Background: an optimization exercise with open tools, aiming at a short achievable clock period and few clock cycles. Do not read the settings as production practice.
Where RTL was checked, it was by simulation tests only, not by an equivalence proof against the original.
Some runs may be left out. An edit can pass the tests and still lose a function that they never use.
The RTL of runs 2 to 5 was laid out without a check of its function.
No activity file was given, so power comes from the tool's default toggle rates.

### Critical path on the layout, run 1

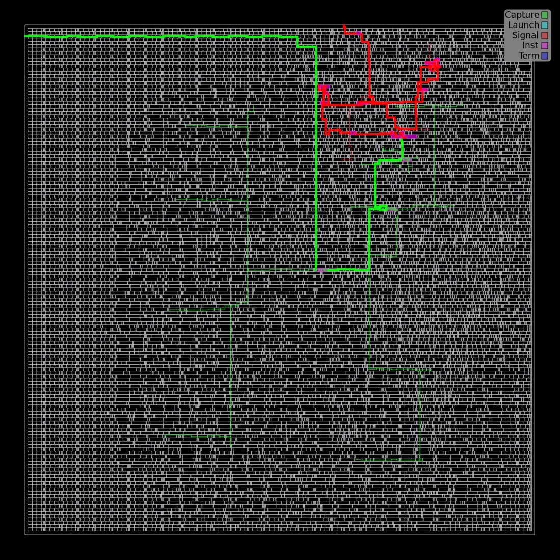
### Layout detail, run 1

Window x 84 to 124, y 84 to 124 um. Cells in gray, sequential cells in the stronger gray; small squares are vias.
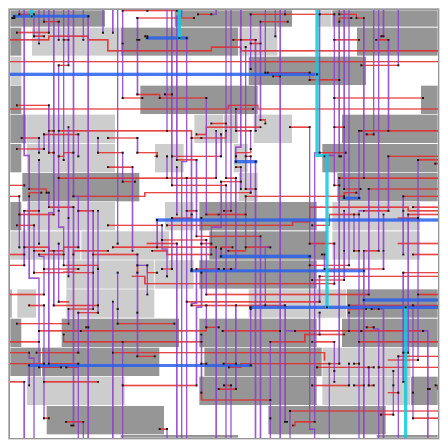
### Signal wires by layer, run 1

Scale: 1 px per um.
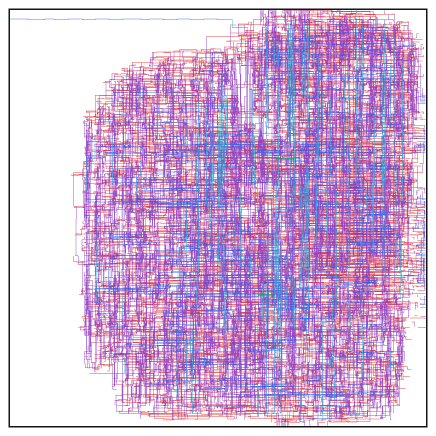
## design/flow/config.mk

```make
export PLATFORM = sky130hd
export DESIGN_NAME = mips
export DESIGN_NICKNAME = mips
export VERILOG_FILES = /design/flow/design.v
export SDC_FILE = /design/flow/constraint.sdc
export NUM_CORES = 4
export LEC_CHECK = 0
export ABC_CLOCK_PERIOD_IN_PS = 3000
export CAP_MARGIN = 20
export CORE_MARGIN = 2
export CORE_UTILIZATION = 40
export SETUP_SLACK_MARGIN = 5
export SLEW_MARGIN = 20
```

## design/flow/constraint.sdc

```tcl
create_clock -name core_clock -period 10.0 [get_ports {clk}]
set_input_delay 2.0000 -clock core_clock [delete_from_list [all_inputs] [get_ports {clk}]]
set_output_delay 2.0000 -clock core_clock [all_outputs]
set_load 0.01 [all_outputs]
```

## design/flow/design.v

```verilog
module mips(input         clk, reset,
            output [31:0] pc,
            input  [31:0] instr,
            output        memwrite,
            output [31:0] memaddr,
            output [31:0] memwritedata,
            input  [31:0] memreaddata);
   reg  [31:0] pc_r;
   reg  [31:0] ras;
   assign pc = pc_r;
   wire [31:0] f_pcp4 = pc_r + 32'd4;
   wire [5:0]  f_op   = instr[31:26];
   wire        f_j    = (f_op == 6'h02);
   wire        f_jal  = (f_op == 6'h03);
   wire        f_beq  = (f_op == 6'h04);
   wire        f_bne  = (f_op == 6'h05);
   wire        f_jr   = (f_op == 6'h00) & (instr[5:0] == 6'h08);
   wire        f_same = (instr[25:21] == instr[20:16]);
   wire        f_bpred = (f_beq & f_same) | (f_bne & ~f_same);
   wire [16:0] f_blo  = {1'b0, f_pcp4[17:2]} + {1'b0, instr[15:0]};
   wire [13:0] f_hi   = f_pcp4[31:18];
   wire [13:0] f_hinc = f_hi + 14'd1;
   wire [13:0] f_hdec = f_hi - 14'd1;
   wire [13:0] f_bhi  = (instr[15] == f_blo[16]) ? f_hi :
                        f_blo[16] ? f_hinc : f_hdec;
   wire [31:0] f_btgt = {f_bhi, f_blo[15:0], f_pcp4[1:0]};
   wire [31:0] f_jtgt = {f_pcp4[31:28], instr[25:0], 2'b00};
   wire        f_taken = f_j | f_jal | f_jr | f_bpred;
   wire [31:0] f_tgt   = f_jr ? ras : (f_j | f_jal) ? f_jtgt : f_btgt;
   wire [31:0] f_alt   = f_jr ? ras : f_bpred ? f_pcp4 : f_btgt;
   reg         fd_valid;
   reg  [31:0] fd_instr, fd_pcp4, fd_alt;
   reg         fd_pred;
   wire [5:0]  op    = fd_instr[31:26];
   wire [4:0]  rs    = fd_instr[25:21];
   wire [4:0]  rt    = fd_instr[20:16];
   wire [4:0]  rd    = fd_instr[15:11];
   wire [5:0]  funct = fd_instr[5:0];
   wire [15:0] imm   = fd_instr[15:0];
   wire        d_r     = (op == 6'h00);
   wire        d_add_r = d_r & ((funct == 6'h20) | (funct == 6'h21));
   wire        d_sub_r = d_r & ((funct == 6'h22) | (funct == 6'h23));
   wire        d_and_r = d_r & (funct == 6'h24);
   wire        d_or_r  = d_r & (funct == 6'h25);
   wire        d_slt_r = d_r & (funct == 6'h2A);
   wire        d_jr    = d_r & (funct == 6'h08);
   wire        d_alur  = d_add_r | d_sub_r | d_and_r | d_or_r | d_slt_r;
   wire        d_addi  = (op == 6'h08) | (op == 6'h09);
   wire        d_ori   = (op == 6'h0D);
   wire        d_lui   = (op == 6'h0F);
   wire        d_lw    = (op == 6'h23);
   wire        d_sw    = (op == 6'h2B);
   wire        d_beq   = (op == 6'h04);
   wire        d_bne   = (op == 6'h05);
   wire        d_jal   = (op == 6'h03);
   wire        d_useimm = d_addi | d_ori | d_lui | d_jal;
   wire [4:0]  d_dst    = d_alur ? rd : d_jal ? 5'd31 : rt;
   wire        d_wr     = (d_alur | d_addi | d_ori | d_lui | d_lw | d_jal) &
                          (d_dst != 5'd0);
   wire [31:0] d_imm    = d_jal ? 32'd0 :
                          d_lui ? {imm, 16'd0} :
                          d_ori ? {16'd0, imm} : {{16{imm[15]}}, imm};
   reg         de_wr, de_load, de_mw, de_br, de_bne, de_jr, de_pred;
   reg         de_sub, de_and, de_or, de_slt;
   reg  [4:0]  de_dst;
   reg  [31:0] de_a, de_b, de_sd, de_addr, de_alt;
   reg         w_wr;
   reg  [4:0]  w_dst;
   reg  [31:0] w_res;
   wire [31:0] e_res;
   reg  [31:0] rf [1:31];
   wire [31:0] rf_s = (rs == 5'd0) ? 32'd0 : rf[rs];
   wire [31:0] rf_t = (rt == 5'd0) ? 32'd0 : rf[rt];
   wire [31:0] w_s = (w_wr & (w_dst == rs)) ? w_res : rf_s;
   wire [31:0] w_t = (w_wr & (w_dst == rt)) ? w_res : rf_t;
   wire        e_fs = de_wr & (de_dst == rs);
   wire        e_ft = de_wr & (de_dst == rt);
   wire [31:0] d_a  = (e_fs & ~d_jal) ? e_res : d_jal ? fd_pcp4 : w_s;
   wire [31:0] d_b  = (e_ft & ~d_useimm) ? e_res : d_useimm ? d_imm : w_t;
   wire [31:0] d_sd = e_ft ? e_res : w_t;
   wire [31:0] d_addr = w_s + {{16{imm[15]}}, imm};
   wire        d_stall = fd_valid & (d_lw | d_sw) & e_fs;
   wire [31:0] e_bx  = (de_sub | de_slt) ? ~de_b : de_b;
   wire [31:0] e_sum = de_a + e_bx + {31'd0, de_sub | de_slt};
   wire        e_lt  = (de_a[31] ^ de_b[31]) ? de_a[31] : e_sum[31];
   wire [31:0] e_alu = de_and ? (de_a & de_b) :
                       de_or  ? (de_a | de_b) :
                       de_slt ? {31'd0, e_lt} : e_sum;
   assign e_res = de_load ? memreaddata : e_alu;
   wire        e_eq    = (de_a == de_b);
   wire        e_taken = de_bne ? ~e_eq : e_eq;
   wire        e_redir = (de_br & (e_taken != de_pred)) |
                         (de_jr & (de_a != de_alt));
   wire [31:0] e_tgt   = de_jr ? de_a : de_alt;
   assign memwrite     = de_mw;
   assign memaddr      = de_addr;
   assign memwritedata = de_sd;
   wire        f_go = ~e_redir & ~d_stall;
   wire        d_go = fd_valid & ~e_redir & ~d_stall;
   always @(posedge clk, posedge reset)
     if (reset) begin
        pc_r     <= 32'd0;
        ras      <= 32'd0;
        fd_valid <= 1'b0;
     end else begin
        if (e_redir)
          pc_r <= e_tgt;
        else if (!d_stall)
          pc_r <= f_taken ? f_tgt : f_pcp4;
        if (f_go & f_jal)
          ras <= f_pcp4;
        if (e_redir)
          fd_valid <= 1'b0;
        else if (!d_stall)
          fd_valid <= 1'b1;
     end
   always @(posedge clk)
     if (f_go) begin
        fd_instr <= instr;
        fd_pcp4  <= f_pcp4;
        fd_alt   <= f_alt;
        fd_pred  <= f_bpred;
     end
   always @(posedge clk, posedge reset)
     if (reset) begin
        de_wr   <= 1'b0;
        de_load <= 1'b0;
        de_mw   <= 1'b0;
        de_br   <= 1'b0;
        de_jr   <= 1'b0;
        w_wr    <= 1'b0;
     end else begin
        de_wr   <= d_go & d_wr;
        de_load <= d_go & d_lw;
        de_mw   <= d_go & d_sw;
        de_br   <= d_go & (d_beq | d_bne);
        de_jr   <= d_go & d_jr;
        w_wr    <= de_wr;
     end
   always @(posedge clk) begin
      de_bne  <= d_bne;
      de_pred <= fd_pred;
      de_sub  <= d_sub_r;
      de_and  <= d_and_r;
      de_or   <= d_or_r | d_ori | d_jal;
      de_slt  <= d_slt_r;
      de_dst  <= d_dst;
      de_a    <= d_a;
      de_b    <= d_b;
      de_sd   <= d_sd;
      de_addr <= d_addr;
      de_alt  <= fd_alt;
      w_dst   <= de_dst;
      w_res   <= e_res;
      if (w_wr)
        rf[w_dst] <= w_res;
   end
endmodule  
```

## design/flow/run.sh

```bash
#!/bin/bash
# synth_recipe.tcl (not shown) runs the flow's synth.tcl, then flattens the netlist and writes it again
# the make line also repeats each setting of config.mk as NAME=value (left out here)
make -C /OpenROAD-flow-scripts/flow DESIGN_CONFIG=/design/flow/config.mk WORK_HOME=/design/flow/orfs CLKGATE_MAP_FILE= SYNTH_SCRIPT=/design/flow/synth_recipe.tcl finish
```

==> flow_metrics.env, run 1 <==
export IMPL_synthTopCellsByCount="edfxtp_1, mux4_2, nor2_1, nand2_1, a21oi_1"
export IMPL_cts_hold_buf=0
export IMPL_arrival_ns=5.47
export IMPL_seq_share_pct=49.2
export IMPL_cp_max_fo=9
export IMPL_n_tap_cell=2218
export IMPL_ant_nets=0
export IMPL_first_pass_iters=6
export IMPL_synth_edff_count=1089
export IMPL_syn_inst=4618
export IMPL_clk_pin_slew_ns=0.06
export IMPL_crit_chain="clkdlybuf4s15_2, ha_4, o21ai_0, or3_4, o21a_4, buf_12, buf_16, ha_4, nand4_1, mux2_2, a21boi_4, o21ai_4, or2_4, o31ai_4, xnor2_1, o21ai_1"
export IMPL_layoutNonFillerInstCount=7156
export IMPL_num_multi_input_gates=2816
export IMPL_final_cell_mix="edfxtp_1, mux4_2, nor2_1, nand2_1, a21oi_1"
export IMPL_async_reset_ff_share_pct=5.15
export IMPL_path_common_cell="ha_4"
export IMPL_buffers=345
export IMPL_dpl_cell_area_um2=72500
export IMPL_worst_slew_pin_slew_ns=1.11
export IMPL_final_area_um2=79100
export IMPL_cts_htree_levels=4
export IMPL_finalHoldViolCount=0
export IMPL_regArea_um2=38900
export IMPL_syn_area_um2=67900
export IMPL_period_share_pct=49.4
export IMPL_netlist_area_leader_share_pct=48.2
export IMPL_die_area_um2=173000
export IMPL_clock_sinks=1378
export IMPL_endpoint_kind="register"
export IMPL_areaGrowthSynthToFinish_pct=16.5
export IMPL_startpoint_type="input port"
export IMPL_post_place_ws_ns=3.00
export IMPL_fin_skew_ns=0.0478
export IMPL_relSlewSlack_pct=25.7
export IMPL_antennaDiodeCount=0
export IMPL_largest_class="sequential cells"
export IMPL_numCtsBuffers=149
export IMPL_gp_congestion=0.980
export IMPL_insertion_delay_ns=0.81
export IMPL_num_rows=151
export IMPL_status="finished clean"
export IMPL_cp_slowest_cell="ha_4"
export IMPL_whs_ns=0.341
export IMPL_ctsLongestPathBuffers=3
export IMPL_nFlopsAndLatches=1378
export IMPL_first_global_vias=43800
export IMPL_synth_area_leader_cell="edfxtp_1"
export IMPL_inv_count=122
export IMPL_worst_path_largest_cell_delay_ns=0.40
export IMPL_setup_ws_ns=5.06
export IMPL_dp_cells=6821
export IMPL_syn_nets=4842
export IMPL_nNetsFinal=5036
export IMPL_area_share_clock_buf_inv_pct=6.41
export IMPL_io_pins=163
export IMPL_buf_share_pct=4.42
export IMPL_synth_ff_type="edfxtp_1"
export IMPL_dp_hpwl_um=144000
export IMPL_setup_viol=0
export IMPL_core_area_um2=169000
export IMPL_required_ns=10.53
export IMPL_n_fill_cell=14600
export IMPL_power_density_nw_per_um2=228
export IMPL_hold_class="reg2reg"
export IMPL_grt_first_pass_wirelength_um=330000
export IMPL_drt_vias_per_instance=6.30
export IMPL_rsz0062_at_grt="yes"
export IMPL_clkbuf_count=202
export IMPL_grt_overflow=0
export IMPL_port_buffers=162
export IMPL_vias=45100
export IMPL_cp_num_buf_inv=3
export IMPL_path_delay_family="compound AO/OA/AOI/OAI gates"
export IMPL_fp_dieW_um=416
export IMPL_start_util_pct=40.2
export IMPL_synth_area_top_cells="edfxtp_1, mux4_2, dfxtp_1"
export IMPL_wire_per_inst_um=32.8
export IMPL_drcViolationCount=0
export IMPL_drv_slew=0
export IMPL_multi_input_area_um2=28400
export IMPL_grt_max_degree=109
export IMPL_routed_wl_um=235000
export IMPL_synth_seq_cells=1378
export IMPL_detail_route_iter0_violations=5607
export IMPL_path_class="in2reg"
export IMPL_cap_viol_max_count=0
export IMPL_antenna_found_initial=7
export IMPL_synth_most_common_cell="edfxtp_1"
export IMPL_multi_input_area_share_pct=35.9
export IMPL_final_setup_tns_ns=0
export IMPL_ys_seq_area_share_pct=57.2
export IMPL_synth_avg_cell_area_um2=14.7
export IMPL_clock_root_buffer="clkbuf_16"
export IMPL_synthDistinctLibCells=81
export IMPL_peakVddDrop_v=0.000147
export IMPL_yosysWarnings=1
export IMPL_final_common_cell="edfxtp_1"
export IMPL_track_usage_pct=26.7
export IMPL_cts_tree="done"
export IMPL_fmax_mhz=202
export IMPL_die_h_um=416
export IMPL_p_leak_uw=0.0270
export IMPL_drive_gt1_share_pct=23.7
Testbench counts for the RTL of run 1, summed over its fixed seeds: cycles 48,741.
About 'Critical path on the layout':
post-layout util: 46.8%
fin crit period: 4.94 ns

About 'Layout detail':
cyan -> metal 4
red -> metal 1
purple -> metal 2
blue -> metal 3
most frequent = edfxtp_1 (23), mux4_2 (12), mux2i_1 (3)
netlist names of flops here include = rf (23)
sequential cells in the window = 23
cells with their middle in the window = 48

About 'Signal wires by layer':
green -> metal 5  # wire length 30.4 um
red -> metal 1  # wire length 90.2 mm
cyan -> metal 4  # wire length 13900 um
purple -> metal 2  # wire length 110 mm
blue -> metal 3  # wire length 20.9 mm

-- run 1: worst reg2reg max path, delay by kind of cell, from the launching register on --
kind / cells / cell delay [ns]
AOI/OAI and AO/OA: 6 / 1.63
buffers and inverters: 2 / 0.51
adders and majority gates: 1 / 0.52
and+or+nand+nor: 1 / 0.18
DFF: 1 / 0.38
muxes: 3 / 1.46
xor gates and xnor gates: 1 / 0.15
-- run 1: timing repair --
action / CTS / global route
setup buffers: 26 / 23
setup endpoints to repair: 101 / 50
gates cloned: 6 / 2
gates resized for setup: 116 / 76
pin swaps: 14 / 38
-- run 1: through the flow --
step	power (uW)	util, %
after floorplan	10200	-
after CTS	17900	46.5
final	18000	46.8
after detailed placement	12000	42.9
after global routing	18600	46.8
after global placement	11900	42.9
-- run 1: metal layers --
metal | routed length (um) | vias up | GRT usage (%) | part of all wire, %
met3 | 20900 | 513 | 4.88 | 8.9
li1 | - | 18700 | - | -
met2 | 110000 | 2562 | 42.0 | 47
met4 | 13900 | 4 | 14.5 | 5.9
met1 | 90200 | 23300 | 35.3 | 38
met5 | 30 | - | 0 | 0.013
-- run 1: path summary, 6_finish.rpt --
path,from,endpoint,slack (ns),cells after the start
worst max-delay path,instr[15],fd_alt[31],5.06,16
worst min-delay path,fd_alt[30],de_alt[30],0.34,0
worst max register to register,register,de_addr[30],5.09,14
worst min register to register,fd_alt[30],de_alt[30],0.34,0
max in group asynchronous,reset,w_wr,7.32,3
min in group asynchronous,reset,ras[13],1.58,2
-- run 1: power breakdown --
part | leakage [uW] | total, uW | internal (uW) | switching, uW
logic | 0.0119 | 3960 | 1730 | 2230
clock network | 0.00245 | 5750 | 3350 | 2390
registers | 0.0126 | 8320 | 7330 | 987
total | 0.0270 | 18000 | 12400 | 5610
-- run 1: registers in the layout (all words and copies together), names as in the netlist, 5 cells and up, named ones only --
name	count
de_a	32
de_addr	32
de_alt	32
rf	992
w_res	32
de_dst	5
fd_alt	32
fd_instr	32
pc_r	32
de_sd	32
w_dst	5
ras	32
de_b	32
fd_pcp4	32
-- run 1: logic make-up (layout without fill, tap and decap cells) --
group / after synthesis / in the layout / synth area share [%]
DFF: 1378 / 1378 / 57.2
and+or+nand+nor: 895 / 895 / 5.91
AOI/OAI and AO/OA: 843 / 844 / 7.98
muxes: 729 / 729 / 21.0
buffers and inverters: 425 / 744 / 2.49
xor gates and xnor gates: 190 / 190 / 2.45
adders and majority gates: 158 / 158 / 2.96
==> run 2: a larger rewrite; changed files in full <==
removed: design/flow/run.sh
==> design/flow/design.v <==
module ksadd #(parameter N = 32)
             (input  [N-1:0] a, b,
              input          ci,
              output [N-1:0] y,
              output         co);
   localparam L = $clog2(N);
   wire [N*(L+1)-1:0] g, p;
   wire [N-1:0]       x = a ^ b;
   assign g[N-1:0] = (a & b) | {{(N-1){1'b0}}, x[0] & ci};
   assign p[N-1:0] = x;
   genvar i, j;
   generate
      for (i = 0; i < L; i = i + 1) begin : lvl
         for (j = 0; j < N; j = j + 1) begin : bt
            if (j >= (1 << i)) begin : m
               assign g[(i+1)*N+j] = g[i*N+j] | (p[i*N+j] & g[i*N+j-(1<<i)]);
               assign p[(i+1)*N+j] = p[i*N+j] & p[i*N+j-(1<<i)];
            end else begin : c
               assign g[(i+1)*N+j] = g[i*N+j];
               assign p[(i+1)*N+j] = p[i*N+j];
            end
         end
      end
   endgenerate
   assign y  = x ^ {g[L*N +: N-1], ci};
   assign co = g[L*N+N-1];
endmodule
module mips(input         clk, reset,
            output [31:0] pc,
            input  [31:0] instr,
            output        memwrite,
            output [31:0] memaddr,
            output [31:0] memwritedata,
            input  [31:0] memreaddata);
   reg  [31:0] pc_r;
   reg  [31:0] ras;
   assign pc = pc_r;
   wire [31:0] f_pcp4 = pc_r + 32'd4;
   wire [5:0]  f_op   = instr[31:26];
   wire [4:0]  f_rs   = instr[25:21];
   wire [4:0]  f_rt   = instr[20:16];
   wire        f_j    = (f_op == 6'h02);
   wire        f_jal  = (f_op == 6'h03);
   wire        f_beq  = (f_op == 6'h04);
   wire        f_bne  = (f_op == 6'h05);
   wire        f_jr   = (f_op == 6'h00) & (instr[5:0] == 6'h08);
   wire        f_same = (f_rs == f_rt);
   wire        f_bpred = (f_beq & f_same) | (f_bne & ~f_same);
   wire [15:0] f_blo;
   wire        f_bco;
   ksadd #(16) f_badd(.a(f_pcp4[17:2]), .b(instr[15:0]), .ci(1'b0),
                      .y(f_blo), .co(f_bco));
   wire [13:0] f_hi   = f_pcp4[31:18];
   wire [13:0] f_hinc = f_hi + 14'd1;
   wire [13:0] f_hdec = f_hi - 14'd1;
   wire [13:0] f_bhi  = (instr[15] == f_bco) ? f_hi : f_bco ? f_hinc : f_hdec;
   wire [31:0] f_btgt = {f_bhi, f_blo, f_pcp4[1:0]};
   wire [31:0] f_jtgt = {f_pcp4[31:28], instr[25:0], 2'b00};
   wire        f_taken = f_j | f_jal | f_jr | f_bpred;
   wire [31:0] f_tgt   = f_jr ? ras : (f_j | f_jal) ? f_jtgt : f_btgt;
   wire [31:0] f_alt   = f_jr ? ras : f_bpred ? f_pcp4 : f_btgt;
   reg  [31:0] rf [1:31];
   wire [31:0] f_rfs = (f_rs == 5'd0) ? 32'd0 : rf[f_rs];
   wire [31:0] f_rft = (f_rt == 5'd0) ? 32'd0 : rf[f_rt];
   reg         fd_valid;
   reg  [31:0] fd_instr, fd_pcp4, fd_alt, fd_s, fd_t;
   reg         fd_pred;
   wire [5:0]  op    = fd_instr[31:26];
   wire [4:0]  rs    = fd_instr[25:21];
   wire [4:0]  rt    = fd_instr[20:16];
   wire [4:0]  rd    = fd_instr[15:11];
   wire [5:0]  funct = fd_instr[5:0];
   wire [15:0] imm   = fd_instr[15:0];
   wire        d_r     = (op == 6'h00);
   wire        d_add_r = d_r & ((funct == 6'h20) | (funct == 6'h21));
   wire        d_sub_r = d_r & ((funct == 6'h22) | (funct == 6'h23));
   wire        d_and_r = d_r & (funct == 6'h24);
   wire        d_or_r  = d_r & (funct == 6'h25);
   wire        d_slt_r = d_r & (funct == 6'h2A);
   wire        d_jr    = d_r & (funct == 6'h08);
   wire        d_alur  = d_add_r | d_sub_r | d_and_r | d_or_r | d_slt_r;
   wire        d_addi  = (op == 6'h08) | (op == 6'h09);
   wire        d_ori   = (op == 6'h0D);
   wire        d_lui   = (op == 6'h0F);
   wire        d_lw    = (op == 6'h23);
   wire        d_sw    = (op == 6'h2B);
   wire        d_beq   = (op == 6'h04);
   wire        d_bne   = (op == 6'h05);
   wire        d_jal   = (op == 6'h03);
   wire        d_br    = d_beq | d_bne;
   wire        d_useimm = d_addi | d_ori | d_lui | d_jal;
   wire [4:0]  d_dst    = d_alur ? rd : d_jal ? 5'd31 : rt;
   wire        d_wr     = (d_alur | d_addi | d_ori | d_lui | d_lw | d_jal) &
                          (d_dst != 5'd0);
   wire [31:0] d_imm    = d_jal ? 32'd0 :
                          d_lui ? {imm, 16'd0} :
                          d_ori ? {16'd0, imm} : {{16{imm[15]}}, imm};
   reg         de_wr, de_load, de_mw, de_br, de_bne, de_jr, de_pred;
   reg         de_sub, de_and, de_or, de_slt;
   reg  [4:0]  de_dst;
   reg  [31:0] de_a, de_b, de_sd, de_addr, de_alt;
   reg         w_wr, x_wr;
   reg  [4:0]  w_dst, x_dst;
   reg  [31:0] w_res, x_res;
   wire [31:0] e_res;
   wire [31:0] d_s = (w_wr & (w_dst == rs)) ? w_res :
                     (x_wr & (x_dst == rs)) ? x_res : fd_s;
   wire [31:0] d_t = (w_wr & (w_dst == rt)) ? w_res :
                     (x_wr & (x_dst == rt)) ? x_res : fd_t;
   wire        e_fs = de_wr & (de_dst == rs);
   wire        e_ft = de_wr & (de_dst == rt);
   wire [31:0] d_a  = (e_fs & ~d_jal) ? e_res : d_jal ? fd_pcp4 : d_s;
   wire [31:0] d_b  = (e_ft & ~d_useimm) ? e_res : d_useimm ? d_imm : d_t;
   wire [31:0] d_sd = e_ft ? e_res : d_t;
   wire [15:0] d_alo;
   wire        d_aco;
   ksadd #(16) d_aadd(.a(d_s[15:0]), .b(imm), .ci(1'b0), .y(d_alo), .co(d_aco));
   wire [15:0] d_ahi  = d_s[31:16];
   wire [15:0] d_ahin = d_ahi + 16'd1;
   wire [15:0] d_ahde = d_ahi - 16'd1;
   wire [31:0] d_addr = {(imm[15] == d_aco) ? d_ahi : d_aco ? d_ahin : d_ahde,
                         d_alo};
   wire        d_stall = fd_valid & (d_lw | d_sw) & e_fs;
   wire        d_late  = e_fs | (e_ft & d_br);
   wire        d_eq    = (d_s == d_t);
   wire        d_taken = d_bne ? ~d_eq : d_eq;
   wire        d_redir = fd_valid & ~d_late &
                         ((d_br & (d_taken != fd_pred)) |
                          (d_jr & (d_s != fd_alt)));
   wire [31:0] d_tgt   = d_jr ? d_s : fd_alt;
   wire [31:0] e_bx  = (de_sub | de_slt) ? ~de_b : de_b;
   wire [31:0] e_sum;
   wire        e_co;
   ksadd #(32) e_add(.a(de_a), .b(e_bx), .ci(de_sub | de_slt), .y(e_sum), .co(e_co));
   wire        e_lt  = (de_a[31] ^ de_b[31]) ? de_a[31] : e_sum[31];
   wire [31:0] e_alu = de_and ? (de_a & de_b) :
                       de_or  ? (de_a | de_b) :
                       de_slt ? {31'd0, e_lt} : e_sum;
   assign e_res = de_load ? memreaddata : e_alu;
   wire        e_eq    = (de_a == de_b);
   wire        e_taken = de_bne ? ~e_eq : e_eq;
   wire        e_redir = (de_br & (e_taken != de_pred)) |
                         (de_jr & (de_a != de_alt));
   wire [31:0] e_tgt   = de_jr ? de_a : de_alt;
   assign memwrite     = de_mw;
   assign memaddr      = de_addr;
   assign memwritedata = de_sd;
   wire        f_kill = e_redir | d_redir;
   wire        d_go   = fd_valid & ~e_redir & ~d_stall;
   always @(posedge clk, posedge reset)
     if (reset) begin
        pc_r     <= 32'd0;
        ras      <= 32'd0;
        fd_valid <= 1'b0;
     end else begin
        if (e_redir)
          pc_r <= e_tgt;
        else if (d_redir)
          pc_r <= d_tgt;
        else if (!d_stall)
          pc_r <= f_taken ? f_tgt : f_pcp4;
        if (!d_stall & f_jal)
          ras <= f_pcp4;
        if (f_kill)
          fd_valid <= 1'b0;
        else if (!d_stall)
          fd_valid <= 1'b1;
     end
   always @(posedge clk) begin
      if (!d_stall) begin
         fd_instr <= instr;
         fd_pcp4  <= f_pcp4;
         fd_alt   <= f_alt;
         fd_pred  <= f_bpred;
         fd_s     <= f_rfs;
         fd_t     <= f_rft;
      end else begin
         fd_s     <= d_s;
         fd_t     <= d_t;
      end
   end
   always @(posedge clk, posedge reset)
     if (reset) begin
        de_wr   <= 1'b0;
        de_load <= 1'b0;
        de_mw   <= 1'b0;
        de_br   <= 1'b0;
        de_jr   <= 1'b0;
        w_wr    <= 1'b0;
        x_wr    <= 1'b0;
     end else begin
        de_wr   <= d_go & d_wr;
        de_load <= d_go & d_lw;
        de_mw   <= d_go & d_sw;
        de_br   <= d_go & d_br & d_late;
        de_jr   <= d_go & d_jr & d_late;
        w_wr    <= de_wr;
        x_wr    <= w_wr;
     end
   always @(posedge clk) begin
      de_bne  <= d_bne;
      de_pred <= fd_pred;
      de_sub  <= d_sub_r;
      de_and  <= d_and_r;
      de_or   <= d_or_r | d_ori | d_jal;
      de_slt  <= d_slt_r;
      de_dst  <= d_dst;
      de_a    <= d_a;
      de_b    <= d_b;
      de_sd   <= d_sd;
      de_addr <= d_addr;
      de_alt  <= fd_alt;
      w_dst   <= de_dst;
      w_res   <= e_res;
      x_dst   <= w_dst;
      x_res   <= w_res;
      if (w_wr)
        rf[w_dst] <= w_res;
   end
endmodule  
==> design/flow/flow/run.sh <==
#!/bin/bash
# The standard layout, with these changes to how it is made:
#  - adders are left to ABC instead of being mapped to adder cells first;
#  - the port buffers are buf_4 cells instead of the delay-type cell that
#    buffer_ports picks by default (every port still gets its buffer);
set -euo pipefail
bash standard.sh ADDER_MAP_FILE= \
  "BUFFER_PORTS_ARGS=-buffer_cell sky130_fd_sc_hd__buf_4" \
  SETUP_SLACK_MARGIN=6.8 finish > standard.log 2>&1
==> design/flow/standard.sh <==
#!/bin/bash
# synth_recipe.tcl (not shown) runs the flow's synth.tcl, then flattens the netlist and writes it again
# the make line also repeats each setting of config.mk as NAME=value (left out here)
make -C /OpenROAD-flow-scripts/flow DESIGN_CONFIG=/design/flow/config.mk WORK_HOME=/design/flow/orfs CLKGATE_MAP_FILE= SYNTH_SCRIPT=/design/flow/synth_recipe.tcl "${@:-finish}"
==> design/flow/config.mk <==
export PLATFORM = sky130hd
export DESIGN_NAME = mips
export DESIGN_NICKNAME = mips
export VERILOG_FILES = /design/flow/design.v
export SDC_FILE = /design/flow/constraint.sdc
export NUM_CORES = 4
export LEC_CHECK = 0
export ABC_CLOCK_PERIOD_IN_PS = 3000
export CAP_MARGIN = 20
export CORE_MARGIN = 2
export CORE_UTILIZATION = 55
export SLEW_MARGIN = 20
### Signal wires by layer, run 2

Scale: 1 px per um.
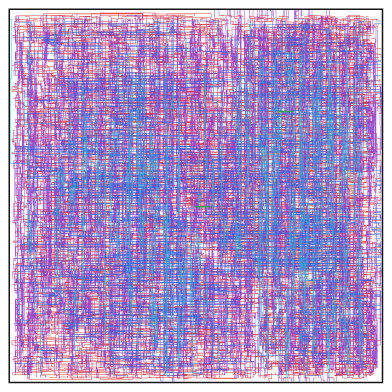
blue -> metal 3  # wire length 39.0 mm
purple -> metal 2  # wire length 142 mm
red -> metal 1  # wire length 108 mm
cyan -> metal 4  # wire length 28.6 mm
green -> metal 5  # wire length 27.6 um

### Layout detail, run 2

Window x 73 to 113, y 73 to 113 um. Cells in gray, sequential cells in the stronger gray; small squares are vias.
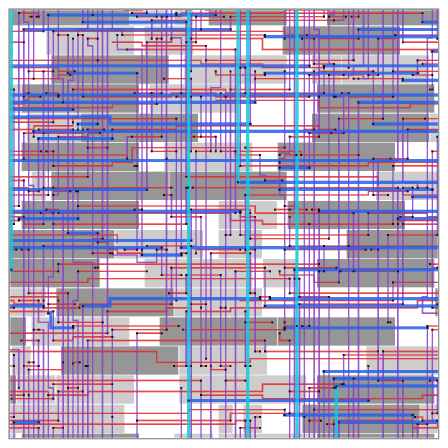
purple -> metal 2
blue -> metal 3
cyan -> metal 4
red -> metal 1
most frequent = edfxtp_1 (24), mux4_2 (8), mux2i_1 (3)
netlist names of flops here include = rf (24), fd_t (1)
sequential cells in the window = 25
cells with their middle in the window = 54

==> run 2 against run 1 <==
Net effect: design area up 24%; total power up 14%; register-to-register slack better by 0.27 ns; sequential share of layout area down 7.6 points; via count up 34%; largest power group unchanged; combinational power up 57%; still clean on timing, DRC and antenna; cell count up 17%.
==> flow_metrics.env, run 2 <==
export IMPL_synth_ff_type="edfxtp_1"
export IMPL_clock_root_buffer="clkbuf_16"
export IMPL_path_class="in2reg"
export IMPL_synth_avg_cell_area_um2=12.9
export IMPL_ant_nets=0
export IMPL_async_reset_ff_share_pct=4.90
export IMPL_synth_area_top_cells="edfxtp_1, mux4_2, dfxtp_1"
export IMPL_numCtsBuffers=158
export IMPL_cts_hold_buf=0
export IMPL_port_buffers=162
export IMPL_routed_wl_um=318000
export IMPL_netlist_area_leader_share_pct=43.9
export IMPL_cap_viol_max_count=0
export IMPL_rsz0062_at_grt="yes"
export IMPL_synthDistinctLibCells=102
export IMPL_start_util_pct=55.6
export IMPL_io_pins=163
export IMPL_clk_pin_slew_ns=0.06
export IMPL_arrival_ns=5.56
export IMPL_cp_num_buf_inv=3
export IMPL_synthTopCellsByCount="edfxtp_1, mux4_2, o21ai_0, nand2_1, clkbuf_1"
export IMPL_dp_hpwl_um=172000
export IMPL_cp_max_fo=6
export IMPL_layout_min_cycle_time_ns=4.87
export IMPL_status="finished clean"
export IMPL_power_density_nw_per_um2=209
export IMPL_ctsLongestPathBuffers=3
export IMPL_synth_seq_cells=1470
export IMPL_required_ns=10.69
export IMPL_final_common_cell="edfxtp_1"
export IMPL_fmax_mhz=205
export IMPL_cts_htree_levels=4
export IMPL_core_area_um2=134000
export IMPL_detail_route_iter0_violations=9428
export IMPL_first_pass_iters=7
export IMPL_period_share_pct=48.7
export IMPL_synth_most_common_cell="edfxtp_1"
export IMPL_cp_slowest_cell="maj3_2"
export IMPL_grt_max_degree=73
export IMPL_hold_class="reg2reg"
export IMPL_finalHoldViolCount=0
export IMPL_synth_edff_count=1089
export IMPL_drcViolationCount=0
export IMPL_yosysWarnings=1
export IMPL_startpoint_type="input port"
export IMPL_gp_congestion=0.971
export IMPL_clock_sinks=1470
export IMPL_wire_per_inst_um=37.9
export IMPL_antenna_found_initial=7
export IMPL_final_cell_mix="edfxtp_1, buf_4, mux4_2, nand2_1, buf_6"
export IMPL_final_setup_tns_ns=0
export IMPL_worst_path_largest_cell_delay_ns=0.37
export IMPL_largest_register="rf"
export IMPL_endpoint_kind="register"
export IMPL_first_global_vias=56400
export IMPL_relSlewSlack_pct=26.1
export IMPL_syn_area_um2=74400
export IMPL_worst_slew_pin_slew_ns=1.10
export IMPL_fp_dieW_um=372
export IMPL_path_delay_family="compound AO/OA/AOI/OAI gates"
export IMPL_die_area_um2=138000
### Clock wires, drivers and flops, run 2

Scale: 2 px per um.
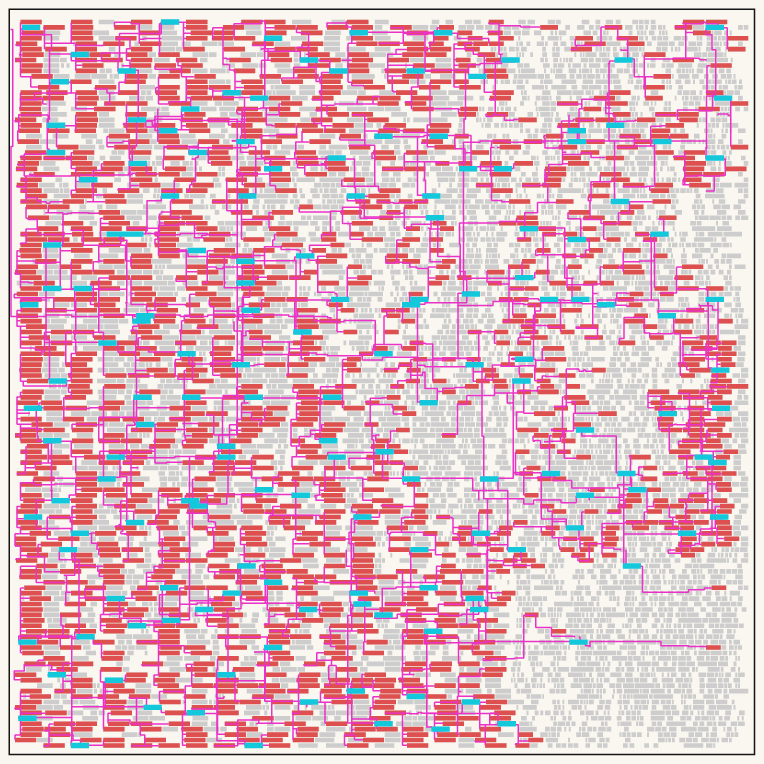
red -> flip-flops  # count 1470
magenta -> clock wires  # length 18100 um
cyan -> clock drivers  # count 158
routed clock nets = 159
flops lie = all over the die
Clk power: 5930 uW
clock latency on the worst-skew pair: 0.82 ns
clock skew: 0.0271 ns
Clock power frac: 28.9%

run 2: area by class of cell:
class,instances,area (um2),area share (%)
clock buffers,218,4430,4.50
inverters,99,437,0.444
repair buffers,1015,12400,12.6
multi-input cells,3733,37100,37.8
well taps,1768,2210,2.25
diodes,4,10.0,0.0102
clock inverters,76,728,0.741
flip-flops and latches,1470,40900,41.6
repair inverters,5,61.3,0.0624
run 2: kinds of logic after synthesis:
| kind of cell | synth area share, % |
|---|---|
| flip-flops | 54.7 |
| AND/OR/NAND/NOR | 7.15 |
| AO/OA/AOI/OAI | 12.1 |
| multiplexers | 18.3 |
| buffers and inverters | 3.03 |
| adder cells (fa/ha/maj) | 0.229 |
| XOR/XNOR | 4.52 |
run 2: power breakdown:
group	switching (uW)	internal, uW	total (uW)	leakage (uW)
clock	2550	3370	5930	0.00255
sequential	670	7700	8370	0.0134
combinational	3540	2680	6220	0.0190
total	6760	13800	20500	0.0349
run 2: what timing repair did:
item,4_1_cts,5_1_grt
gates cloned,96,14
endpoints found under the setup margin,516,484
pin swaps,229,315
buffers inserted,350,239
resized for setup,1016,487
run 2: through the flow:
| stage | instance area, um2 | utilization (%) | setup slack, ns | hold WS (ns) | instances |
|---|---|---|---|---|---|
| floorplan | 77000 | - | 4.69 | 0.326 | 5767 |
| global placement | 78900 | 59.0 | 3.73 | 0.388 | 7387 |
| detailed placement | 79000 | 59.0 | 3.75 | 0.387 | 7389 |
| CTS | 93900 | 70.2 | 5.22 | 0.392 | 8129 |
| global route | 98200 | 73.4 | 5.11 | 0.398 | 8384 |
| finish | 98200 | 73.4 | 5.13 | 0.394 | 8388 |
run 2: routing by layer:
layer,vias to the layer above,wire length (um),global-route usage (%)
li1,24000,-,-
met1,30200,108000,56.4
met2,4906,142000,68.4
met3,1294,39000,10.9
met4,4,28600,31.5
met5,-,27,0
run 2: final timing paths:
path | from | to | slack [ns] | cells past startpoint
setup / recovery | instr[1] | pc_r[26] | 5.13 | 18
hold / removal | de_dst[3] | w_dst[3] | 0.39 | 0
setup reg to reg | fd_instr[21] | pc_r[31] | 5.36 | 20
hold reg to reg | de_dst[3] | w_dst[3] | 0.39 | 0
max in group asynchronous | reset | pc_r[2] | 7.36 | 3
min in group asynchronous | reset | ras[10] | 1.29 | 2
--- run 3 (diff from run 2) ---
--- a/design/flow/design.v
+++ b/design/flow/design.v
@@ -46,25 +46,23 @@
    wire        f_jr   = (f_op == 6'h00) & (instr[5:0] == 6'h08);
    wire        f_same = (f_rs == f_rt);
    wire        f_bpred = (f_beq & f_same) | (f_bne & ~f_same);
-   wire [15:0] f_blo;
-   wire        f_bco;
-   ksadd #(16) f_badd(.a(f_pcp4[17:2]), .b(instr[15:0]), .ci(1'b0),
-                      .y(f_blo), .co(f_bco));
-   wire [13:0] f_hi   = f_pcp4[31:18];
-   wire [13:0] f_hinc = f_hi + 14'd1;
-   wire [13:0] f_hdec = f_hi - 14'd1;
-   wire [13:0] f_bhi  = (instr[15] == f_bco) ? f_hi : f_bco ? f_hinc : f_hdec;
-   wire [31:0] f_btgt = {f_bhi, f_blo, f_pcp4[1:0]};
+   reg  [15:0] btb_v;
+   reg  [3:0]  btb_tag [0:15];
+   reg  [13:0] btb_tgt [0:15];
+   wire [3:0]  f_bi   = pc_r[5:2];
+   wire        f_hit  = btb_v[f_bi] & (btb_tag[f_bi] == pc_r[9:6]);
+   wire [31:0] f_btgt = {f_pcp4[31:16], btb_tgt[f_bi], 2'b00};
    wire [31:0] f_jtgt = {f_pcp4[31:28], instr[25:0], 2'b00};
-   wire        f_taken = f_j | f_jal | f_jr | f_bpred;
+   wire        f_taken = f_j | f_jal | f_jr | (f_bpred & f_hit);
    wire [31:0] f_tgt   = f_jr ? ras : (f_j | f_jal) ? f_jtgt : f_btgt;
-   wire [31:0] f_alt   = f_jr ? ras : f_bpred ? f_pcp4 : f_btgt;
+   wire [31:0] f_next  = f_taken ? f_tgt : f_pcp4;
    reg  [31:0] rf [1:31];
    wire [31:0] f_rfs = (f_rs == 5'd0) ? 32'd0 : rf[f_rs];
    wire [31:0] f_rft = (f_rt == 5'd0) ? 32'd0 : rf[f_rt];
    reg         fd_valid;
-   reg  [31:0] fd_instr, fd_pcp4, fd_alt, fd_s, fd_t;
-   reg         fd_pred;
+   reg  [31:0] fd_instr, fd_pcp4, fd_next, fd_s, fd_t;
+   reg  [7:0]  fd_pcb;
+   reg         fd_pred, fd_ftk;
    wire [5:0]  op    = fd_instr[31:26];
    wire [4:0]  rs    = fd_instr[25:21];
    wire [4:0]  rt    = fd_instr[20:16];
@@ -121,13 +119,20 @@
    wire [31:0] d_addr = {(imm[15] == d_aco) ? d_ahi : d_aco ? d_ahin : d_ahde,
                          d_alo};
    wire        d_stall = fd_valid & (d_lw | d_sw) & e_fs;
+   wire [29:0] d_btgt30;
+   wire        d_bco;
+   ksadd #(30) d_badd(.a(fd_pcp4[31:2]), .b({{14{imm[15]}}, imm}), .ci(1'b0),
+                      .y(d_btgt30), .co(d_bco));
+   wire [31:0] d_btgt  = {d_btgt30, fd_pcp4[1:0]};
    wire        d_late  = e_fs | (e_ft & d_br);
    wire        d_eq    = (d_s == d_t);
-   wire        d_taken = d_bne ? ~d_eq : d_eq;
-   wire        d_redir = fd_valid & ~d_late &
-                         ((d_br & (d_taken != fd_pred)) |
-                          (d_jr & (d_s != fd_alt)));
-   wire [31:0] d_tgt   = d_jr ? d_s : fd_alt;
+   wire        d_taken = d_late ? fd_pred : (d_bne ? ~d_eq : d_eq);
+   wire        d_mt    = (d_btgt == fd_next);
+   wire        d_redir = fd_valid &
+                         ((d_br & (d_taken ? ~d_mt : fd_ftk)) |
+                          (d_jr & ~d_late & (d_s != fd_next)));
+   wire [31:0] d_tgt   = d_jr ? d_s : d_taken ? d_btgt : fd_pcp4;
+   wire [31:0] d_alt   = d_jr ? fd_next : fd_pred ? fd_pcp4 : d_btgt;
    wire [31:0] e_bx  = (de_sub | de_slt) ? ~de_b : de_b;
    wire [31:0] e_sum;
    wire        e_co;
@@ -151,14 +156,17 @@
      if (reset) begin
         pc_r     <= 32'd0;
         ras      <= 32'd0;
+        btb_v    <= 16'd0;
         fd_valid <= 1'b0;
      end else begin
+        if (d_go & d_br & fd_pred)
+          btb_v[fd_pcb[3:0]] <= 1'b1;
         if (e_redir)
           pc_r <= e_tgt;
         else if (d_redir)
           pc_r <= d_tgt;
         else if (!d_stall)
-          pc_r <= f_taken ? f_tgt : f_pcp4;
+          pc_r <= f_next;
         if (!d_stall & f_jal)
           ras <= f_pcp4;
         if (f_kill)
@@ -170,8 +178,10 @@
       if (!d_stall) begin
          fd_instr <= instr;
          fd_pcp4  <= f_pcp4;
-         fd_alt   <= f_alt;
+         fd_next  <= f_next;
+         fd_pcb   <= pc_r[9:2];
          fd_pred  <= f_bpred;
+         fd_ftk   <= f_taken;
          fd_s     <= f_rfs;
          fd_t     <= f_rft;
       end else begin
@@ -209,12 +219,16 @@
       de_b    <= d_b;
       de_sd   <= d_sd;
       de_addr <= d_addr;
-      de_alt  <= fd_alt;
+      de_alt  <= d_alt;
       w_dst   <= de_dst;
       w_res   <= e_res;
       x_dst   <= w_dst;
       x_res   <= w_res;
       if (w_wr)
         rf[w_dst] <= w_res;
+      if (d_go & d_br & fd_pred) begin
+         btb_tag[fd_pcb[3:0]] <= fd_pcb[7:4];
+         btb_tgt[fd_pcb[3:0]] <= d_btgt[15:2];
+      end
    end
 endmodule  
### Critical path on the layout, run 3

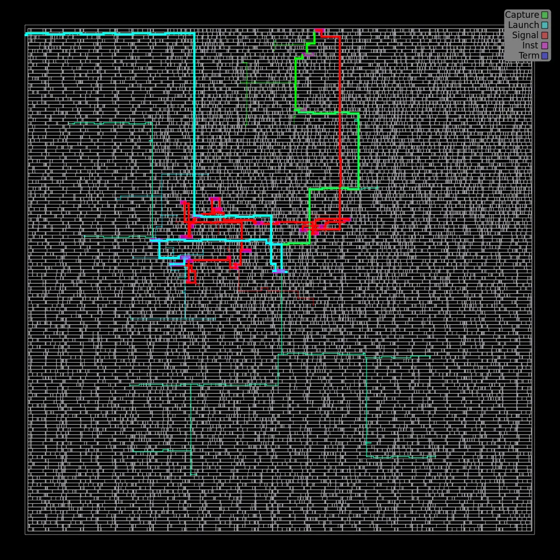
final std cells w/o fill: 9523
fin crit period: 4.60 ns
Worst Slack Setup Final: 5.40 ns
setup TNS: 0 ns

### Layout detail, run 3

Window x 81 to 121, y 81 to 121 um. Cells in gray, sequential cells in the stronger gray; small squares are vias.
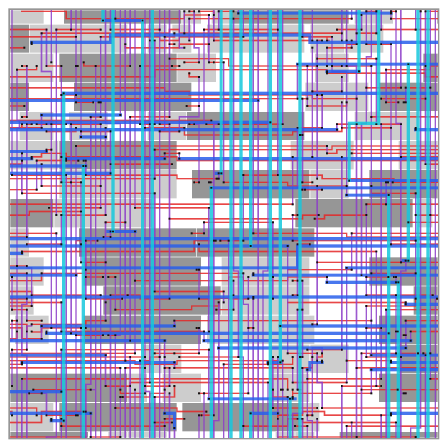
red -> metal 1
blue -> metal 3
cyan -> metal 4
purple -> metal 2
netlist names of flops here include = rf (19)
most frequent = edfxtp_1 (19), mux2i_1 (10)
sequential cells in the window = 19
cells with their middle in the window = 55

==> run 3 against run 2 <==
Net effect: clock power rose by 26%; sequential cell count grew 313; worst setup slack better by 0.27 ns; clock skew grew 0.030 ns; synthesized cell count is 10% higher; clock-buffer cell count up 23; via count increased by 14%; routed wire length is 17% higher; largest cell class unchanged.
==> flow_metrics.env, run 3 <==
export IMPL_switching_share_pct=33.3
export IMPL_status="finished clean"
export IMPL_worst_slew_pin_slew_ns=1.25
export IMPL_yosysWarnings=1
export IMPL_fmax_mhz=217
export IMPL_synthDistinctLibCells=101
export IMPL_p_leak_uw=0.0413
export IMPL_synth_ff_type="edfxtp_1"
export IMPL_power_largest_group="sequential cells"
export IMPL_cap_viol_max_count=0
export IMPL_largest_reg_flops=992
export IMPL_power_switching_uw=8650
export IMPL_power_clock_uw=7460
export IMPL_clock_sinks=1783
export IMPL_wire_per_inst_um=38.9
export IMPL_total_power_uw=26000
export IMPL_insertion_delay_ns=0.86
export IMPL_power_density_nw_per_um2=224
export IMPL_hold_class="reg2reg"
export IMPL_path_delay_family="compound AO/OA/AOI/OAI gates"
export IMPL_die_area_um2=162000
export IMPL_cp_max_fo=7
export IMPL_cts_htree_levels=4
export IMPL_syn_area_um2=87400
export IMPL_drt_vias_per_instance=7.24
export IMPL_clock_root_buffer="clkbuf_16"
export IMPL_drv_slew=0
export IMPL_netlist_area_leader_share_pct=47.6
export IMPL_relSlewSlack_pct=16.1
export IMPL_fin_skew_ns=0.0569
export IMPL_detail_route_iter0_violations=11700
export IMPL_areaGrowthSynthToFinish_pct=33.0
export IMPL_rsz0062_at_grt="yes"
export IMPL_seq_power_share_pct=39.5
export IMPL_regArea_um2=50200
export IMPL_synth_edff_count=1386
export IMPL_cp_slowest_cell="edfxtp_1"
export IMPL_clk_pin_slew_ns=0.06
export IMPL_synth_most_common_cell="edfxtp_1"
export IMPL_numCtsBuffers=186
export IMPL_first_global_vias=64300
export IMPL_ys_seq_area_share_pct=57.2
export IMPL_period_share_pct=46.0
export IMPL_drive_gt1_share_pct=42.9
export IMPL_combPwrFrac_pct=31.8
export IMPL_setup_viol=0
export IMPL_dp_hpwl_um=200000
export IMPL_synth_area_top_cells="edfxtp_1, mux4_2, dfxtp_1"
export IMPL_num_rows=146
export IMPL_grt_overflow=0
export IMPL_p_int_uw=17400
export IMPL_async_reset_ff_share_pct=4.94
export IMPL_nNetsFinal=7345
export IMPL_final_cell_mix="edfxtp_1, buf_4, mux4_2, nand2_1, buf_6"
export IMPL_start_util_pct=55.3
export IMPL_io_pins=163
export IMPL_required_ns=10.65
export IMPL_antenna_found_initial=18
export IMPL_core_area_um2=158000
export IMPL_grt_max_degree=93
export IMPL_path_class="reg2reg"
export IMPL_vias=68900
export IMPL_crit_chain="buf_4, xnor2_2, nand2_2, or2_4, buf_4, a31oi_4, a22oi_2, a2bb2oi_4, a22oi_2, buf_6, a31oi_4, buf_12, o31ai_4, o221a_4, nor2_4, buf_6, a21oi_4, a22oi_2, xnor2_2"
export IMPL_finalHoldViolCount=0
export IMPL_ant_nets=0
export IMPL_pwr_share_clk_pct=28.7
export IMPL_syn_nets=6435
export IMPL_synth_avg_cell_area_um2=13.7
export IMPL_largest_register="rf"
export IMPL_cts_hold_buf=0
export IMPL_path_common_cell="a22oi_2"
export IMPL_drcViolationCount=0
export IMPL_synthTopCellsByCount="edfxtp_1, mux4_2, nand2_1, clkbuf_1, o21ai_0"
export IMPL_peakVddDrop_v=0.000207
export IMPL_synth_area_leader_cell="edfxtp_1"
export IMPL_gp_congestion=1.02
export IMPL_cp_num_buf_inv=5
export IMPL_cts_tree="done"
export IMPL_first_pass_iters=8
export IMPL_arrival_ns=5.25
export IMPL_startpoint_type="register"
export IMPL_multi_input_area_um2=41900
export IMPL_fp_dieW_um=403
export IMPL_syn_inst=6369
export IMPL_ctsLongestPathBuffers=3
export IMPL_grt_first_pass_wirelength_um=498000
export IMPL_port_buffers=162
export IMPL_final_common_cell="edfxtp_1"
export IMPL_die_h_um=403
export IMPL_n_fill_cell=9918
export IMPL_track_usage_pct=44.2
export IMPL_endpoint_kind="register"
export IMPL_p_comb_uw=8280
export IMPL_routed_wl_um=370000
export IMPL_seq_power_uw=10300
export IMPL_worst_path_largest_cell_delay_ns=0.46
export IMPL_synth_seq_cells=1783
### Clock wires, drivers and flops, run 3

Scale: 2 px per um.
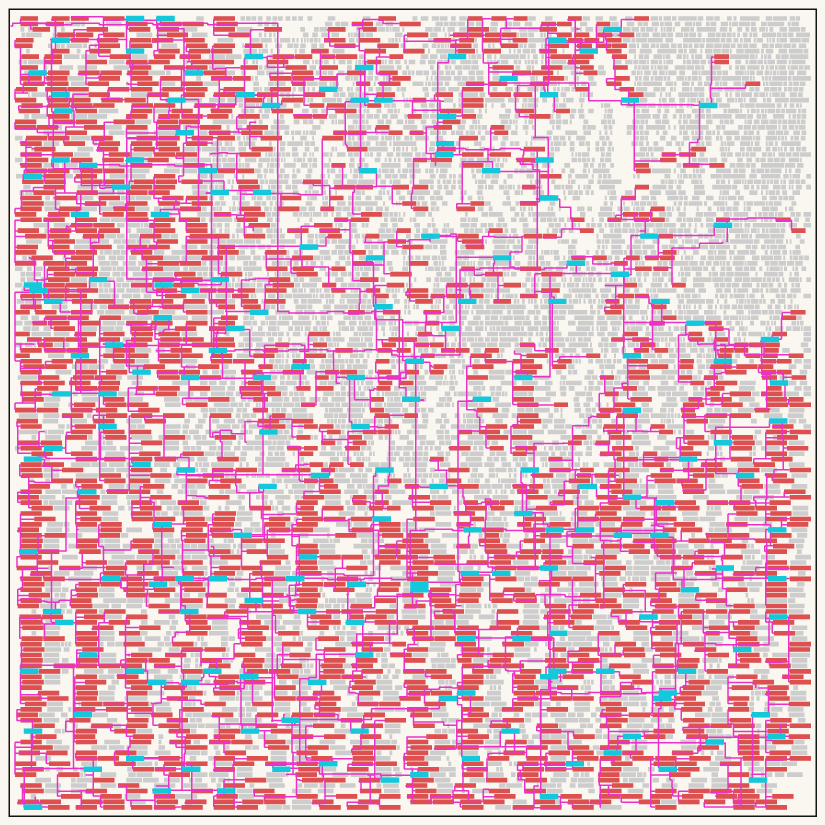
cyan -> clock drivers  # count 186
red -> flip-flops  # count 1783
magenta -> clock wires  # length 21.7 mm
flops lie = all over the die
routed clock nets = 187

-- run 3: cell count changes after synthesis, sizes merged, moves of 19 or more --
cell	delta
a31oi	-27
o21ai	-40
mux2i	+56
clkbuf	+19
nand3	-30
mux4	+99
nor2	+43
edfxtp	+297
xnor2	+30
-- run 3: routing by layer --
layer  GRT usage (%)  share of wire, %  vias to the layer above  wire, um
li1                -                 -                    27000         -
met1            60.5                35                    34900    131000
met2            62.9                42                     5674    156000
met3            13.3                15                     1371     55200
met4            25.5               7.6                       16     28100
met5               0             0.024                        -        90
-- run 3: logic make-up after synthesis --
family / Yosys count / share of synthesized area, %
DFF: 1783 / 57.2
muxes: 947 / 18.7
and+or+nand+nor: 1206 / 6.41
buffers and inverters: 617 / 2.78
AOI/OAI and AO/OA: 1388 / 10.6
adders and majority gates: 13 / 0.149
xor gates and xnor gates: 415 / 4.21
-- run 3: area by class of cell --
cell class | count | area share, %
clock buffers | 241 | 4.54
inverters | 106 | 0.380
repair buffers | 1218 | 12.5
clock inverters | 110 | 1.11
repair inverters | 1 | 0.00968
well taps | 2072 | 2.23
multi-input cells | 3983 | 36.0
flip-flops and latches | 1783 | 43.2
diodes | 9 | 0.0194
-- run 3: path summary, 6_finish.rpt --
path	start	endpoint	slack (ns)	cells after the start
worst min-delay path	de_dst[0]	w_dst[0]	0.40	0
worst max-delay path	fd_instr[25]	de_addr[19]	5.40	19
worst min register to register	de_dst[0]	w_dst[0]	0.40	0
max in group asynchronous	reset	pc_r[8]	7.11	3
worst max register to register	fd_instr[25]	de_addr[19]	5.40	19
min in group asynchronous	reset	btb_v[0]	1.33	2
-- run 3: what timing repair did --
action | 4_1_cts | 5_1_grt
resized for setup | 1235 | 522
endpoints found under the setup margin | 908 | 925
endpoints found under the hold margin | 0 | 0
gates cloned | 94 | 19
pin swaps | 246 | 303
setup buffers | 493 | 254
-- run 3: metrics by stage --
stage / hold slack [ns] / cells / setup WS [ns] / cell area, um2 / utilization, %
2_1_floorplan: 0.326 / 6369 / 6.07 / 90200 / -
3_3_place_gp: 0.386 / 8301 / 3.72 / 92700 / 58.6
3_5_place_dp: 0.389 / 8303 / 3.67 / 92700 / 58.6
4_1_cts: 0.415 / 9241 / 5.39 / 111000 / 70.3
5_1_grt: 0.429 / 9516 / 5.33 / 116000 / 73.5
6_report: 0.399 / 9523 / 5.40 / 116000 / 73.5
--- run 4 (changed files replaced; the others as in run 3) ---
==> design/flow/design.v <==
module ksadd #(parameter N = 32)
             (input  [N-1:0] a, b,
              input          ci,
              output [N-1:0] y,
              output         co);
   localparam L = $clog2(N);
   wire [N*(L+1)-1:0] g, p;
   wire [N-1:0]       x = a ^ b;
   assign g[N-1:0] = (a & b) | {{(N-1){1'b0}}, x[0] & ci};
   assign p[N-1:0] = x;
   genvar i, j;
   generate
      for (i = 0; i < L; i = i + 1) begin : lvl
         for (j = 0; j < N; j = j + 1) begin : bt
            if (j >= (1 << i)) begin : m
               assign g[(i+1)*N+j] = g[i*N+j] | (p[i*N+j] & g[i*N+j-(1<<i)]);
               assign p[(i+1)*N+j] = p[i*N+j] & p[i*N+j-(1<<i)];
            end else begin : c
               assign g[(i+1)*N+j] = g[i*N+j];
               assign p[(i+1)*N+j] = p[i*N+j];
            end
         end
      end
   endgenerate
   assign y  = x ^ {g[L*N +: N-1], ci};
   assign co = g[L*N+N-1];
endmodule
module mips(input         clk, reset,
            output [31:0] pc,
            input  [31:0] instr,
            output        memwrite,
            output [31:0] memaddr,
            output [31:0] memwritedata,
            input  [31:0] memreaddata);
   reg  [31:0] pc_r;
   reg  [31:0] ras;
   reg         fd_valid;
   reg  [31:0] fd_instr, fd_pcp4, fd_next, fd_s, fd_t;
   reg  [31:0] fd_pc;
   reg         fd_pred, fd_ftk;
   reg  [4:0]  fd_dst;
   reg         fd_wr, fd_br, fd_bne, fd_jr, fd_jal, fd_lw, fd_sw, fd_useimm;
   reg         fd_inv, fd_and, fd_or, fd_slt;
   reg         fd_es, fd_ws, fd_xs, fd_et, fd_wt, fd_xt;
   reg         de_wr, de_load, de_mw, de_br, de_jr;
   reg         de_bne, de_pred, de_inv, de_and, de_or, de_slt, de_fa, de_fb;
   reg  [4:0]  de_dst;
   reg  [31:0] de_a, de_bx, de_sd, de_addr, de_alt;
   reg         w_wr, x_wr;
   reg  [4:0]  w_dst, x_dst;
   reg  [31:0] w_res, x_res;
   assign pc = pc_r;
   wire [31:0] f_pcp4 = pc_r + 32'd4;
   wire [5:0]  f_op   = instr[31:26];
   wire [4:0]  f_rs   = instr[25:21];
   wire [4:0]  f_rt   = instr[20:16];
   wire [4:0]  f_rd   = instr[15:11];
   wire [5:0]  f_fn   = instr[5:0];
   wire        f_r    = (f_op == 6'h00);
   wire        f_j    = (f_op == 6'h02);
   wire        f_jal  = (f_op == 6'h03);
   wire        f_beq  = (f_op == 6'h04);
   wire        f_bne  = (f_op == 6'h05);
   wire        f_jr   = f_r & (f_fn == 6'h08);
   wire        f_same = (f_rs == f_rt);
   wire        f_bpred = (f_beq & f_same) | (f_bne & ~f_same);
   reg  [7:0]  btb_v;
   reg  [26:0] btb_tag [0:7];
   reg  [29:0] btb_tgt [0:7];
   wire [2:0]  f_bi   = pc_r[4:2];
   wire        f_hit  = btb_v[f_bi] & (btb_tag[f_bi] == pc_r[31:5]);
   wire [31:0] f_btgt = {btb_tgt[f_bi], 2'b00};
   wire [31:0] f_jtgt = {f_pcp4[31:28], instr[25:0], 2'b00};
   wire        f_taken = f_j | f_jal | f_jr | (f_bpred & f_hit);
   wire [31:0] f_tgt   = f_jr ? ras : (f_j | f_jal) ? f_jtgt : f_btgt;
   wire [31:0] f_next  = f_taken ? f_tgt : f_pcp4;
   wire        f_add_r = f_r & ((f_fn == 6'h20) | (f_fn == 6'h21));
   wire        f_sub_r = f_r & ((f_fn == 6'h22) | (f_fn == 6'h23));
   wire        f_and_r = f_r & (f_fn == 6'h24);
   wire        f_or_r  = f_r & (f_fn == 6'h25);
   wire        f_slt_r = f_r & (f_fn == 6'h2A);
   wire        f_alur  = f_add_r | f_sub_r | f_and_r | f_or_r | f_slt_r;
   wire        f_addi  = (f_op == 6'h08) | (f_op == 6'h09);
   wire        f_ori   = (f_op == 6'h0D);
   wire        f_lui   = (f_op == 6'h0F);
   wire        f_lw    = (f_op == 6'h23);
   wire        f_sw    = (f_op == 6'h2B);
   wire [4:0]  f_dst   = f_alur ? f_rd : f_jal ? 5'd31 : f_rt;
   wire        f_wr    = (f_alur | f_addi | f_ori | f_lui | f_lw | f_jal) &
                         (f_dst != 5'd0);
   reg  [31:0] rf [1:31];
   wire [31:0] f_rfs = (f_rs == 5'd0) ? 32'd0 : rf[f_rs];
   wire [31:0] f_rft = (f_rt == 5'd0) ? 32'd0 : rf[f_rt];
   wire        f_es = fd_valid & fd_wr & (fd_dst == f_rs);
   wire        f_ws = de_wr & (de_dst == f_rs);
   wire        f_xs = w_wr & (w_dst == f_rs);
   wire        f_et = fd_valid & fd_wr & (fd_dst == f_rt);
   wire        f_wt = de_wr & (de_dst == f_rt);
   wire        f_xt = w_wr & (w_dst == f_rt);
   wire [15:0] imm = fd_instr[15:0];
   wire [31:0] d_s = fd_ws ? w_res : fd_xs ? x_res : fd_s;
   wire [31:0] d_t = fd_wt ? w_res : fd_xt ? x_res : fd_t;
   wire [31:0] d_imm = fd_jal ? 32'd0 :
                       fd_instr[28] ? (fd_instr[27] ? {imm, 16'd0} : {16'd0, imm}) :
                       {{16{imm[15]}}, imm};
   wire [31:0] d_a   = fd_jal ? fd_pcp4 : d_s;
   wire [31:0] d_b   = fd_useimm ? d_imm : d_t;
   wire [31:0] e_res;
   wire [31:0] d_sd  = fd_et ? e_res : d_t;
   wire [15:0] d_alo;
   wire        d_aco;
   ksadd #(16) d_aadd(.a(d_s[15:0]), .b(imm), .ci(1'b0), .y(d_alo), .co(d_aco));
   wire [15:0] d_ahi  = d_s[31:16];
   wire [15:0] d_ahin = d_ahi + 16'd1;
   wire [15:0] d_ahde = d_ahi - 16'd1;
   wire [31:0] d_addr = {(imm[15] == d_aco) ? d_ahi : d_aco ? d_ahin : d_ahde,
                         d_alo};
   wire        d_stall = fd_valid & (fd_lw | fd_sw) & fd_es;
   wire        s_f = ~fd_ws & ~fd_xs;
   wire        t_f = ~fd_wt & ~fd_xt;
   wire        s_x = ~fd_ws & fd_xs;
   wire        t_x = ~fd_wt & fd_xt;
   wire        q_ff = (fd_s == fd_t);
   wire        q_fw = (fd_s == w_res);
   wire        q_fx = (fd_s == x_res);
   wire        q_wf = (w_res == fd_t);
   wire        q_xf = (x_res == fd_t);
   wire        q_wx = (w_res == x_res);
   wire        d_eq = s_f ? (t_f ? q_ff : fd_wt ? q_fw : q_fx) :
                      fd_ws ? (t_f ? q_wf : fd_wt ? 1'b1 : q_wx) :
                              (t_f ? q_xf : fd_wt ? q_wx : 1'b1);
   wire        d_late  = fd_es | (fd_et & fd_br);
   wire        d_taken = d_late ? fd_pred : (fd_bne ? ~d_eq : d_eq);
   wire [29:0] d_btgt30;
   wire        d_bco;
   ksadd #(30) d_badd(.a(fd_pcp4[31:2]), .b({{14{imm[15]}}, imm}), .ci(1'b0),
                      .y(d_btgt30), .co(d_bco));
   wire [31:0] d_btgt = {d_btgt30, fd_pcp4[1:0]};
   wire        j_f = (fd_s == fd_next);
   wire        j_w = (w_res == fd_next);
   wire        j_x = (x_res == fd_next);
   wire        d_jok = fd_ws ? j_w : fd_xs ? j_x : j_f;
   wire        d_redir = fd_valid &
                         ((fd_br & (d_taken ^ fd_ftk)) |
                          (fd_jr & ~d_late & ~d_jok));
   wire [31:0] d_tgt   = fd_jr ? d_s : d_taken ? d_btgt : fd_pcp4;
   wire [31:0] d_alt   = fd_jr ? fd_next : fd_pred ? fd_pcp4 : d_btgt;
   wire [31:0] e_a   = de_fa ? w_res : de_a;
   wire [31:0] e_bx  = de_fb ? (de_inv ? ~w_res : w_res) : de_bx;
   wire [31:0] e_sum;
   wire        e_co;
   ksadd #(32) e_add(.a(e_a), .b(e_bx), .ci(de_inv), .y(e_sum), .co(e_co));
   wire        e_lt  = (e_a[31] == e_bx[31]) ? e_a[31] : e_sum[31];
   wire [31:0] e_alu = de_and ? (e_a & e_bx) :
                       de_or  ? (e_a | e_bx) :
                       de_slt ? {31'd0, e_lt} : e_sum;
   assign e_res = de_load ? memreaddata : e_alu;
   wire        e_eq    = (e_a == e_bx);
   wire        e_taken = de_bne ? ~e_eq : e_eq;
   wire        e_redir = (de_br & (e_taken != de_pred)) |
                         (de_jr & (e_a != de_alt));
   wire [31:0] e_tgt   = de_jr ? e_a : de_alt;
   assign memwrite     = de_mw;
   assign memaddr      = de_addr;
   assign memwritedata = de_sd;
   wire        f_kill = e_redir | d_redir;
   wire        d_go   = fd_valid & ~e_redir & ~d_stall;
   wire        d_bw   = fd_valid & fd_br & fd_pred;
   always @(posedge clk, posedge reset)
     if (reset) begin
        pc_r     <= 32'd0;
        ras      <= 32'd0;
        btb_v    <= 8'd0;
        fd_valid <= 1'b0;
     end else begin
        if (e_redir)
          pc_r <= e_tgt;
        else if (d_redir)
          pc_r <= d_tgt;
        else if (!d_stall)
          pc_r <= f_next;
        if (!d_stall & f_jal)
          ras <= f_pcp4;
        if (d_bw)
          btb_v[fd_pc[4:2]] <= 1'b1;
        if (f_kill)
          fd_valid <= 1'b0;
        else if (!d_stall)
          fd_valid <= 1'b1;
     end
   always @(posedge clk) begin
      if (!d_stall) begin
         fd_instr  <= instr;
         fd_pcp4   <= f_pcp4;
         fd_next   <= f_next;
         fd_pc     <= pc_r;
         fd_pred   <= f_bpred;
         fd_ftk    <= f_taken;
         fd_dst    <= f_dst;
         fd_wr     <= f_wr;
         fd_br     <= f_beq | f_bne;
         fd_bne    <= f_bne;
         fd_jr     <= f_jr;
         fd_jal    <= f_jal;
         fd_lw     <= f_lw;
         fd_sw     <= f_sw;
         fd_useimm <= f_addi | f_ori | f_lui | f_jal;
         fd_inv    <= f_sub_r | f_slt_r;
         fd_and    <= f_and_r;
         fd_or     <= f_or_r | f_ori | f_jal;
         fd_slt    <= f_slt_r;
         fd_s      <= f_rfs;
         fd_t      <= f_rft;
         fd_es     <= f_es;
         fd_ws     <= f_ws;
         fd_xs     <= f_xs;
         fd_et     <= f_et;
         fd_wt     <= f_wt;
         fd_xt     <= f_xt;
      end else begin
         fd_s      <= d_s;
         fd_t      <= d_t;
         fd_es     <= 1'b0;
         fd_ws     <= fd_es;
         fd_xs     <= 1'b0;
         fd_et     <= 1'b0;
         fd_wt     <= fd_et;
         fd_xt     <= 1'b0;
      end
   end
   always @(posedge clk, posedge reset)
     if (reset) begin
        de_wr   <= 1'b0;
        de_load <= 1'b0;
        de_mw   <= 1'b0;
        de_br   <= 1'b0;
        de_jr   <= 1'b0;
        w_wr    <= 1'b0;
        x_wr    <= 1'b0;
     end else begin
        de_wr   <= d_go & fd_wr;
        de_load <= d_go & fd_lw;
        de_mw   <= d_go & fd_sw;
        de_br   <= d_go & fd_br & d_late;
        de_jr   <= d_go & fd_jr & d_late;
        w_wr    <= de_wr;
        x_wr    <= w_wr;
     end
   always @(posedge clk) begin
      de_bne  <= fd_bne;
      de_pred <= fd_pred;
      de_inv  <= fd_inv;
      de_and  <= fd_and;
      de_or   <= fd_or;
      de_slt  <= fd_slt;
      de_fa   <= fd_es & ~fd_jal;
      de_fb   <= fd_et & ~fd_useimm;
      de_dst  <= fd_dst;
      de_a    <= d_a;
      de_bx   <= fd_inv ? ~d_b : d_b;
      de_sd   <= d_sd;
      de_addr <= d_addr;
      de_alt  <= d_alt;
      w_dst   <= de_dst;
      w_res   <= e_res;
      x_dst   <= w_dst;
      x_res   <= w_res;
      if (w_wr)
        rf[w_dst] <= w_res;
      if (d_bw) begin
         btb_tag[fd_pc[4:2]] <= fd_pc[31:5];
         btb_tgt[fd_pc[4:2]] <= d_btgt[31:2];
      end
   end
endmodule  
==> design/flow/config.mk <==
export PLATFORM = sky130hd
export DESIGN_NAME = mips
export DESIGN_NICKNAME = mips
export VERILOG_FILES = /design/flow/design.v
export SDC_FILE = /design/flow/constraint.sdc
export NUM_CORES = 4
export LEC_CHECK = 0
export ABC_CLOCK_PERIOD_IN_PS = 3000
export CAP_MARGIN = 20
export CORE_MARGIN = 2
export CORE_UTILIZATION = 55
export SLEW_MARGIN = 20
export TNS_END_PERCENT = 5
### Clock wires, drivers and flops, run 4

Scale: 2 px per um.
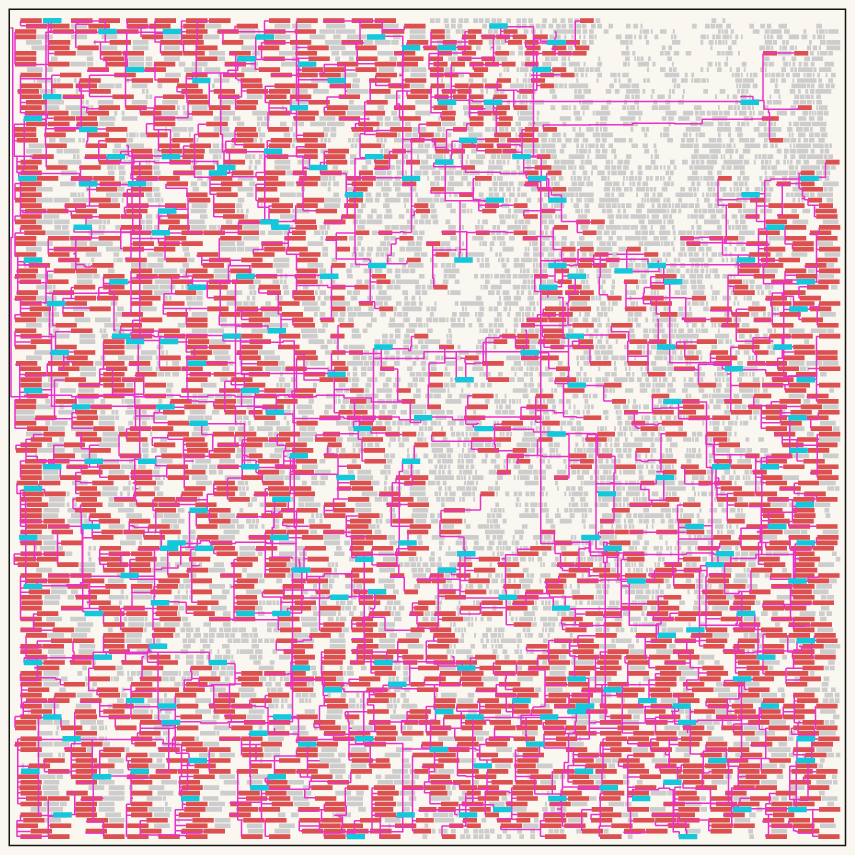
magenta -> clock wires  # length 23.2 mm
cyan -> clock drivers  # count 202
red -> flip-flops  # count 1970
routed clock nets = 203
clock skew: 0.0539 ns
clock latency on the worst-skew pair: 0.89 ns

### Wires at chosen ports, followed through buffers, run 4

Scale: 1 px per um.
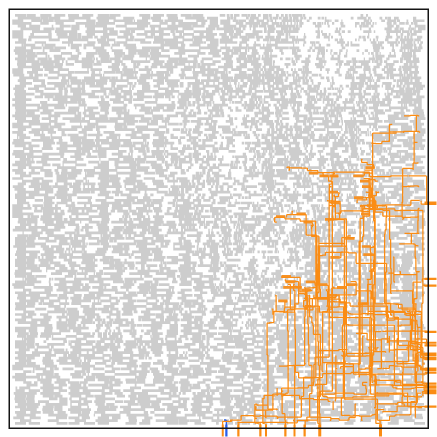
orange -> pc  # direction output, end cells 32, buffers 46, wire 9790 um
blue -> reset  # direction input, end cells 1, buffers 1, wire 8.80 um
I/O Pins: 163
port bufs: 162

==> run 4 against run 3 <==
Net effect: maximum frequency increased by 11%; non-clock buffer count decreased by 571; register-to-register slack improved by 0.52 ns; critical path depth decreased by 11; utilization decreased by 8.0 points; sequential power increased by 11%; worst setup slack improved by 0.46 ns; clock skew decreased by 0.0030 ns.
==> flow_metrics.env, run 4 <==
export IMPL_status="finished clean"
export IMPL_synth_area_mux_share_pct=19.1
export IMPL_synthXorXnorAreaFrac_pct=4.74
export IMPL_power_density_nw_per_um2=236
export IMPL_finalHoldViolCount=0
export IMPL_drcViolationCount=0
export IMPL_first_pass_iters=8
export IMPL_nNetsFinal=6896
export IMPL_detail_route_iter0_violations=8031
export IMPL_final_cell_mix="edfxtp_1, mux4_2, buf_4, mux2i_1, nand2_1"
export IMPL_startpoint_type="input port"
export IMPL_async_reset_ff_share_pct=4.01
export IMPL_synthTopCellsByCount="edfxtp_1, mux4_2, mux2i_1, nor2_1, nand2_1"
export IMPL_ys_seq_area_share_pct=59.2
export IMPL_clock_sinks=1970
export IMPL_peakVddDrop_v=0.000227
export IMPL_layout_min_cycle_time_ns=4.15
export IMPL_reg2regPathDepth=16
export IMPL_ant_nets=0
export IMPL_whs_ns=0.345
export IMPL_grt_overflow=0
export IMPL_synth_seq_cells=1970
export IMPL_core_area_um2=170000
export IMPL_cts_hold_buf=0
export IMPL_worst_slew_pin_slew_ns=1.28
export IMPL_syn_inst=6480
export IMPL_setup_viol=0
export IMPL_grt_first_pass_wirelength_um=475000
export IMPL_synthSimpleGateAreaFrac_pct=5.46
export IMPL_dpl_cell_area_um2=98100
export IMPL_clk_pin_slew_ns=0.06
export IMPL_hold_class="reg2reg"
export IMPL_cp_max_fo=52
export IMPL_vias=64200
export IMPL_rsz0062_at_grt="yes"
export IMPL_p_leak_uw=0.0376
export IMPL_drv_slew=0
export IMPL_drive_gt1_share_pct=30.3
export IMPL_die_area_um2=174000
export IMPL_relSlewSlack_pct=14.3
export IMPL_first_global_vias=61800
export IMPL_largest_reg_flops=992
export IMPL_clock_root_buffer="clkbuf_16"
export IMPL_yosysWarnings=1
export IMPL_synth_top_family_by_area="multiplexers"
export IMPL_fp_dieW_um=417
export IMPL_ctsLongestPathBuffers=3
export IMPL_synth_edff_count=1579
export IMPL_cap_viol_max_count=0
export IMPL_required_ns=10.73
export IMPL_synth_area_leader_cell="edfxtp_1"
export IMPL_path_class="in2reg"
export IMPL_wire_per_inst_um=37.3
export IMPL_track_usage_pct=38.9
export IMPL_dp_hpwl_um=216000
export IMPL_cts_tree="done"
export IMPL_cts_htree_levels=4
export IMPL_endpoint_kind="register"
export IMPL_period_share_pct=41.5
export IMPL_arrival_ns=4.88
export IMPL_routed_wl_um=344000
export IMPL_synth_compound_area_share_pct=8.58
export IMPL_start_util_pct=55.4
export IMPL_antenna_found_initial=26
export IMPL_syn_area_um2=94000
export IMPL_die_h_um=417
export IMPL_final_area_um2=111000
export IMPL_synth_most_common_cell="edfxtp_1"
export IMPL_synthDistinctLibCells=105
export IMPL_syn_nets=6546
export IMPL_synth_area_top_cells="edfxtp_1, mux4_2, dfxtp_1"
export IMPL_drt_vias_per_instance=6.95
export IMPL_numCtsBuffers=202
export IMPL_num_rows=151
export IMPL_areaGrowthSynthToFinish_pct=18.3
export IMPL_final_setup_tns_ns=0
export IMPL_largest_register="rf"
export IMPL_synth_fa_ha_area_share_pct=0.369
export IMPL_final_common_cell="edfxtp_1"
export IMPL_fmax_mhz=241
export IMPL_n_fill_cell=12100
export IMPL_grt_max_degree=100
export IMPL_synth_avg_cell_area_um2=14.5
export IMPL_hold_path_cell_count=0
export IMPL_netlist_area_leader_share_pct=50.4
export IMPL_synth_ff_type="edfxtp_1"
export IMPL_gp_congestion=1.00
### Signal wires by layer, run 4

Scale: 1 px per um.
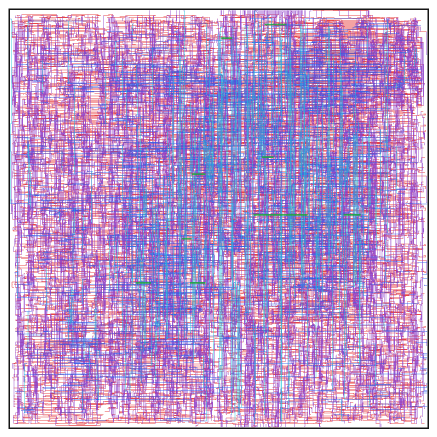
green -> metal 5  # wire length 156 um
blue -> metal 3  # wire length 33.1 mm
red -> metal 1  # wire length 127 mm
cyan -> metal 4  # wire length 26.5 mm
purple -> metal 2  # wire length 157 mm

## run 4: changes by cell type in the layout (fill, tap and decap cells not counted), moves of 64 or more
cell,previous run,this run
dfxtp_2,81,5
xor2_1,89,197
mux2i_1,258,322
a221o_1,70,1
buf_6,344,43
buf_4,620,490
mux2_2,70,140
edfxtp_1,1386,1579
dfxtp_1,208,295
## run 4: repair_timing
action | in CTS | in global routing
setup buffers | 160 | 72
setup endpoints to repair | 833 | 897
gates resized for setup | 523 | 183
endpoints found under the hold margin | 0 | 0
pin swaps | 113 | 91
cloned | 30 | 9
## run 4: through the flow
| step | power [uW] | worst slack [ns] | cells | util, % |
|---|---|---|---|---|
| 2_1_floorplan | 14800 | 5.56 | 6480 | - |
| 6_report | 26300 | 5.85 | 9234 | 65.5 |
| 5_1_grt | 27000 | 5.78 | 9230 | 65.5 |
| 4_1_cts | 25800 | 5.98 | 9145 | 64.5 |
| 3_5_place_dp | 17600 | 3.52 | 8573 | 57.8 |
| 3_3_place_gp | 17500 | 3.29 | 8572 | 57.8 |
## run 4: cell type report
class,count,area (um2),share of cell area [%]
sequential,1970,55700,50.1
multi-input combinational,3943,39000,35.1
timing repair buffer,647,6760,6.09
clock buffer,257,5400,4.85
tap,2218,2780,2.50
clock inverter,125,1250,1.13
inverter,66,275,0.248
antenna,8,20.0,0.0180
## run 4: power breakdown
group	switching (uW)	internal (uW)	leakage (uW)
registers	1030	10400	0.0180
clock network	3310	4280	0.00325
logic	4440	2840	0.0164
## run 4: worst max-delay path: stages
cell,delay [ns]
buf_4,0.18
nor2_1,0.26
nand2_1,0.14
nor3_1,0.98
and2_1,0.48
nand2_2,0.06
buf_4,0.33
mux2_2,0.37
## run 4: per-layer routing
layer  track usage [%]  part of all wire (%)
met1              51.1                    37
met2              59.4                    46
met3              7.97                   9.6
met4              25.2                   7.7
met5                 0                 0.045
## run 4: final timing paths
path                            startpoint         to  slack (ns)
worst max-delay path             instr[28]     ras[1]        5.85
worst min-delay path                 fd_or      de_or        0.34
worst max register to register       de_fa  de_sd[13]        5.92
worst min register to register       fd_or      de_or        0.34
max in group asynchronous            reset    pc_r[4]        7.49
min in group asynchronous            reset   btb_v[3]        1.09
--- run 5 (diff from run 4) ---
--- a/design/flow/design.v
+++ b/design/flow/design.v
@@ -71,7 +71,7 @@
    wire        f_hit  = btb_v[f_bi] & (btb_tag[f_bi] == pc_r[31:5]);
    wire [31:0] f_btgt = {btb_tgt[f_bi], 2'b00};
    wire [31:0] f_jtgt = {f_pcp4[31:28], instr[25:0], 2'b00};
-   wire        f_taken = f_j | f_jal | f_jr | (f_bpred & f_hit);
+   wire        f_taken = f_j | f_jal | f_jr | f_hit;
    wire [31:0] f_tgt   = f_jr ? ras : (f_j | f_jal) ? f_jtgt : f_btgt;
    wire [31:0] f_next  = f_taken ? f_tgt : f_pcp4;
    wire        f_add_r = f_r & ((f_fn == 6'h20) | (f_fn == 6'h21));
@@ -179,8 +179,8 @@
           pc_r <= d_tgt;
         else if (!d_stall)
           pc_r <= f_next;
-        if (!d_stall & f_jal)
-          ras <= f_pcp4;
+        if (fd_valid & fd_jal)
+          ras <= fd_pcp4;
         if (d_bw)
           btb_v[fd_pc[4:2]] <= 1'b1;
         if (f_kill)
### Signal wires by layer, run 5

Scale: 1 px per um.
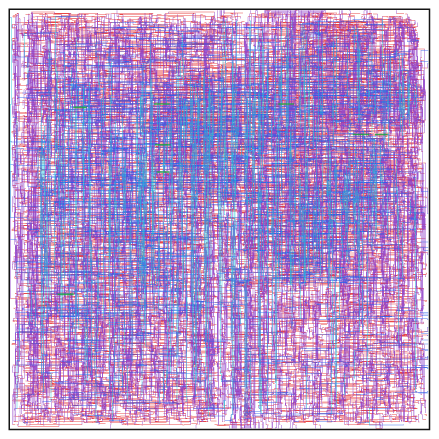
purple -> metal 2  # wire length 169 mm
green -> metal 5  # wire length 105 um
red -> metal 1  # wire length 131 mm
cyan -> metal 4  # wire length 31.9 mm
blue -> metal 3  # wire length 41.1 mm
Avg WL per Cell: 39.4 um
routed vias: 67800
final WL: 374000 um
GRT Util Overall: 41.5%

### Clock wires, drivers and flops, run 5

Scale: 2 px per um.
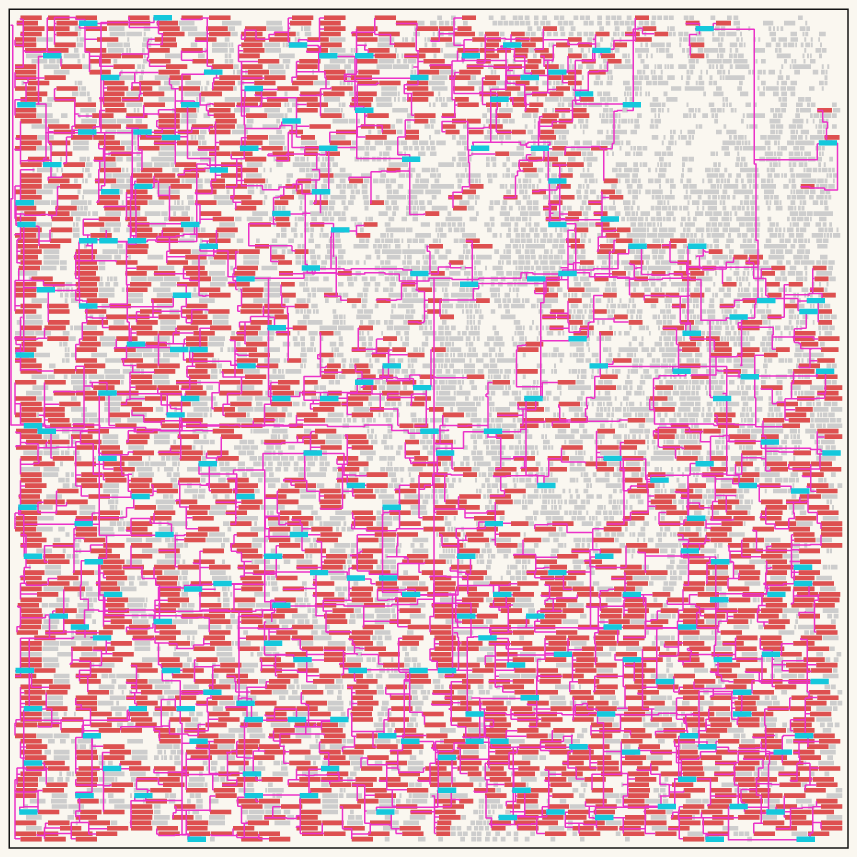
magenta -> clock wires  # length 23.7 mm
cyan -> clock drivers  # count 205
red -> flip-flops  # count 1970
flops lie = all over the die

==> run 5 against run 4 <==
Net effect: cell count is 2.7% higher; via count up 5.6%; design area increased by 1.7%; non-clock buffer count up 21; utilization rose by 0.53 points.
==> flow_metrics.env, run 5 <==
export IMPL_syn_nets=6761
export IMPL_wl_met2_um=169000
export IMPL_synth_top_family_by_area="multiplexers"
export IMPL_status="finished clean"
export IMPL_multi_input_area_um2=39700
export IMPL_grt_first_pass_wirelength_um=503000
export IMPL_syn_inst=6695
export IMPL_rsz0062_at_grt="yes"
export IMPL_arrival_ns=4.80
export IMPL_cts_htree_levels=4
export IMPL_core_area_um2=171000
export IMPL_final_util_pct=66.1
export IMPL_cap_viol_max_count=0
export IMPL_path_class="reg2reg"
export IMPL_grt_overflow=0
export IMPL_power_switching_uw=9360
export IMPL_io_pins=163
export IMPL_synth_fa_ha_area_share_pct=0.360
export IMPL_cts_tree="done"
export IMPL_drv_slew=0
export IMPL_power_density_nw_per_um2=239
export IMPL_final_cell_mix="edfxtp_1, mux4_2, buf_4, nor2_1, mux2i_1"
export IMPL_insertion_delay_ns=0.90
export IMPL_fmax_mhz=248
export IMPL_numCtsBuffers=205
export IMPL_port_buffers=162
export IMPL_first_global_vias=64900
export IMPL_synth_area_leader_cell="edfxtp_1"
export IMPL_ys_seq_area_share_pct=58.8
export IMPL_final_common_cell="edfxtp_1"
export IMPL_start_util_pct=55.3
export IMPL_netlist_area_leader_share_pct=50.1
export IMPL_hold_path_cell_count=0
export IMPL_dp_hpwl_um=223000
export IMPL_clock_sinks=1970
export IMPL_combPwrFrac_pct=29.4
export IMPL_seq_power_share_pct=42.2
export IMPL_clock_root_buffer="clkbuf_16"
export IMPL_fp_dieW_um=419
export IMPL_switching_share_pct=34.6
export IMPL_finalHoldViolCount=0
export IMPL_period_share_pct=40.4
export IMPL_antenna_found_initial=26
export IMPL_largest_reg_flops=992
export IMPL_n_fill_cell=12300
export IMPL_die_h_um=419
export IMPL_startpoint_type="register"
export IMPL_reg2regPathDepth=16
export IMPL_wl_met1_um=131000
export IMPL_async_reset_ff_share_pct=4.01
export IMPL_ctsLongestPathBuffers=3
export IMPL_required_ns=10.76
export IMPL_syn_area_um2=94600
export IMPL_synth_ff_type="edfxtp_1"
export IMPL_first_pass_iters=10
export IMPL_setup_ws_ns=5.96
export IMPL_num_rows=152
export IMPL_regArea_um2=55700
export IMPL_detail_route_iter0_violations=9913
export IMPL_synthDistinctLibCells=100
export IMPL_die_area_um2=175000
export IMPL_hold_class="reg2reg"
export IMPL_synth_edff_count=1579
export IMPL_whs_ns=0.345
export IMPL_drive_gt1_share_pct=29.5
export IMPL_relSlewSlack_pct=14.9
### Layout detail, run 5

Window x 85 to 125, y 85 to 125 um. Cells in gray, sequential cells in the stronger gray; small squares are vias.
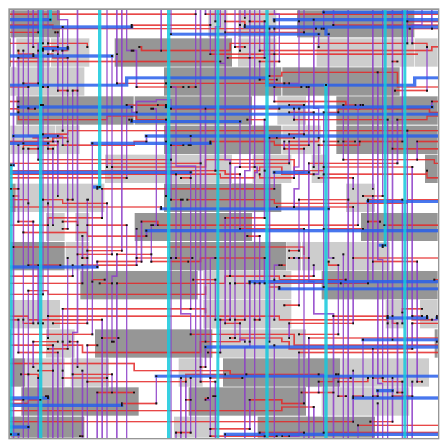
blue -> metal 3
red -> metal 1
purple -> metal 2
cyan -> metal 4
netlist names of flops here include = rf (21)
cells with their middle in the window = 55
sequential cells in the window = 21
most frequent = edfxtp_1 (21), mux4_2 (10), mux2i_1 (7)

## run 5: cells by family (layout without fill, tap and decap cells)
group / Yosys count / count (layout)
multiplexers: 1056 / 1056
XOR/XNOR: 477 / 477
other: 0 / 14
AO/OA/AOI/OAI: 1313 / 1315
flip-flops: 1970 / 1970
adder cells (fa/ha/maj): 34 / 34
buffers and inverters: 595 / 1129
AND/OR/NAND/NOR: 1250 / 1255
## run 5: final timing paths
check	start	to	slack (ns)
setup / recovery	w_res[22]	pc_r[16]	5.96
hold / removal	fd_or	de_or	0.35
setup reg to reg	w_res[22]	pc_r[16]	5.96
hold reg to reg	fd_or	de_or	0.35
max in group asynchronous	reset	pc_r[3]	7.31
min in group asynchronous	reset	btb_v[5]	1.16
## run 5: layout make-up
type	count	share of cell area [%]
Multi-Input combinational cell	4137	35.2
Clock buffer	272	4.90
Timing Repair Buffer	668	6.79
Clock inverter	110	1.03
Tap cell	2233	2.47
Antenna cell	14	0.0310
Inverter	79	0.322
Sequential cell	1970	49.3
## run 5: per-layer routing
layer	GRT usage, %	vias up
li1	-	27000
met1	52.7	34600
met2	63.4	4894
met3	9.87	1243
met4	28.5	16
met5	0	-
## run 5: worst max-delay path, cell delays in order (launching register included)
cell	delay, ns
dfxtp_4	0.68
xor2_1	0.14
nor4_1	0.26
nand3_1	0.22
nor4_4	0.39
o32ai_1	0.19
a41o_1	0.31
or3_4	0.40
buf_12	0.15
buf_4	0.14
buf_8	0.13
nand2b_4	0.07
a21bo_4	0.15
buf_12	0.12
nand3_4	0.18
o22ai_1	0.25
a211oi_2	0.07
## run 5: power by group through the flow
stage	sequential [uW]	clock (uW)	combinational (uW)
2_1_floorplan	11200	0	3630
3_3_place_gp	11600	0	6260
3_5_place_dp	11600	0	6290
4_1_cts	11300	7720	7360
5_1_grt	11400	8040	8170
6_report	11400	7680	7960
## run 5: what timing repair did
action / in CTS / in global routing
cloned: 43 / 22
resized for setup: 625 / 207
hold buffers: 0 / 0
buffers inserted: 176 / 59
setup endpoints to repair: 763 / 798
pin swaps: 100 / 61
## run 5: metrics by stage
stage / instances / total power [uW]
4_1_cts: 9387 / 26400
5_1_grt: 9471 / 27600
2_1_floorplan: 6695 / 14800
3_5_place_dp: 8786 / 17900
3_3_place_gp: 8786 / 17800
6_report: 9483 / 27100
--- run 6 (diff from run 5) ---
--- a/design/flow/design.v
+++ b/design/flow/design.v
@@ -1,9 +1,8 @@
-module ksadd #(parameter N = 32)
+module ksadd #(parameter N = 32, parameter L = 5)
              (input  [N-1:0] a, b,
               input          ci,
               output [N-1:0] y,
               output         co);
-   localparam L = $clog2(N);
    wire [N*(L+1)-1:0] g, p;
    wire [N-1:0]       x = a ^ b;
    assign g[N-1:0] = (a & b) | {{(N-1){1'b0}}, x[0] & ci};
@@ -109,7 +108,7 @@
    wire [31:0] d_sd  = fd_et ? e_res : d_t;
    wire [15:0] d_alo;
    wire        d_aco;
-   ksadd #(16) d_aadd(.a(d_s[15:0]), .b(imm), .ci(1'b0), .y(d_alo), .co(d_aco));
+   ksadd #(.N(16), .L(4)) d_aadd(.a(d_s[15:0]), .b(imm), .ci(1'b0), .y(d_alo), .co(d_aco));
    wire [15:0] d_ahi  = d_s[31:16];
    wire [15:0] d_ahin = d_ahi + 16'd1;
    wire [15:0] d_ahde = d_ahi - 16'd1;
@@ -133,7 +132,7 @@
    wire        d_taken = d_late ? fd_pred : (fd_bne ? ~d_eq : d_eq);
    wire [29:0] d_btgt30;
    wire        d_bco;
-   ksadd #(30) d_badd(.a(fd_pcp4[31:2]), .b({{14{imm[15]}}, imm}), .ci(1'b0),
+   ksadd #(.N(30), .L(5)) d_badd(.a(fd_pcp4[31:2]), .b({{14{imm[15]}}, imm}), .ci(1'b0),
                       .y(d_btgt30), .co(d_bco));
    wire [31:0] d_btgt = {d_btgt30, fd_pcp4[1:0]};
    wire        j_f = (fd_s == fd_next);
@@ -149,7 +148,7 @@
    wire [31:0] e_bx  = de_fb ? (de_inv ? ~w_res : w_res) : de_bx;
    wire [31:0] e_sum;
    wire        e_co;
-   ksadd #(32) e_add(.a(e_a), .b(e_bx), .ci(de_inv), .y(e_sum), .co(e_co));
+   ksadd #(.N(32), .L(5)) e_add(.a(e_a), .b(e_bx), .ci(de_inv), .y(e_sum), .co(e_co));
    wire        e_lt  = (e_a[31] == e_bx[31]) ? e_a[31] : e_sum[31];
    wire [31:0] e_alu = de_and ? (e_a & e_bx) :
                        de_or  ? (e_a | e_bx) :
### Critical path on the layout, run 6

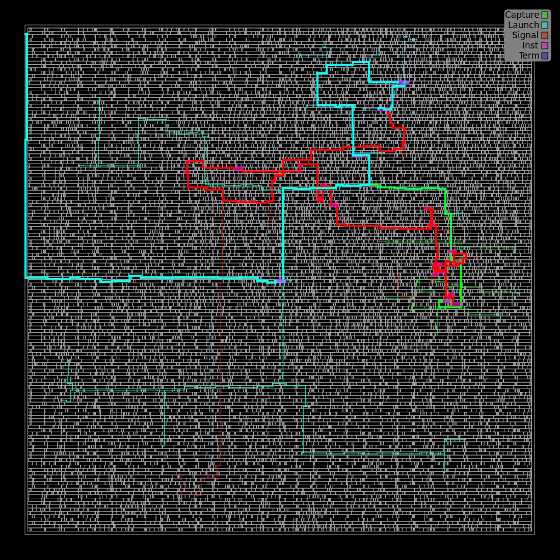
fin crit period: 4.04 ns
final std cells w/o fill: 9483

==> run 6 against run 5 <==
Net effect: non-clock buffer count is the same; sequential cell count unchanged; global-route usage did not move; combinational power barely moved; sequential share of layout area stayed put.
==> flow_metrics.env, run 6 <==
export IMPL_synthDistinctLibCells=100
export IMPL_p_leak_uw=0.0390
export IMPL_endpoint_kind="register"
export IMPL_vias=67800
export IMPL_rsz0062_at_grt="yes"
export IMPL_finalHoldViolCount=0
export IMPL_n_fill_cell=12300
export IMPL_path_class="reg2reg"
export IMPL_dp_cells=8786
export IMPL_path_common_cell="buf_12"
export IMPL_crit_chain="xor2_1, nor4_1, nand3_1, nor4_4, o32ai_1, a41o_1, or3_4, buf_12, buf_4, buf_8, nand2b_4, a21bo_4, buf_12, nand3_4, o22ai_1, a211oi_2"
export IMPL_areaGrowthSynthToFinish_pct=19.5
export IMPL_period_share_pct=40.4
export IMPL_peakVddDrop_v=0.000205
export IMPL_cp_slowest_cell="dfxtp_4"
export IMPL_path_delay_family="simple AND/OR/NAND/NOR gates"
export IMPL_synthTopCellsByCount="edfxtp_1, mux4_2, nor2_1, mux2i_1, nand2_1"
export IMPL_core_area_um2=171000
export IMPL_cp_num_buf_inv=4
export IMPL_clock_root_buffer="clkbuf_16"
export IMPL_first_pass_iters=10
export IMPL_final_util_pct=66.1
export IMPL_die_area_um2=175000
export IMPL_nNetsFinal=7127
export IMPL_yosysWarnings=1
export IMPL_antenna_found_initial=26
export IMPL_syn_area_um2=94600
export IMPL_cts_tree="done"
export IMPL_arrival_ns=4.80
export IMPL_cap_viol_max_count=0
export IMPL_detail_route_iter0_violations=9913
export IMPL_gp_congestion=1.01
export IMPL_startpoint_type="register"
export IMPL_drive_gt1_share_pct=29.5
export IMPL_final_cell_mix="edfxtp_1, mux4_2, buf_4, nor2_1, mux2i_1"
export IMPL_num_rows=152
export IMPL_synth_ff_type="edfxtp_1"
export IMPL_netlist_area_leader_share_pct=50.1
export IMPL_cts_hold_buf=0
export IMPL_post_place_ws_ns=4.05
export IMPL_fp_dieW_um=419
export IMPL_setup_ws_ns=5.96
export IMPL_total_power_uw=27100
export IMPL_syn_inst=6695
export IMPL_start_util_pct=55.3
export IMPL_track_usage_pct=41.5
export IMPL_ctsLongestPathBuffers=3
export IMPL_largest_register="rf"
export IMPL_worst_path_largest_cell_delay_ns=0.68
export IMPL_status="finished clean"
export IMPL_drv_slew=0
export IMPL_drt_vias_per_instance=7.15
export IMPL_fin_skew_ns=0.0462
export IMPL_io_pins=163
export IMPL_grt_overflow=0
export IMPL_synth_area_top_cells="edfxtp_1, mux4_2, dfxtp_1"
export IMPL_largest_reg_flops=992
export IMPL_power_density_nw_per_um2=239
export IMPL_async_reset_ff_share_pct=4.01
export IMPL_setup_viol=0
export IMPL_syn_nets=6761
export IMPL_synth_seq_cells=1970
export IMPL_grt_first_pass_wirelength_um=503000
export IMPL_cts_htree_levels=4
export IMPL_wire_per_inst_um=39.4
export IMPL_hold_class="reg2reg"
export IMPL_dp_hpwl_um=223000
export IMPL_final_setup_tns_ns=0
export IMPL_clock_sinks=1970
export IMPL_first_global_vias=64900
export IMPL_synth_area_leader_cell="edfxtp_1"
export IMPL_relSlewSlack_pct=14.9
export IMPL_ant_nets=0
export IMPL_worst_slew_pin_slew_ns=1.27
export IMPL_grt_max_degree=84
export IMPL_ys_seq_area_share_pct=58.8
export IMPL_required_ns=10.76
export IMPL_numCtsBuffers=205
export IMPL_synth_edff_count=1579
export IMPL_cp_max_fo=23
export IMPL_final_common_cell="edfxtp_1"
export IMPL_synth_avg_cell_area_um2=14.1
export IMPL_drcViolationCount=0
export IMPL_die_h_um=419
export IMPL_insertion_delay_ns=0.90
export IMPL_routed_wl_um=374000
export IMPL_fmax_mhz=248
export IMPL_synth_most_common_cell="edfxtp_1"
export IMPL_clk_pin_slew_ns=0.07
export IMPL_port_buffers=162
Testbench counts for the RTL of run 6, summed over its fixed seeds: cycles 50,844.
### Wires at chosen ports, followed through buffers, run 6

Scale: 1 px per um.
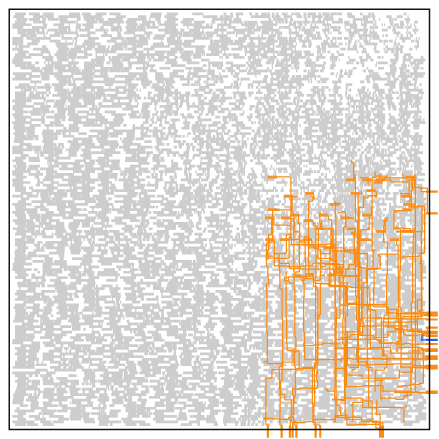
orange -> pc  # direction output, end cells 32, buffers 57, wire 9590 um
blue -> reset  # direction input, end cells 1, buffers 1, wire 12.9 um

-- run 6: cell counts in the layout (fill, tap and decap cells not counted) --
Identical to the previous run, type by type.
-- run 6: per-stage QoR --
stage / area, um2 / hold slack, ns
global placement: 98600 / 0.329
CTS: 111000 / 0.345
global route: 113000 / 0.360
detailed placement: 98600 / 0.332
finish: 113000 / 0.345
floorplan: 94700 / 0.323
-- run 6: final timing paths --
kind	slack, ns	start	to	cells past startpoint
setup / recovery	5.96	w_res[22]	pc_r[16]	16
hold / removal	0.35	fd_or	de_or	0
setup reg to reg	5.96	w_res[22]	pc_r[16]	16
hold reg to reg	0.35	fd_or	de_or	0
max in group asynchronous	7.31	reset	pc_r[3]	3
min in group asynchronous	1.16	reset	btb_v[5]	2
-- run 6: layer usage --
| metal | GRT usage [%] | routed length (um) |
|---|---|---|
| met5 | 0 | 104 |
| met4 | 28.5 | 31900 |
| met3 | 9.87 | 41100 |
| met2 | 63.4 | 169000 |
| met1 | 52.7 | 131000 |
-- run 6: power by group --
part,total [uW],internal (uW),leakage (uW),switching [uW]
clock,7680,4330,0.00325,3350
sequential,11400,10400,0.0181,1040
combinational,7960,2990,0.0176,4970
-- run 6: what timing repair did --
| action | CTS | global route |
|---|---|---|
| gates resized for setup | 625 | 207 |
| setup endpoints to repair | 763 | 798 |
| pin swaps | 100 | 61 |
| buffers inserted | 176 | 59 |
| cloned | 43 | 22 |
-- run 6: logic make-up (layout without fill, tap and decap cells) --
family / Yosys count / after routing / synth area share [%]
compound gates: 1313 / 1315 / 9.03
xor+xnor: 477 / 477 / 4.42
fa+ha+maj: 34 / 34 / 0.360
buf+inv: 595 / 1129 / 2.59
flops: 1970 / 1970 / 58.8
mux: 1056 / 1056 / 18.6
other cells: 0 / 14 / 0
simple gates: 1250 / 1255 / 6.13
-- run 6: final cells by class --
class                   instances  area (um2)  share of cell area (%)
diodes                         14        35.0                  0.0310
clock buffers                 272        5540                    4.90
inverters                      79         364                   0.322
well taps                    2233        2790                    2.47
repair buffers                668        7680                    6.79
clock inverters               110        1160                    1.03
flip-flops and latches       1970       55700                    49.3
multi-input cells            4137       39700                    35.2
--- run 7 (diff from run 6) ---
--- a/design/flow/config.mk
+++ b/design/flow/config.mk
@@ -8,6 +8,6 @@
 export ABC_CLOCK_PERIOD_IN_PS = 3000
 export CAP_MARGIN = 20
 export CORE_MARGIN = 2
-export CORE_UTILIZATION = 55
+export CORE_UTILIZATION = 45
 export SLEW_MARGIN = 20
 export TNS_END_PERCENT = 5
### Wires at chosen ports, followed through buffers, run 7

Scale: 1 px per um.
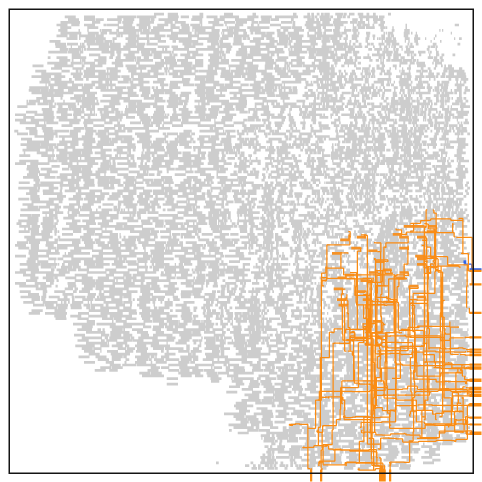
orange -> pc  # direction output, end cells 32, buffers 56, wire 9620 um
blue -> reset  # direction input, end cells 1, buffers 1, wire 16.6 um

### Critical path on the layout, run 7

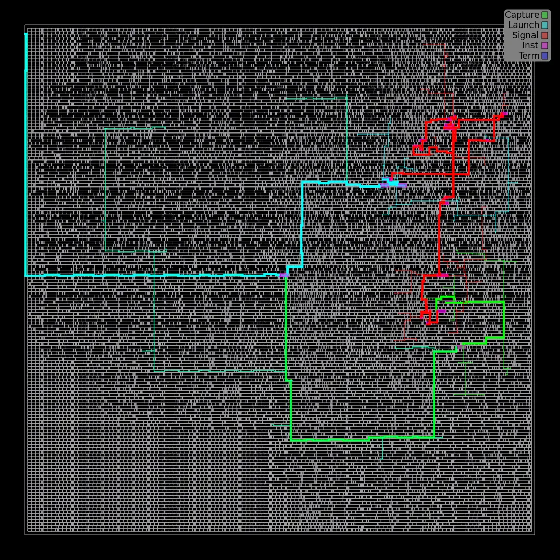
final std cells w/o fill: 10200
post-layout util: 55.4%

==> run 7 against run 6 <==
Net effect: still clean; combinational power is 4.4% higher; clock skew grew 0.036 ns; worst hold slack better by 0.064 ns; sequential share of layout area shrank 1.2 points; sequential power hardly changed; die area rose by 22%; first-iteration DRC count is 7.1% higher; via count up 1.9%; maximum frequency rose by 0.50%; sequential cell count did not move; clock-buffer cell count rose by 9; critical path depth is 1 higher; critical path type unchanged; critical endpoint is now pc_r[26].
==> flow_metrics.env, run 7 <==
export IMPL_reg2regPathDepth=17
export IMPL_cp_max_fo=25
export IMPL_fmax_mhz=249
export IMPL_core_area_um2=209000
export IMPL_synth_avg_cell_area_um2=14.1
export IMPL_hold_class="reg2reg"
export IMPL_period_share_pct=40.2
export IMPL_worstHoldStart="de_dst[3]"
export IMPL_numCtsBuffers=208
export IMPL_r2r_start="de_fa"
export IMPL_syn_inst=6695
export IMPL_drv_slew=0
export IMPL_worst_r2r_endpoint="pc_r[26]"
export IMPL_drt_vias_per_instance=6.78
export IMPL_finalHoldViolCount=0
export IMPL_nNetsFinal=7261
export IMPL_grt_overflow=0
export IMPL_cp_num_buf_inv=5
export IMPL_fp_dieW_um=462
export IMPL_synth_edff_count=1579
export IMPL_power_switching_uw=9620
export IMPL_first_global_vias=65600
export IMPL_crit_chain="buf_4, nand2b_4, buf_4, clkbuf_16, mux2_2, nand3_1, o21ai_4, nor4_2, nand3_1, nor4_4, xnor2_1, a22oi_2, buf_4, buf_16, nand4_1, o21ai_0, or4_1"
export IMPL_routed_wl_um=382000
export IMPL_io_pins=163
export IMPL_grt_max_degree=119
export IMPL_arrival_ns=4.80
export IMPL_dp_cells=9354
export IMPL_synthDistinctLibCells=100
export IMPL_switching_share_pct=34.7
export IMPL_final_cell_mix="edfxtp_1, mux4_2, buf_4, nor2_1, mux2i_1"
export IMPL_async_reset_ff_share_pct=4.01
export IMPL_netlist_area_leader_share_pct=50.1
export IMPL_clock_sinks=1970
export IMPL_cts_htree_levels=4
export IMPL_start_util_pct=45.2
export IMPL_die_area_um2=214000
export IMPL_cp_slowest_cell="or4_1"
export IMPL_hold_path_cell_count=0
export IMPL_layout_min_cycle_time_ns=4.02
export IMPL_rsz0062_at_grt="yes"
export IMPL_gp_congestion=1.01
export IMPL_grt_first_pass_wirelength_um=511000
export IMPL_cap_viol_max_count=0
export IMPL_endpoint_kind="register"
export IMPL_worst_slew_pin_slew_ns=1.21
export IMPL_wire_per_inst_um=37.5
export IMPL_synth_ff_type="edfxtp_1"
export IMPL_drcViolationCount=0
export IMPL_multi_input_area_um2=40200
export IMPL_worst_path_largest_cell_delay_ns=0.53
export IMPL_detail_route_iter0_violations=10600
export IMPL_whs_ns=0.409
export IMPL_ctsLongestPathBuffers=3
export IMPL_ant_nets=0
export IMPL_combPwrFrac_pct=30.0
export IMPL_vias=69100
export IMPL_path_delay_family="simple AND/OR/NAND/NOR gates"
export IMPL_synth_area_top_cells="edfxtp_1, mux4_2, dfxtp_1"
export IMPL_die_h_um=462
export IMPL_reg2reg_slack_ns=5.98
export IMPL_peakVddDrop_v=0.000208
export IMPL_ys_seq_area_share_pct=58.8
export IMPL_setup_viol=0
export IMPL_port_buffers=162
export IMPL_p_int_uw=18100
export IMPL_cts_tree="done"
export IMPL_hold_end="w_dst[3]"
export IMPL_clk_pin_slew_ns=0.06
export IMPL_synth_area_leader_cell="edfxtp_1"
export IMPL_path_common_cell="buf_4"
export IMPL_final_setup_tns_ns=0
export IMPL_status="finished clean"
export IMPL_p_leak_uw=0.0401
export IMPL_seq_power_share_pct=41.4
export IMPL_required_ns=10.78
export IMPL_dp_hpwl_um=221000
export IMPL_power_density_nw_per_um2=239
export IMPL_n_fill_cell=16600
export IMPL_track_usage_pct=33.8
export IMPL_num_rows=168
export IMPL_final_common_cell="edfxtp_1"
export IMPL_startpoint_type="register"
export IMPL_synth_seq_cells=1970
export IMPL_regArea_um2=55800
export IMPL_antenna_found_initial=23
### Clock wires, drivers and flops, run 7

Scale: 1.5 px per um.
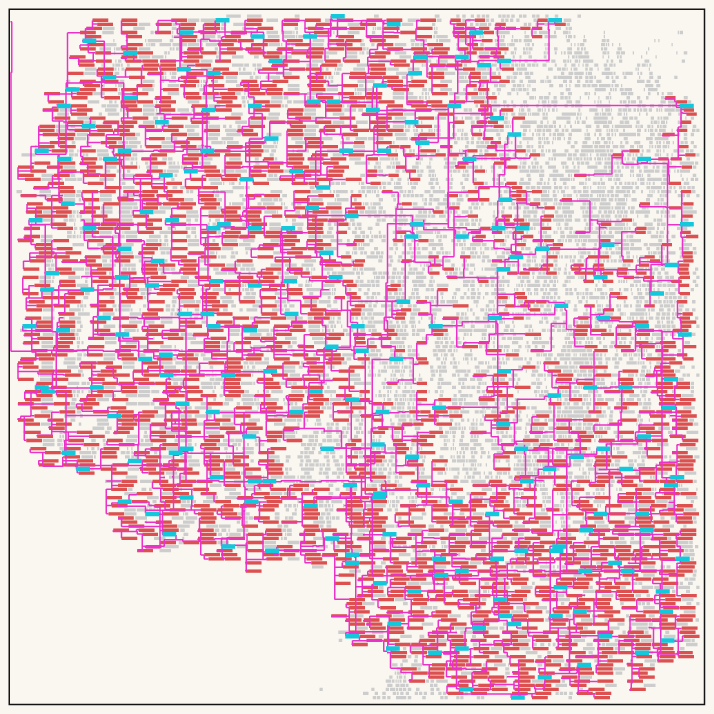
clock skew: 0.0822 ns
clock latency on the worst-skew pair: 0.93 ns
Clk power: 7930 uW
Clock power frac: 28.6%

[run 7: layout make-up]
class,count,area share [%]
clock buffer,281,4.92
tap,2805,3.03
sequential,1970,48.1
multi-input combinational,4141,34.7
timing repair buffer,795,7.85
antenna,11,0.0237
clock inverter,111,1.10
inverter,79,0.331
[run 7: how the worst max path moves through the flow]
stage	slack, ns	depth (start not counted)	endpoint	start
after floorplan	5.98	9	fd_t[16]	instr[16]
after global placement	3.89	8	fd_s[7]	instr[21]
after detailed placement	3.97	8	fd_s[7]	instr[21]
after CTS	6.10	3	pc[2]	pc_r[2]
after global routing	5.92	16	pc_r[26]	de_fa
final	5.98	17	pc_r[26]	de_fa
[run 7: power groups by stage]
stage / combinational (uW) / clock [uW] / sequential (uW)
after floorplan: 3630 / 0 / 11200
after global placement: 6060 / 0 / 11800
after detailed placement: 6100 / 0 / 11800
after CTS: 7720 / 7980 / 11400
after global routing: 8530 / 8290 / 11500
final: 8310 / 7930 / 11500
[run 7: metrics by stage]
step	setup slack, ns	area [um2]	total power (uW)	utilization (%)
2_1_floorplan	5.98	94700	14800	-
3_3_place_gp	3.89	99200	17800	47.4
3_5_place_dp	3.97	99300	17900	47.5
4_1_cts	6.10	113000	27100	54.0
5_1_grt	5.92	116000	28300	55.4
6_report	5.98	116000	27700	55.4
[run 7: per-layer routing]
| metal | routed length (um) | vias to the layer above | global-route usage [%] |
|---|---|---|---|
| li1 | - | 27300 | - |
| met1 | 135000 | 35300 | 43.4 |
| met2 | 172000 | 5140 | 51.7 |
| met3 | 45600 | 1377 | 8.31 |
| met4 | 30000 | 8 | 21.1 |
| met5 | 53 | - | 0 |
[run 7: kinds of logic (layout without fill, tap and decap cells)]
logic type | Yosys count | after routing | synth area share [%]
multiplexers | 1056 | 1056 | 18.6
buffers and inverters | 595 | 1266 | 2.59
adder cells (fa/ha/maj) | 34 | 34 | 0.360
AND/OR/NAND/NOR | 1250 | 1257 | 6.13
XOR/XNOR | 477 | 477 | 4.42
flip-flops | 1970 | 1970 | 58.8
AO/OA/AOI/OAI | 1313 | 1317 | 9.03
other | 0 | 11 | 0
[run 7: timing repair]
| item | in CTS | in global routing |
|---|---|---|
| endpoints found under the setup margin | 784 | 796 |
| gates cloned | 43 | 37 |
| hold buffers | 0 | 0 |
| pin swaps | 123 | 102 |
| gates resized for setup | 706 | 299 |
| setup buffers | 244 | 112 |
--- run 8 (diff from run 7) ---
--- a/design/flow/design.v
+++ b/design/flow/design.v
@@ -154,10 +154,14 @@
                        de_or  ? (e_a | e_bx) :
                        de_slt ? {31'd0, e_lt} : e_sum;
    assign e_res = de_load ? memreaddata : e_alu;
-   wire        e_eq    = (e_a == e_bx);
+   wire        e_q_ab  = (de_a == de_bx);
+   wire        e_q_wb  = (w_res == de_bx);
+   wire        e_q_aw  = (de_a == w_res);
+   wire        e_eq    = de_fa ? (de_fb | e_q_wb) : (de_fb ? e_q_aw : e_q_ab);
+   wire        e_jok   = de_fa ? (w_res == de_alt) : (de_a == de_alt);
    wire        e_taken = de_bne ? ~e_eq : e_eq;
    wire        e_redir = (de_br & (e_taken != de_pred)) |
-                         (de_jr & (e_a != de_alt));
+                         (de_jr & ~e_jok);
    wire [31:0] e_tgt   = de_jr ? e_a : de_alt;
    assign memwrite     = de_mw;
    assign memaddr      = de_addr;
### Layout detail, run 8

Window x 96 to 136, y 96 to 136 um. Cells in gray, sequential cells in the stronger gray; small squares are vias.
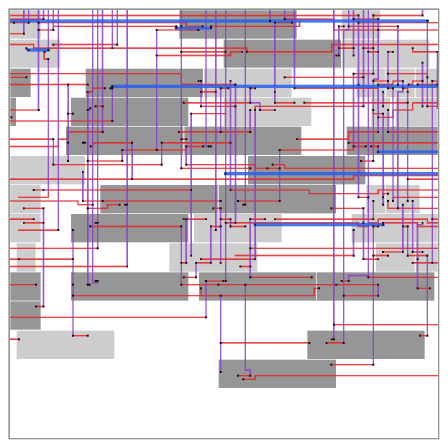

### Clock wires, drivers and flops, run 8

Scale: 1.5 px per um.
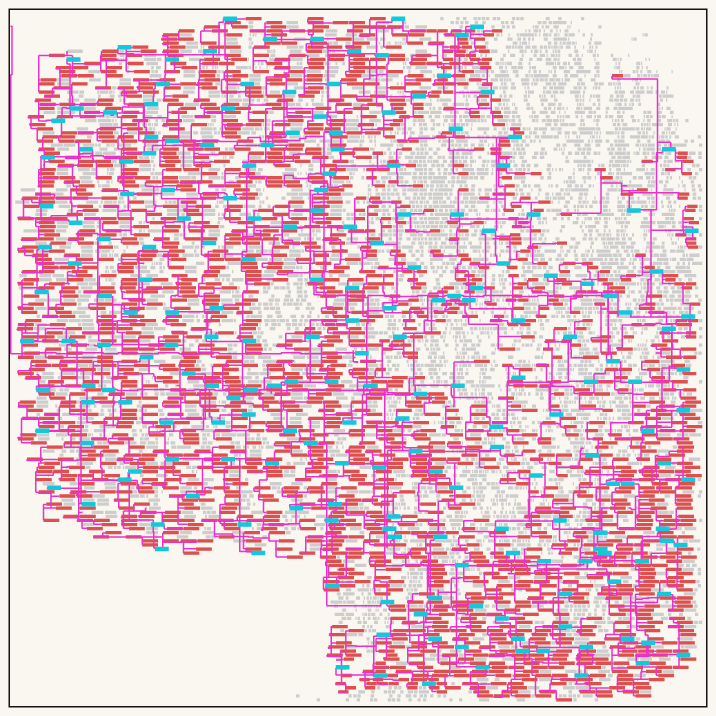
red -> flip-flops  # count 1970
magenta -> clock wires  # length 24.2 mm
cyan -> clock drivers  # count 206
flops lie = all over the die
clock latency on the worst-skew pair: 0.88 ns
clock skew: 0.0557 ns
Clock power frac: 28.0%

==> run 8 against run 7 <==
Net effect: clock-buffer cell count is 8 lower; via count fell by 1.8%; design area grew 0.22%; clock skew decreased by 0.027 ns; die area grew 0.71%; still clean on timing, DRC and antenna; sequential cell count unchanged; critical path type unchanged; cell count rose by 0.34%; highest routed layer unchanged; global-route usage shrank 0.80 points; worst setup slack got worse by 0.13 ns; maximum frequency is 3.2% lower.
==> flow_metrics.env, run 8 <==
export IMPL_status="finished clean"
export IMPL_path_class="reg2reg"
export IMPL_clock_root_buffer="clkbuf_16"
export IMPL_rsz0062_at_grt="yes"
export IMPL_n_fill_cell=16600
export IMPL_yosysWarnings=1
export IMPL_grt_max_degree=134
export IMPL_die_h_um=464
export IMPL_cts_hold_buf=0
export IMPL_die_area_um2=215000
export IMPL_num_rows=168
export IMPL_p_leak_uw=0.0396
export IMPL_drt_vias_per_instance=6.63
export IMPL_synth_most_common_cell="edfxtp_1"
export IMPL_nNetsFinal=7294
export IMPL_grt_overflow=0
export IMPL_cap_viol_max_count=0
export IMPL_worst_slew_pin_slew_ns=1.17
export IMPL_io_pins=163
export IMPL_total_power_uw=27500
export IMPL_relSlewSlack_pct=21.9
export IMPL_final_setup_tns_ns=0
export IMPL_setup_viol=0
export IMPL_start_util_pct=45.4
export IMPL_synthTopCellsByCount="edfxtp_1, mux4_2, nor2_1, mux2i_1, clkbuf_1"
export IMPL_synthDistinctLibCells=100
export IMPL_numCtsBuffers=206
export IMPL_synth_edff_count=1579
export IMPL_final_cell_mix="edfxtp_1, buf_4, mux4_2, nor2_1, mux2i_1"
export IMPL_crit_start="de_fa"
export IMPL_hold_class="reg2reg"
export IMPL_period_share_pct=41.5
export IMPL_ys_seq_area_share_pct=58.4
export IMPL_clk_pin_slew_ns=0.06
export IMPL_synth_area_leader_cell="edfxtp_1"
export IMPL_port_buffers=162
export IMPL_drcViolationCount=0
export IMPL_regArea_um2=55700
export IMPL_wire_per_inst_um=37.0
export IMPL_worst_path_largest_cell_delay_ns=0.62
export IMPL_syn_nets=6791
export IMPL_cp_num_buf_inv=5
export IMPL_fp_dieW_um=464
export IMPL_required_ns=10.76
export IMPL_crit_cells=18
export IMPL_cts_tree="done"
export IMPL_ant_nets=0
export IMPL_largest_register="rf"
export IMPL_arrival_ns=4.91
export IMPL_areaGrowthSynthToFinish_pct=22.0
export IMPL_syn_inst=6725
export IMPL_dp_hpwl_um=225000
export IMPL_synth_ff_type="edfxtp_1"
export IMPL_r2r_start="de_fa"
export IMPL_gp_congestion=1.03
export IMPL_reg2regPathDepth=18
export IMPL_finalHoldViolCount=0
export IMPL_drv_slew=0
export IMPL_largest_reg_flops=992
export IMPL_routed_wl_um=378000
export IMPL_cts_htree_levels=4
export IMPL_crit_chain="buf_12, buf_16, buf_6, mux2i_4, xor2_1, o22ai_2, nand4_1, or4_4, buf_6, nor3_4, nor3_4, maj3_2, a21oi_4, nand4_1, a31oi_2, nor3_2, buf_4, o22ai_4"
export IMPL_first_pass_iters=8
export IMPL_antenna_found_initial=20
export IMPL_vias=67800
export IMPL_core_area_um2=210000
export IMPL_critPathCapture="de_sd[31]"
export IMPL_drive_gt1_share_pct=31.7
export IMPL_layout_min_cycle_time_ns=4.15
export IMPL_cp_max_fo=8
export IMPL_startpoint_type="register"
export IMPL_peakVddDrop_v=0.000276
export IMPL_grt_first_pass_wirelength_um=500000
export IMPL_async_reset_ff_share_pct=4.01
export IMPL_first_global_vias=64500
export IMPL_synth_avg_cell_area_um2=14.2
export IMPL_reg2reg_slack_ns=5.85
export IMPL_endpoint_kind="register"
export IMPL_clock_sinks=1970
export IMPL_netlist_area_leader_share_pct=49.8
export IMPL_fmax_mhz=241
export IMPL_ctsLongestPathBuffers=3
export IMPL_detail_route_iter0_violations=10300
export IMPL_multi_input_area_um2=40700
export IMPL_final_common_cell="edfxtp_1"
export IMPL_synth_seq_cells=1970
export IMPL_track_usage_pct=33.0
export IMPL_worst_r2r_endpoint="de_sd[31]"
export IMPL_cp_slowest_cell="or4_4"
Testbench counts for the RTL of run 8, summed over its fixed seeds: cycles 50,844.
### Signal wires by layer, run 8

Scale: 1 px per um.
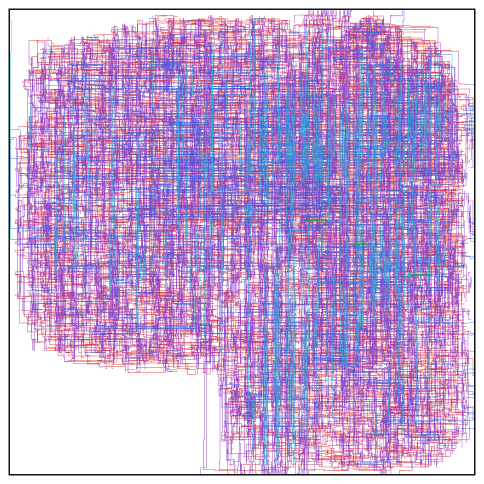
blue -> metal 3  # wire length 40.0 mm
cyan -> metal 4  # wire length 30.4 mm
red -> metal 1  # wire length 135 mm
green -> metal 5  # wire length 54.3 um
purple -> metal 2  # wire length 172 mm

==> run 8: layout make-up <==
class / count / share of cell area, %
sequential: 1970 / 48.0
multi-input combinational: 4167 / 35.0
timing repair buffer: 817 / 7.88
clock buffer: 273 / 4.83
tap: 2805 / 3.02
clock inverter: 117 / 0.999
inverter: 66 / 0.266
antenna: 13 / 0.0280
==> run 8: per-stage QoR <==
step	hold WS, ns	util, %	std cells	setup slack (ns)	cell area [um2]
2_1_floorplan	0.323	-	6725	5.98	95600
3_3_place_gp	0.369	47.6	9363	3.79	99900
3_5_place_dp	0.350	47.6	9364	3.77	99900
4_1_cts	0.370	53.5	10000	5.89	112000
5_1_grt	0.373	55.3	10200	5.76	116000
6_report	0.378	55.3	10200	5.85	116000
==> run 8: power by group <==
part	internal [uW]	switching (uW)	total, uW
sequential	10400	1070	11500
clock	4310	3400	7710
combinational	3230	5120	8350
total	17900	9600	27500
==> run 8: logic make-up after synthesis <==
logic type	Yosys count	share of synthesized area, %
DFF	1970	58.4
AOI/OAI and AO/OA	1252	8.33
and+or+nand+nor	1203	5.93
muxes	1102	19.1
buffers and inverters	592	2.56
xor gates and xnor gates	567	5.21
adders and majority gates	39	0.423
==> run 8: worst min-delay path by stage <==
stage / from / to / slack (ns) / cells past startpoint
final: fd_slt / de_slt / 0.38 / 0
after global routing: fd_slt / de_slt / 0.37 / 0
after CTS: fd_slt / de_slt / 0.37 / 0
after detailed placement: fd_slt / de_slt / 0.35 / 0
after global placement: fd_slt / de_slt / 0.37 / 0
after floorplan: fd_and / de_and / 0.32 / 0
==> run 8: routing by layer <==
layer / share of wire (%) / routed length (um) / GRT usage (%) / vias to the layer above
met2: 46 / 172000 / 51.8 / 4662
met3: 11 / 40000 / 7.53 / 1155
met5: 0.014 / 54 / 0 / -
met4: 8.0 / 30400 / 21.3 / 6
met1: 36 / 135000 / 41.3 / 34700
li1: - / - / - / 27400
==> run 8: repair_timing <==
| item | in CTS | in global routing |
|---|---|---|
| endpoints found under the setup margin | 778 | 860 |
| pin swaps | 122 | 118 |
| cloned | 35 | 43 |
| gates resized for setup | 599 | 328 |
| buffers inserted | 218 | 164 |
--- run 9 (diff from run 8) ---
--- a/design/flow/design.v
+++ b/design/flow/design.v
@@ -63,12 +63,12 @@
    wire        f_jr   = f_r & (f_fn == 6'h08);
    wire        f_same = (f_rs == f_rt);
    wire        f_bpred = (f_beq & f_same) | (f_bne & ~f_same);
-   reg  [7:0]  btb_v;
-   reg  [26:0] btb_tag [0:7];
-   reg  [29:0] btb_tgt [0:7];
-   wire [2:0]  f_bi   = pc_r[4:2];
-   wire        f_hit  = btb_v[f_bi] & (btb_tag[f_bi] == pc_r[31:5]);
-   wire [31:0] f_btgt = {btb_tgt[f_bi], 2'b00};
+   reg  [15:0] btb_v;
+   reg  [27:0] btb_tag [0:15];
+   reg  [31:0] btb_tgt [0:15];
+   wire [3:0]  f_bi   = pc_r[5:2];
+   wire        f_hit  = btb_v[f_bi] & (btb_tag[f_bi] == {pc_r[31:6], pc_r[1:0]});
+   wire [31:0] f_btgt = btb_tgt[f_bi];
    wire [31:0] f_jtgt = {f_pcp4[31:28], instr[25:0], 2'b00};
    wire        f_taken = f_j | f_jal | f_jr | f_hit;
    wire [31:0] f_tgt   = f_jr ? ras : (f_j | f_jal) ? f_jtgt : f_btgt;
@@ -154,14 +154,10 @@
                        de_or  ? (e_a | e_bx) :
                        de_slt ? {31'd0, e_lt} : e_sum;
    assign e_res = de_load ? memreaddata : e_alu;
-   wire        e_q_ab  = (de_a == de_bx);
-   wire        e_q_wb  = (w_res == de_bx);
-   wire        e_q_aw  = (de_a == w_res);
-   wire        e_eq    = de_fa ? (de_fb | e_q_wb) : (de_fb ? e_q_aw : e_q_ab);
-   wire        e_jok   = de_fa ? (w_res == de_alt) : (de_a == de_alt);
+   wire        e_eq    = (e_a == e_bx);
    wire        e_taken = de_bne ? ~e_eq : e_eq;
    wire        e_redir = (de_br & (e_taken != de_pred)) |
-                         (de_jr & ~e_jok);
+                         (de_jr & (e_a != de_alt));
    wire [31:0] e_tgt   = de_jr ? e_a : de_alt;
    assign memwrite     = de_mw;
    assign memaddr      = de_addr;
@@ -173,7 +169,7 @@
      if (reset) begin
         pc_r     <= 32'd0;
         ras      <= 32'd0;
-        btb_v    <= 8'd0;
+        btb_v    <= 16'd0;
         fd_valid <= 1'b0;
      end else begin
         if (e_redir)
@@ -185,7 +181,7 @@
         if (fd_valid & fd_jal)
           ras <= fd_pcp4;
         if (d_bw)
-          btb_v[fd_pc[4:2]] <= 1'b1;
+          btb_v[fd_pc[5:2]] <= 1'b1;
         if (f_kill)
           fd_valid <= 1'b0;
         else if (!d_stall)
@@ -271,8 +267,8 @@
       if (w_wr)
         rf[w_dst] <= w_res;
       if (d_bw) begin
-         btb_tag[fd_pc[4:2]] <= fd_pc[31:5];
-         btb_tgt[fd_pc[4:2]] <= d_btgt[31:2];
+         btb_tag[fd_pc[5:2]] <= {fd_pc[31:6], fd_pc[1:0]};
+         btb_tgt[fd_pc[5:2]] <= d_btgt;
       end
    end
 endmodule  
--- a/design/flow/config.mk
+++ b/design/flow/config.mk
@@ -8,6 +8,6 @@
 export ABC_CLOCK_PERIOD_IN_PS = 3000
 export CAP_MARGIN = 20
 export CORE_MARGIN = 2
-export CORE_UTILIZATION = 45
+export CORE_UTILIZATION = 38
 export SLEW_MARGIN = 20
 export TNS_END_PERCENT = 5
### Critical path on the layout, run 9

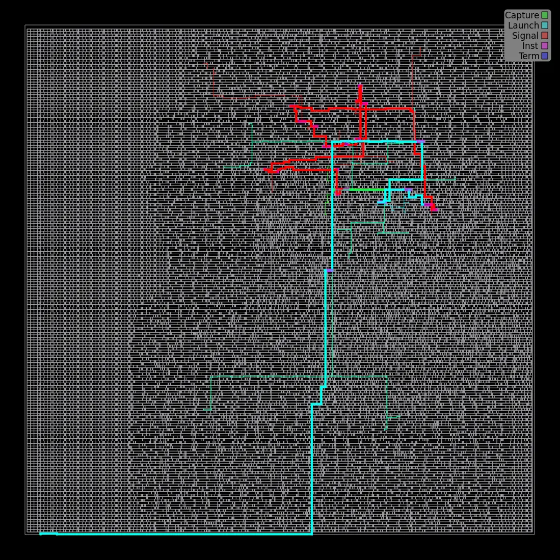
Worst Slack Setup Final: 5.74 ns
fin crit period: 4.26 ns
final std cells w/o fill: 11900
post-layout util: 46.0%

### Signal wires by layer, run 9

Scale: 1 px per um.
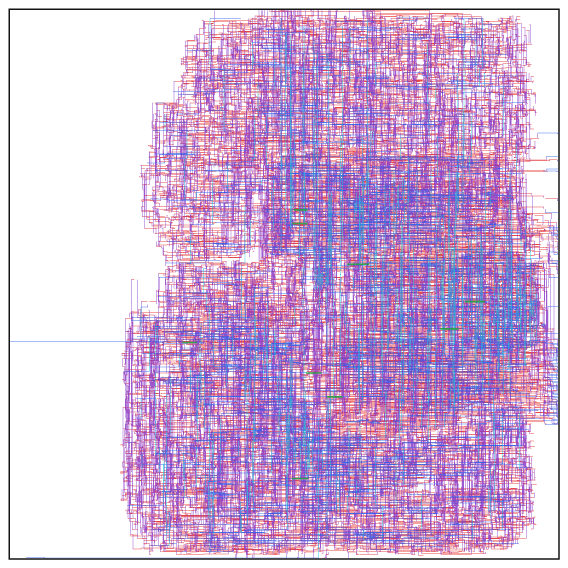
cyan -> metal 4  # wire length 19300 um
red -> metal 1  # wire length 163 mm
blue -> metal 3  # wire length 45.8 mm
green -> metal 5  # wire length 136 um
purple -> metal 2  # wire length 183 mm

==> run 9 against run 8 <==
Net effect: largest power group unchanged; critical endpoint is now pc_r[22]; worst setup slack lost 0.11 ns; utilization shrank 9.3 points; design area grew 17%; critical path depth is the same; cell count grew 17%.
==> flow_metrics.env, run 9 <==
export IMPL_setup_viol=0
export IMPL_numCtsBuffers=244
export IMPL_async_reset_ff_share_pct=3.55
export IMPL_clkbuf_count=305
export IMPL_seq_power_share_pct=42.3
export IMPL_synth_edff_count=2051
export IMPL_crit_chain="buf_12, buf_12, buf_16, buf_12, mux4_2, mux4_2, xnor2_2, nand4_1, nor4_2, nand4_1, buf_6, buf_12, o21ai_2, o221ai_1, nand2_1, mux2i_1, a22o_1, a311oi_2"
export IMPL_grt_first_pass_wirelength_um=562000
export IMPL_antenna_found_initial=34
export IMPL_grt_overflow=0
export IMPL_synth_area_leader_cell="edfxtp_1"
export IMPL_die_h_um=548
export IMPL_cap_viol_max_count=0
export IMPL_multi_input_area_share_pct=32.3
export IMPL_drt_vias_per_instance=6.27
export IMPL_die_area_um2=301000
export IMPL_peakVddDrop_v=0.000152
export IMPL_cp_num_buf_inv=6
export IMPL_final_common_cell="edfxtp_1"
export IMPL_insertion_delay_ns=0.93
export IMPL_path_class="reg2reg"
export IMPL_crit_start="pc_r[2]"
export IMPL_clock_root_buffer="clkbuf_16"
export IMPL_switching_share_pct=32.1
export IMPL_seq_share_pct=51.7
export IMPL_relSlewSlack_pct=17.1
export IMPL_port_buffers=162
export IMPL_worstHoldStart="fd_slt"
export IMPL_cp_max_fo=8
export IMPL_vias=74900
export IMPL_drive_gt1_share_pct=31.9
export IMPL_path_delay_family="multiplexers"
export IMPL_io_pins=163
export IMPL_power_switching_uw=10400
export IMPL_startpoint_type="register"
export IMPL_core_area_um2=294000
export IMPL_start_util_pct=38.3
export IMPL_syn_inst=7314
export IMPL_ys_seq_area_share_pct=62.2
export IMPL_ctsLongestPathBuffers=4
export IMPL_synth_most_common_cell="edfxtp_1"
export IMPL_path_common_cell="buf_12"
export IMPL_final_cell_mix="edfxtp_1, mux4_2, buf_4, nand2_1, nor2_1"
export IMPL_num_rows=199
export IMPL_nNetsFinal=7871
export IMPL_num_multi_input_gates=4255
export IMPL_syn_area_um2=113000
export IMPL_hold_class="reg2reg"
export IMPL_synth_ff_type="edfxtp_1"
export IMPL_r2r_start="pc_r[2]"
export IMPL_grt_max_degree=122
export IMPL_regArea_um2=70100
export IMPL_routed_wl_um=411000
export IMPL_clk_pin_slew_ns=0.06
export IMPL_synth_avg_cell_area_um2=15.4
export IMPL_drv_slew=0
export IMPL_period_share_pct=42.6
export IMPL_syn_nets=7380
export IMPL_fmax_mhz=235
export IMPL_cts_tree="done"
export IMPL_final_setup_tns_ns=0
export IMPL_synth_area_top_cells="edfxtp_1, mux4_2, dfxtp_1"
export IMPL_track_usage_pct=26.3
export IMPL_fp_dieW_um=548
export IMPL_worst_slew_pin_slew_ns=1.24
export IMPL_areaGrowthSynthToFinish_pct=20.4
export IMPL_synthTopCellsByCount="edfxtp_1, mux4_2, nor2_1, nand2_1, mux2i_1"
export IMPL_first_pass_iters=7
export IMPL_yosysWarnings=1
export IMPL_n_fill_cell=25300
export IMPL_largest_reg_flops=992
export IMPL_multi_input_area_um2=43700
export IMPL_cp_slowest_cell="mux4_2"
export IMPL_rsz0062_at_grt="yes"
export IMPL_detail_route_iter0_violations=10900
export IMPL_n_tap_cell=3919
export IMPL_fin_skew_ns=0.0498
export IMPL_netlist_area_leader_share_pct=54.7
export IMPL_arrival_ns=5.07
export IMPL_clock_sinks=2450
export IMPL_required_ns=10.81
export IMPL_wire_per_inst_um=34.4
export IMPL_combPwrFrac_pct=28.7
export IMPL_dp_hpwl_um=240000
export IMPL_endpoint_kind="register"
export IMPL_nFlopsAndLatches=2450
export IMPL_worst_path_largest_cell_delay_ns=0.56
export IMPL_drcViolationCount=0
export IMPL_largest_register="rf"
export IMPL_ant_nets=0
export IMPL_synthDistinctLibCells=97
export IMPL_finalHoldViolCount=0
export IMPL_area_share_clock_buf_inv_pct=5.94
export IMPL_power_density_nw_per_um2=239
export IMPL_buf_share_pct=6.17
export IMPL_pwr_share_clk_pct=29.1
export IMPL_antennaDiodeCount=18
export IMPL_first_global_vias=72100
export IMPL_buffers=777
export IMPL_status="finished clean"
export IMPL_largest_class="sequential cells"
export IMPL_inv_count=77
export IMPL_p_int_uw=22000
export IMPL_synth_seq_cells=2450
export IMPL_whs_ns=0.344
export IMPL_p_leak_uw=0.0451
export IMPL_gp_congestion=0.976
export IMPL_cts_htree_levels=4
Testbench counts for the RTL of run 9, summed over its fixed seeds: cycles 50,633.
### Clock wires, drivers and flops, run 9

Scale: 1.5 px per um.
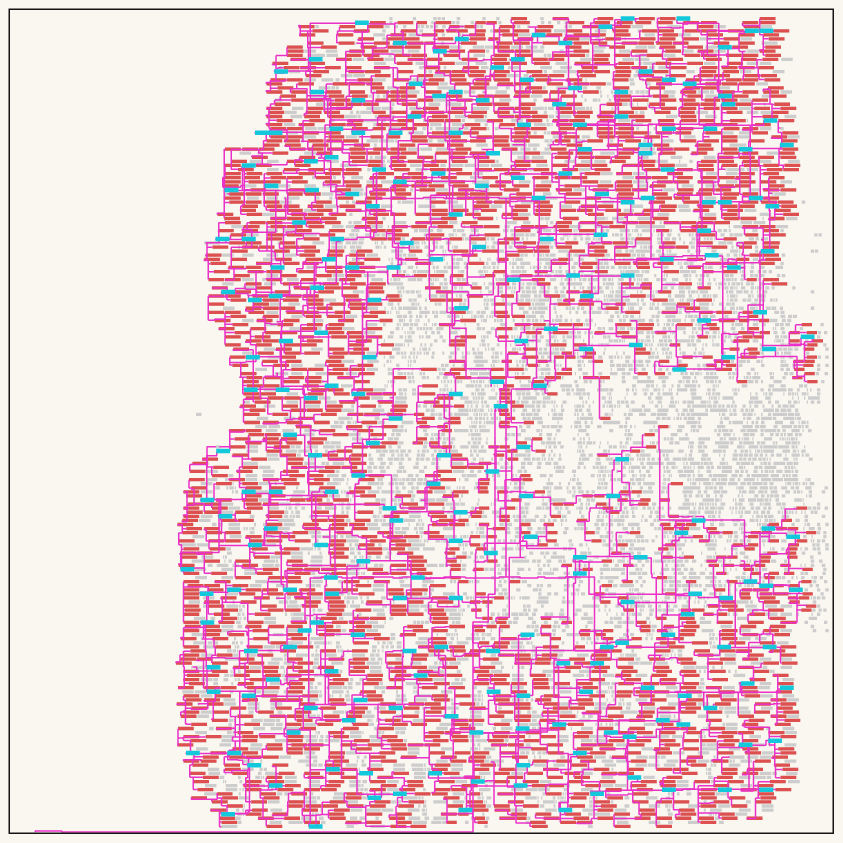
red -> flip-flops  # count 2450
magenta -> clock wires  # length 29.9 mm
cyan -> clock drivers  # count 244
routed clock nets = 245

[run 9: cell types whose count changed after synthesis, moves of 18 or more]
cell      delta
a211oi_1    -30
a21oi_1     -42
edfxtp_1   +472
mux2i_1     -72
mux4_2     +175
nand2_1     +87
nand2b_1    +18
nor2_1      -37
nor3_1      +20
o22ai_1     -19
xnor2_1     -28
xor2_1      -34
[run 9: metrics by stage]
| stage | cells | cell area (um2) | worst slack, ns | total power, uW |
|---|---|---|---|---|
| 4_1_cts | 11800 | 133000 | 5.88 | 31900 |
| 2_1_floorplan | 7314 | 113000 | 5.76 | 18300 |
| 3_5_place_dp | 11100 | 119000 | 3.34 | 21500 |
| 3_3_place_gp | 11100 | 119000 | 3.50 | 21400 |
| 6_report | 11900 | 136000 | 5.74 | 32400 |
| 5_1_grt | 11900 | 136000 | 5.65 | 33300 |
[run 9: worst paths after layout]
path                            endpoint  slack [ns]  cells after the start
worst min register to register    de_slt        0.34                      0
max in group asynchronous        pc_r[5]        7.21                      3
min in group asynchronous       btb_v[1]        1.24                      2
worst max register to register  pc_r[22]        5.74                     18
worst max-delay path            pc_r[22]        5.74                     18
worst min-delay path              de_slt        0.34                      0
[run 9: kinds of logic after synthesis]
logic type / share of synthesized area, %
and+or+nand+nor: 5.24
adders and majority gates: 0.322
muxes: 19.2
xor gates and xnor gates: 3.93
buffers and inverters: 2.31
DFF: 62.2
AOI/OAI and AO/OA: 6.86
[run 9: per-layer routing]
layer | share of wire, % | vias up | GRT usage (%)
met3 | 11 | 876 | 5.45
met4 | 4.7 | 18 | 11.1
met1 | 40 | 39200 | 37.1
met2 | 45 | 4844 | 39.5
li1 | - | 30000 | -
met5 | 0.033 | - | 0
[run 9: repair_timing]
action                                  in CTS  in global routing
gates cloned                                43                 20
hold buffers                                 0                  0
endpoints found under the setup margin    1261               1226
resized for setup                          661                251
setup buffers                              213                 89
pin swaps                                  145                112
[run 9: power by group through the flow]
| stage | clock [uW] | combinational, uW | sequential, uW |
|---|---|---|---|
| after floorplan | 0 | 4630 | 13700 |
| after global placement | 0 | 7480 | 13900 |
| after detailed placement | 0 | 7550 | 14000 |
| after CTS | 9520 | 8770 | 13600 |
| after global routing | 9870 | 9660 | 13700 |
| final | 9400 | 9280 | 13700 |

==> re-timing with driven ports <==
In the flow no input, the clock included, has a driving cell. The finished layouts below were timed again as built, in two steps.
Step 1: set_driving_cell puts a clkbuf_16 on clk and a buf_2 on each other input, an assumption about the parent block.
Step 2 moves the port delays by t, midway between the first and last clock arrival at a register: inputs arrive t later, outputs are due t later. That takes back most of the time a late clock gives input paths.
a / b / c = ideal ports / drivers / drivers and shift; a / b = the first two.
| run | t, ns | setup WS [ns] | clock arrival spread, ns | worst register clock-pin slew, ns | worst data-port slew with drivers (ns) |
|---|---|---|---|---|---|
| run 1 | 0.875 | 5.060 / 5.091 / 4.217 | 0.060 / 0.060 | 0.07 / 0.07 | 0.07 |
| run 2 | 0.887 | 5.131 / 5.159 / 4.273 | 0.028 / 0.029 | 0.07 / 0.07 | 0.44 |
| run 3 | 0.929 | 5.396 / 5.396 / 5.324 | 0.059 / 0.059 | 0.07 / 0.07 | 0.27 |
| run 4 | 0.957 | 5.853 / 5.772 / 4.816 | 0.055 / 0.055 | 0.08 / 0.08 | 0.32 |
| run 5 | 0.969 | 5.960 / 5.960 / 5.054 | 0.051 / 0.052 | 0.07 / 0.07 | 0.38 |
| run 6 | 0.969 | 5.960 / 5.960 / 5.054 | 0.051 / 0.052 | 0.07 / 0.07 | 0.38 |
| run 7 | 0.968 | 5.980 / 5.980 / 5.208 | 0.087 / 0.087 | 0.07 / 0.07 | 0.48 |
| run 8 | 0.953 | 5.850 / 5.850 / 4.996 | 0.058 / 0.058 | 0.07 / 0.07 | 0.33 |
| run 9 | 1.014 | 5.743 / 5.714 / 4.871 | 0.054 / 0.054 | 0.08 / 0.08 | 0.40 |
After both steps every run listed still meets setup and hold. The setup slack of run 4, which loses most, moves by -0.081 ns with the drivers and by -1.037 ns with both steps.
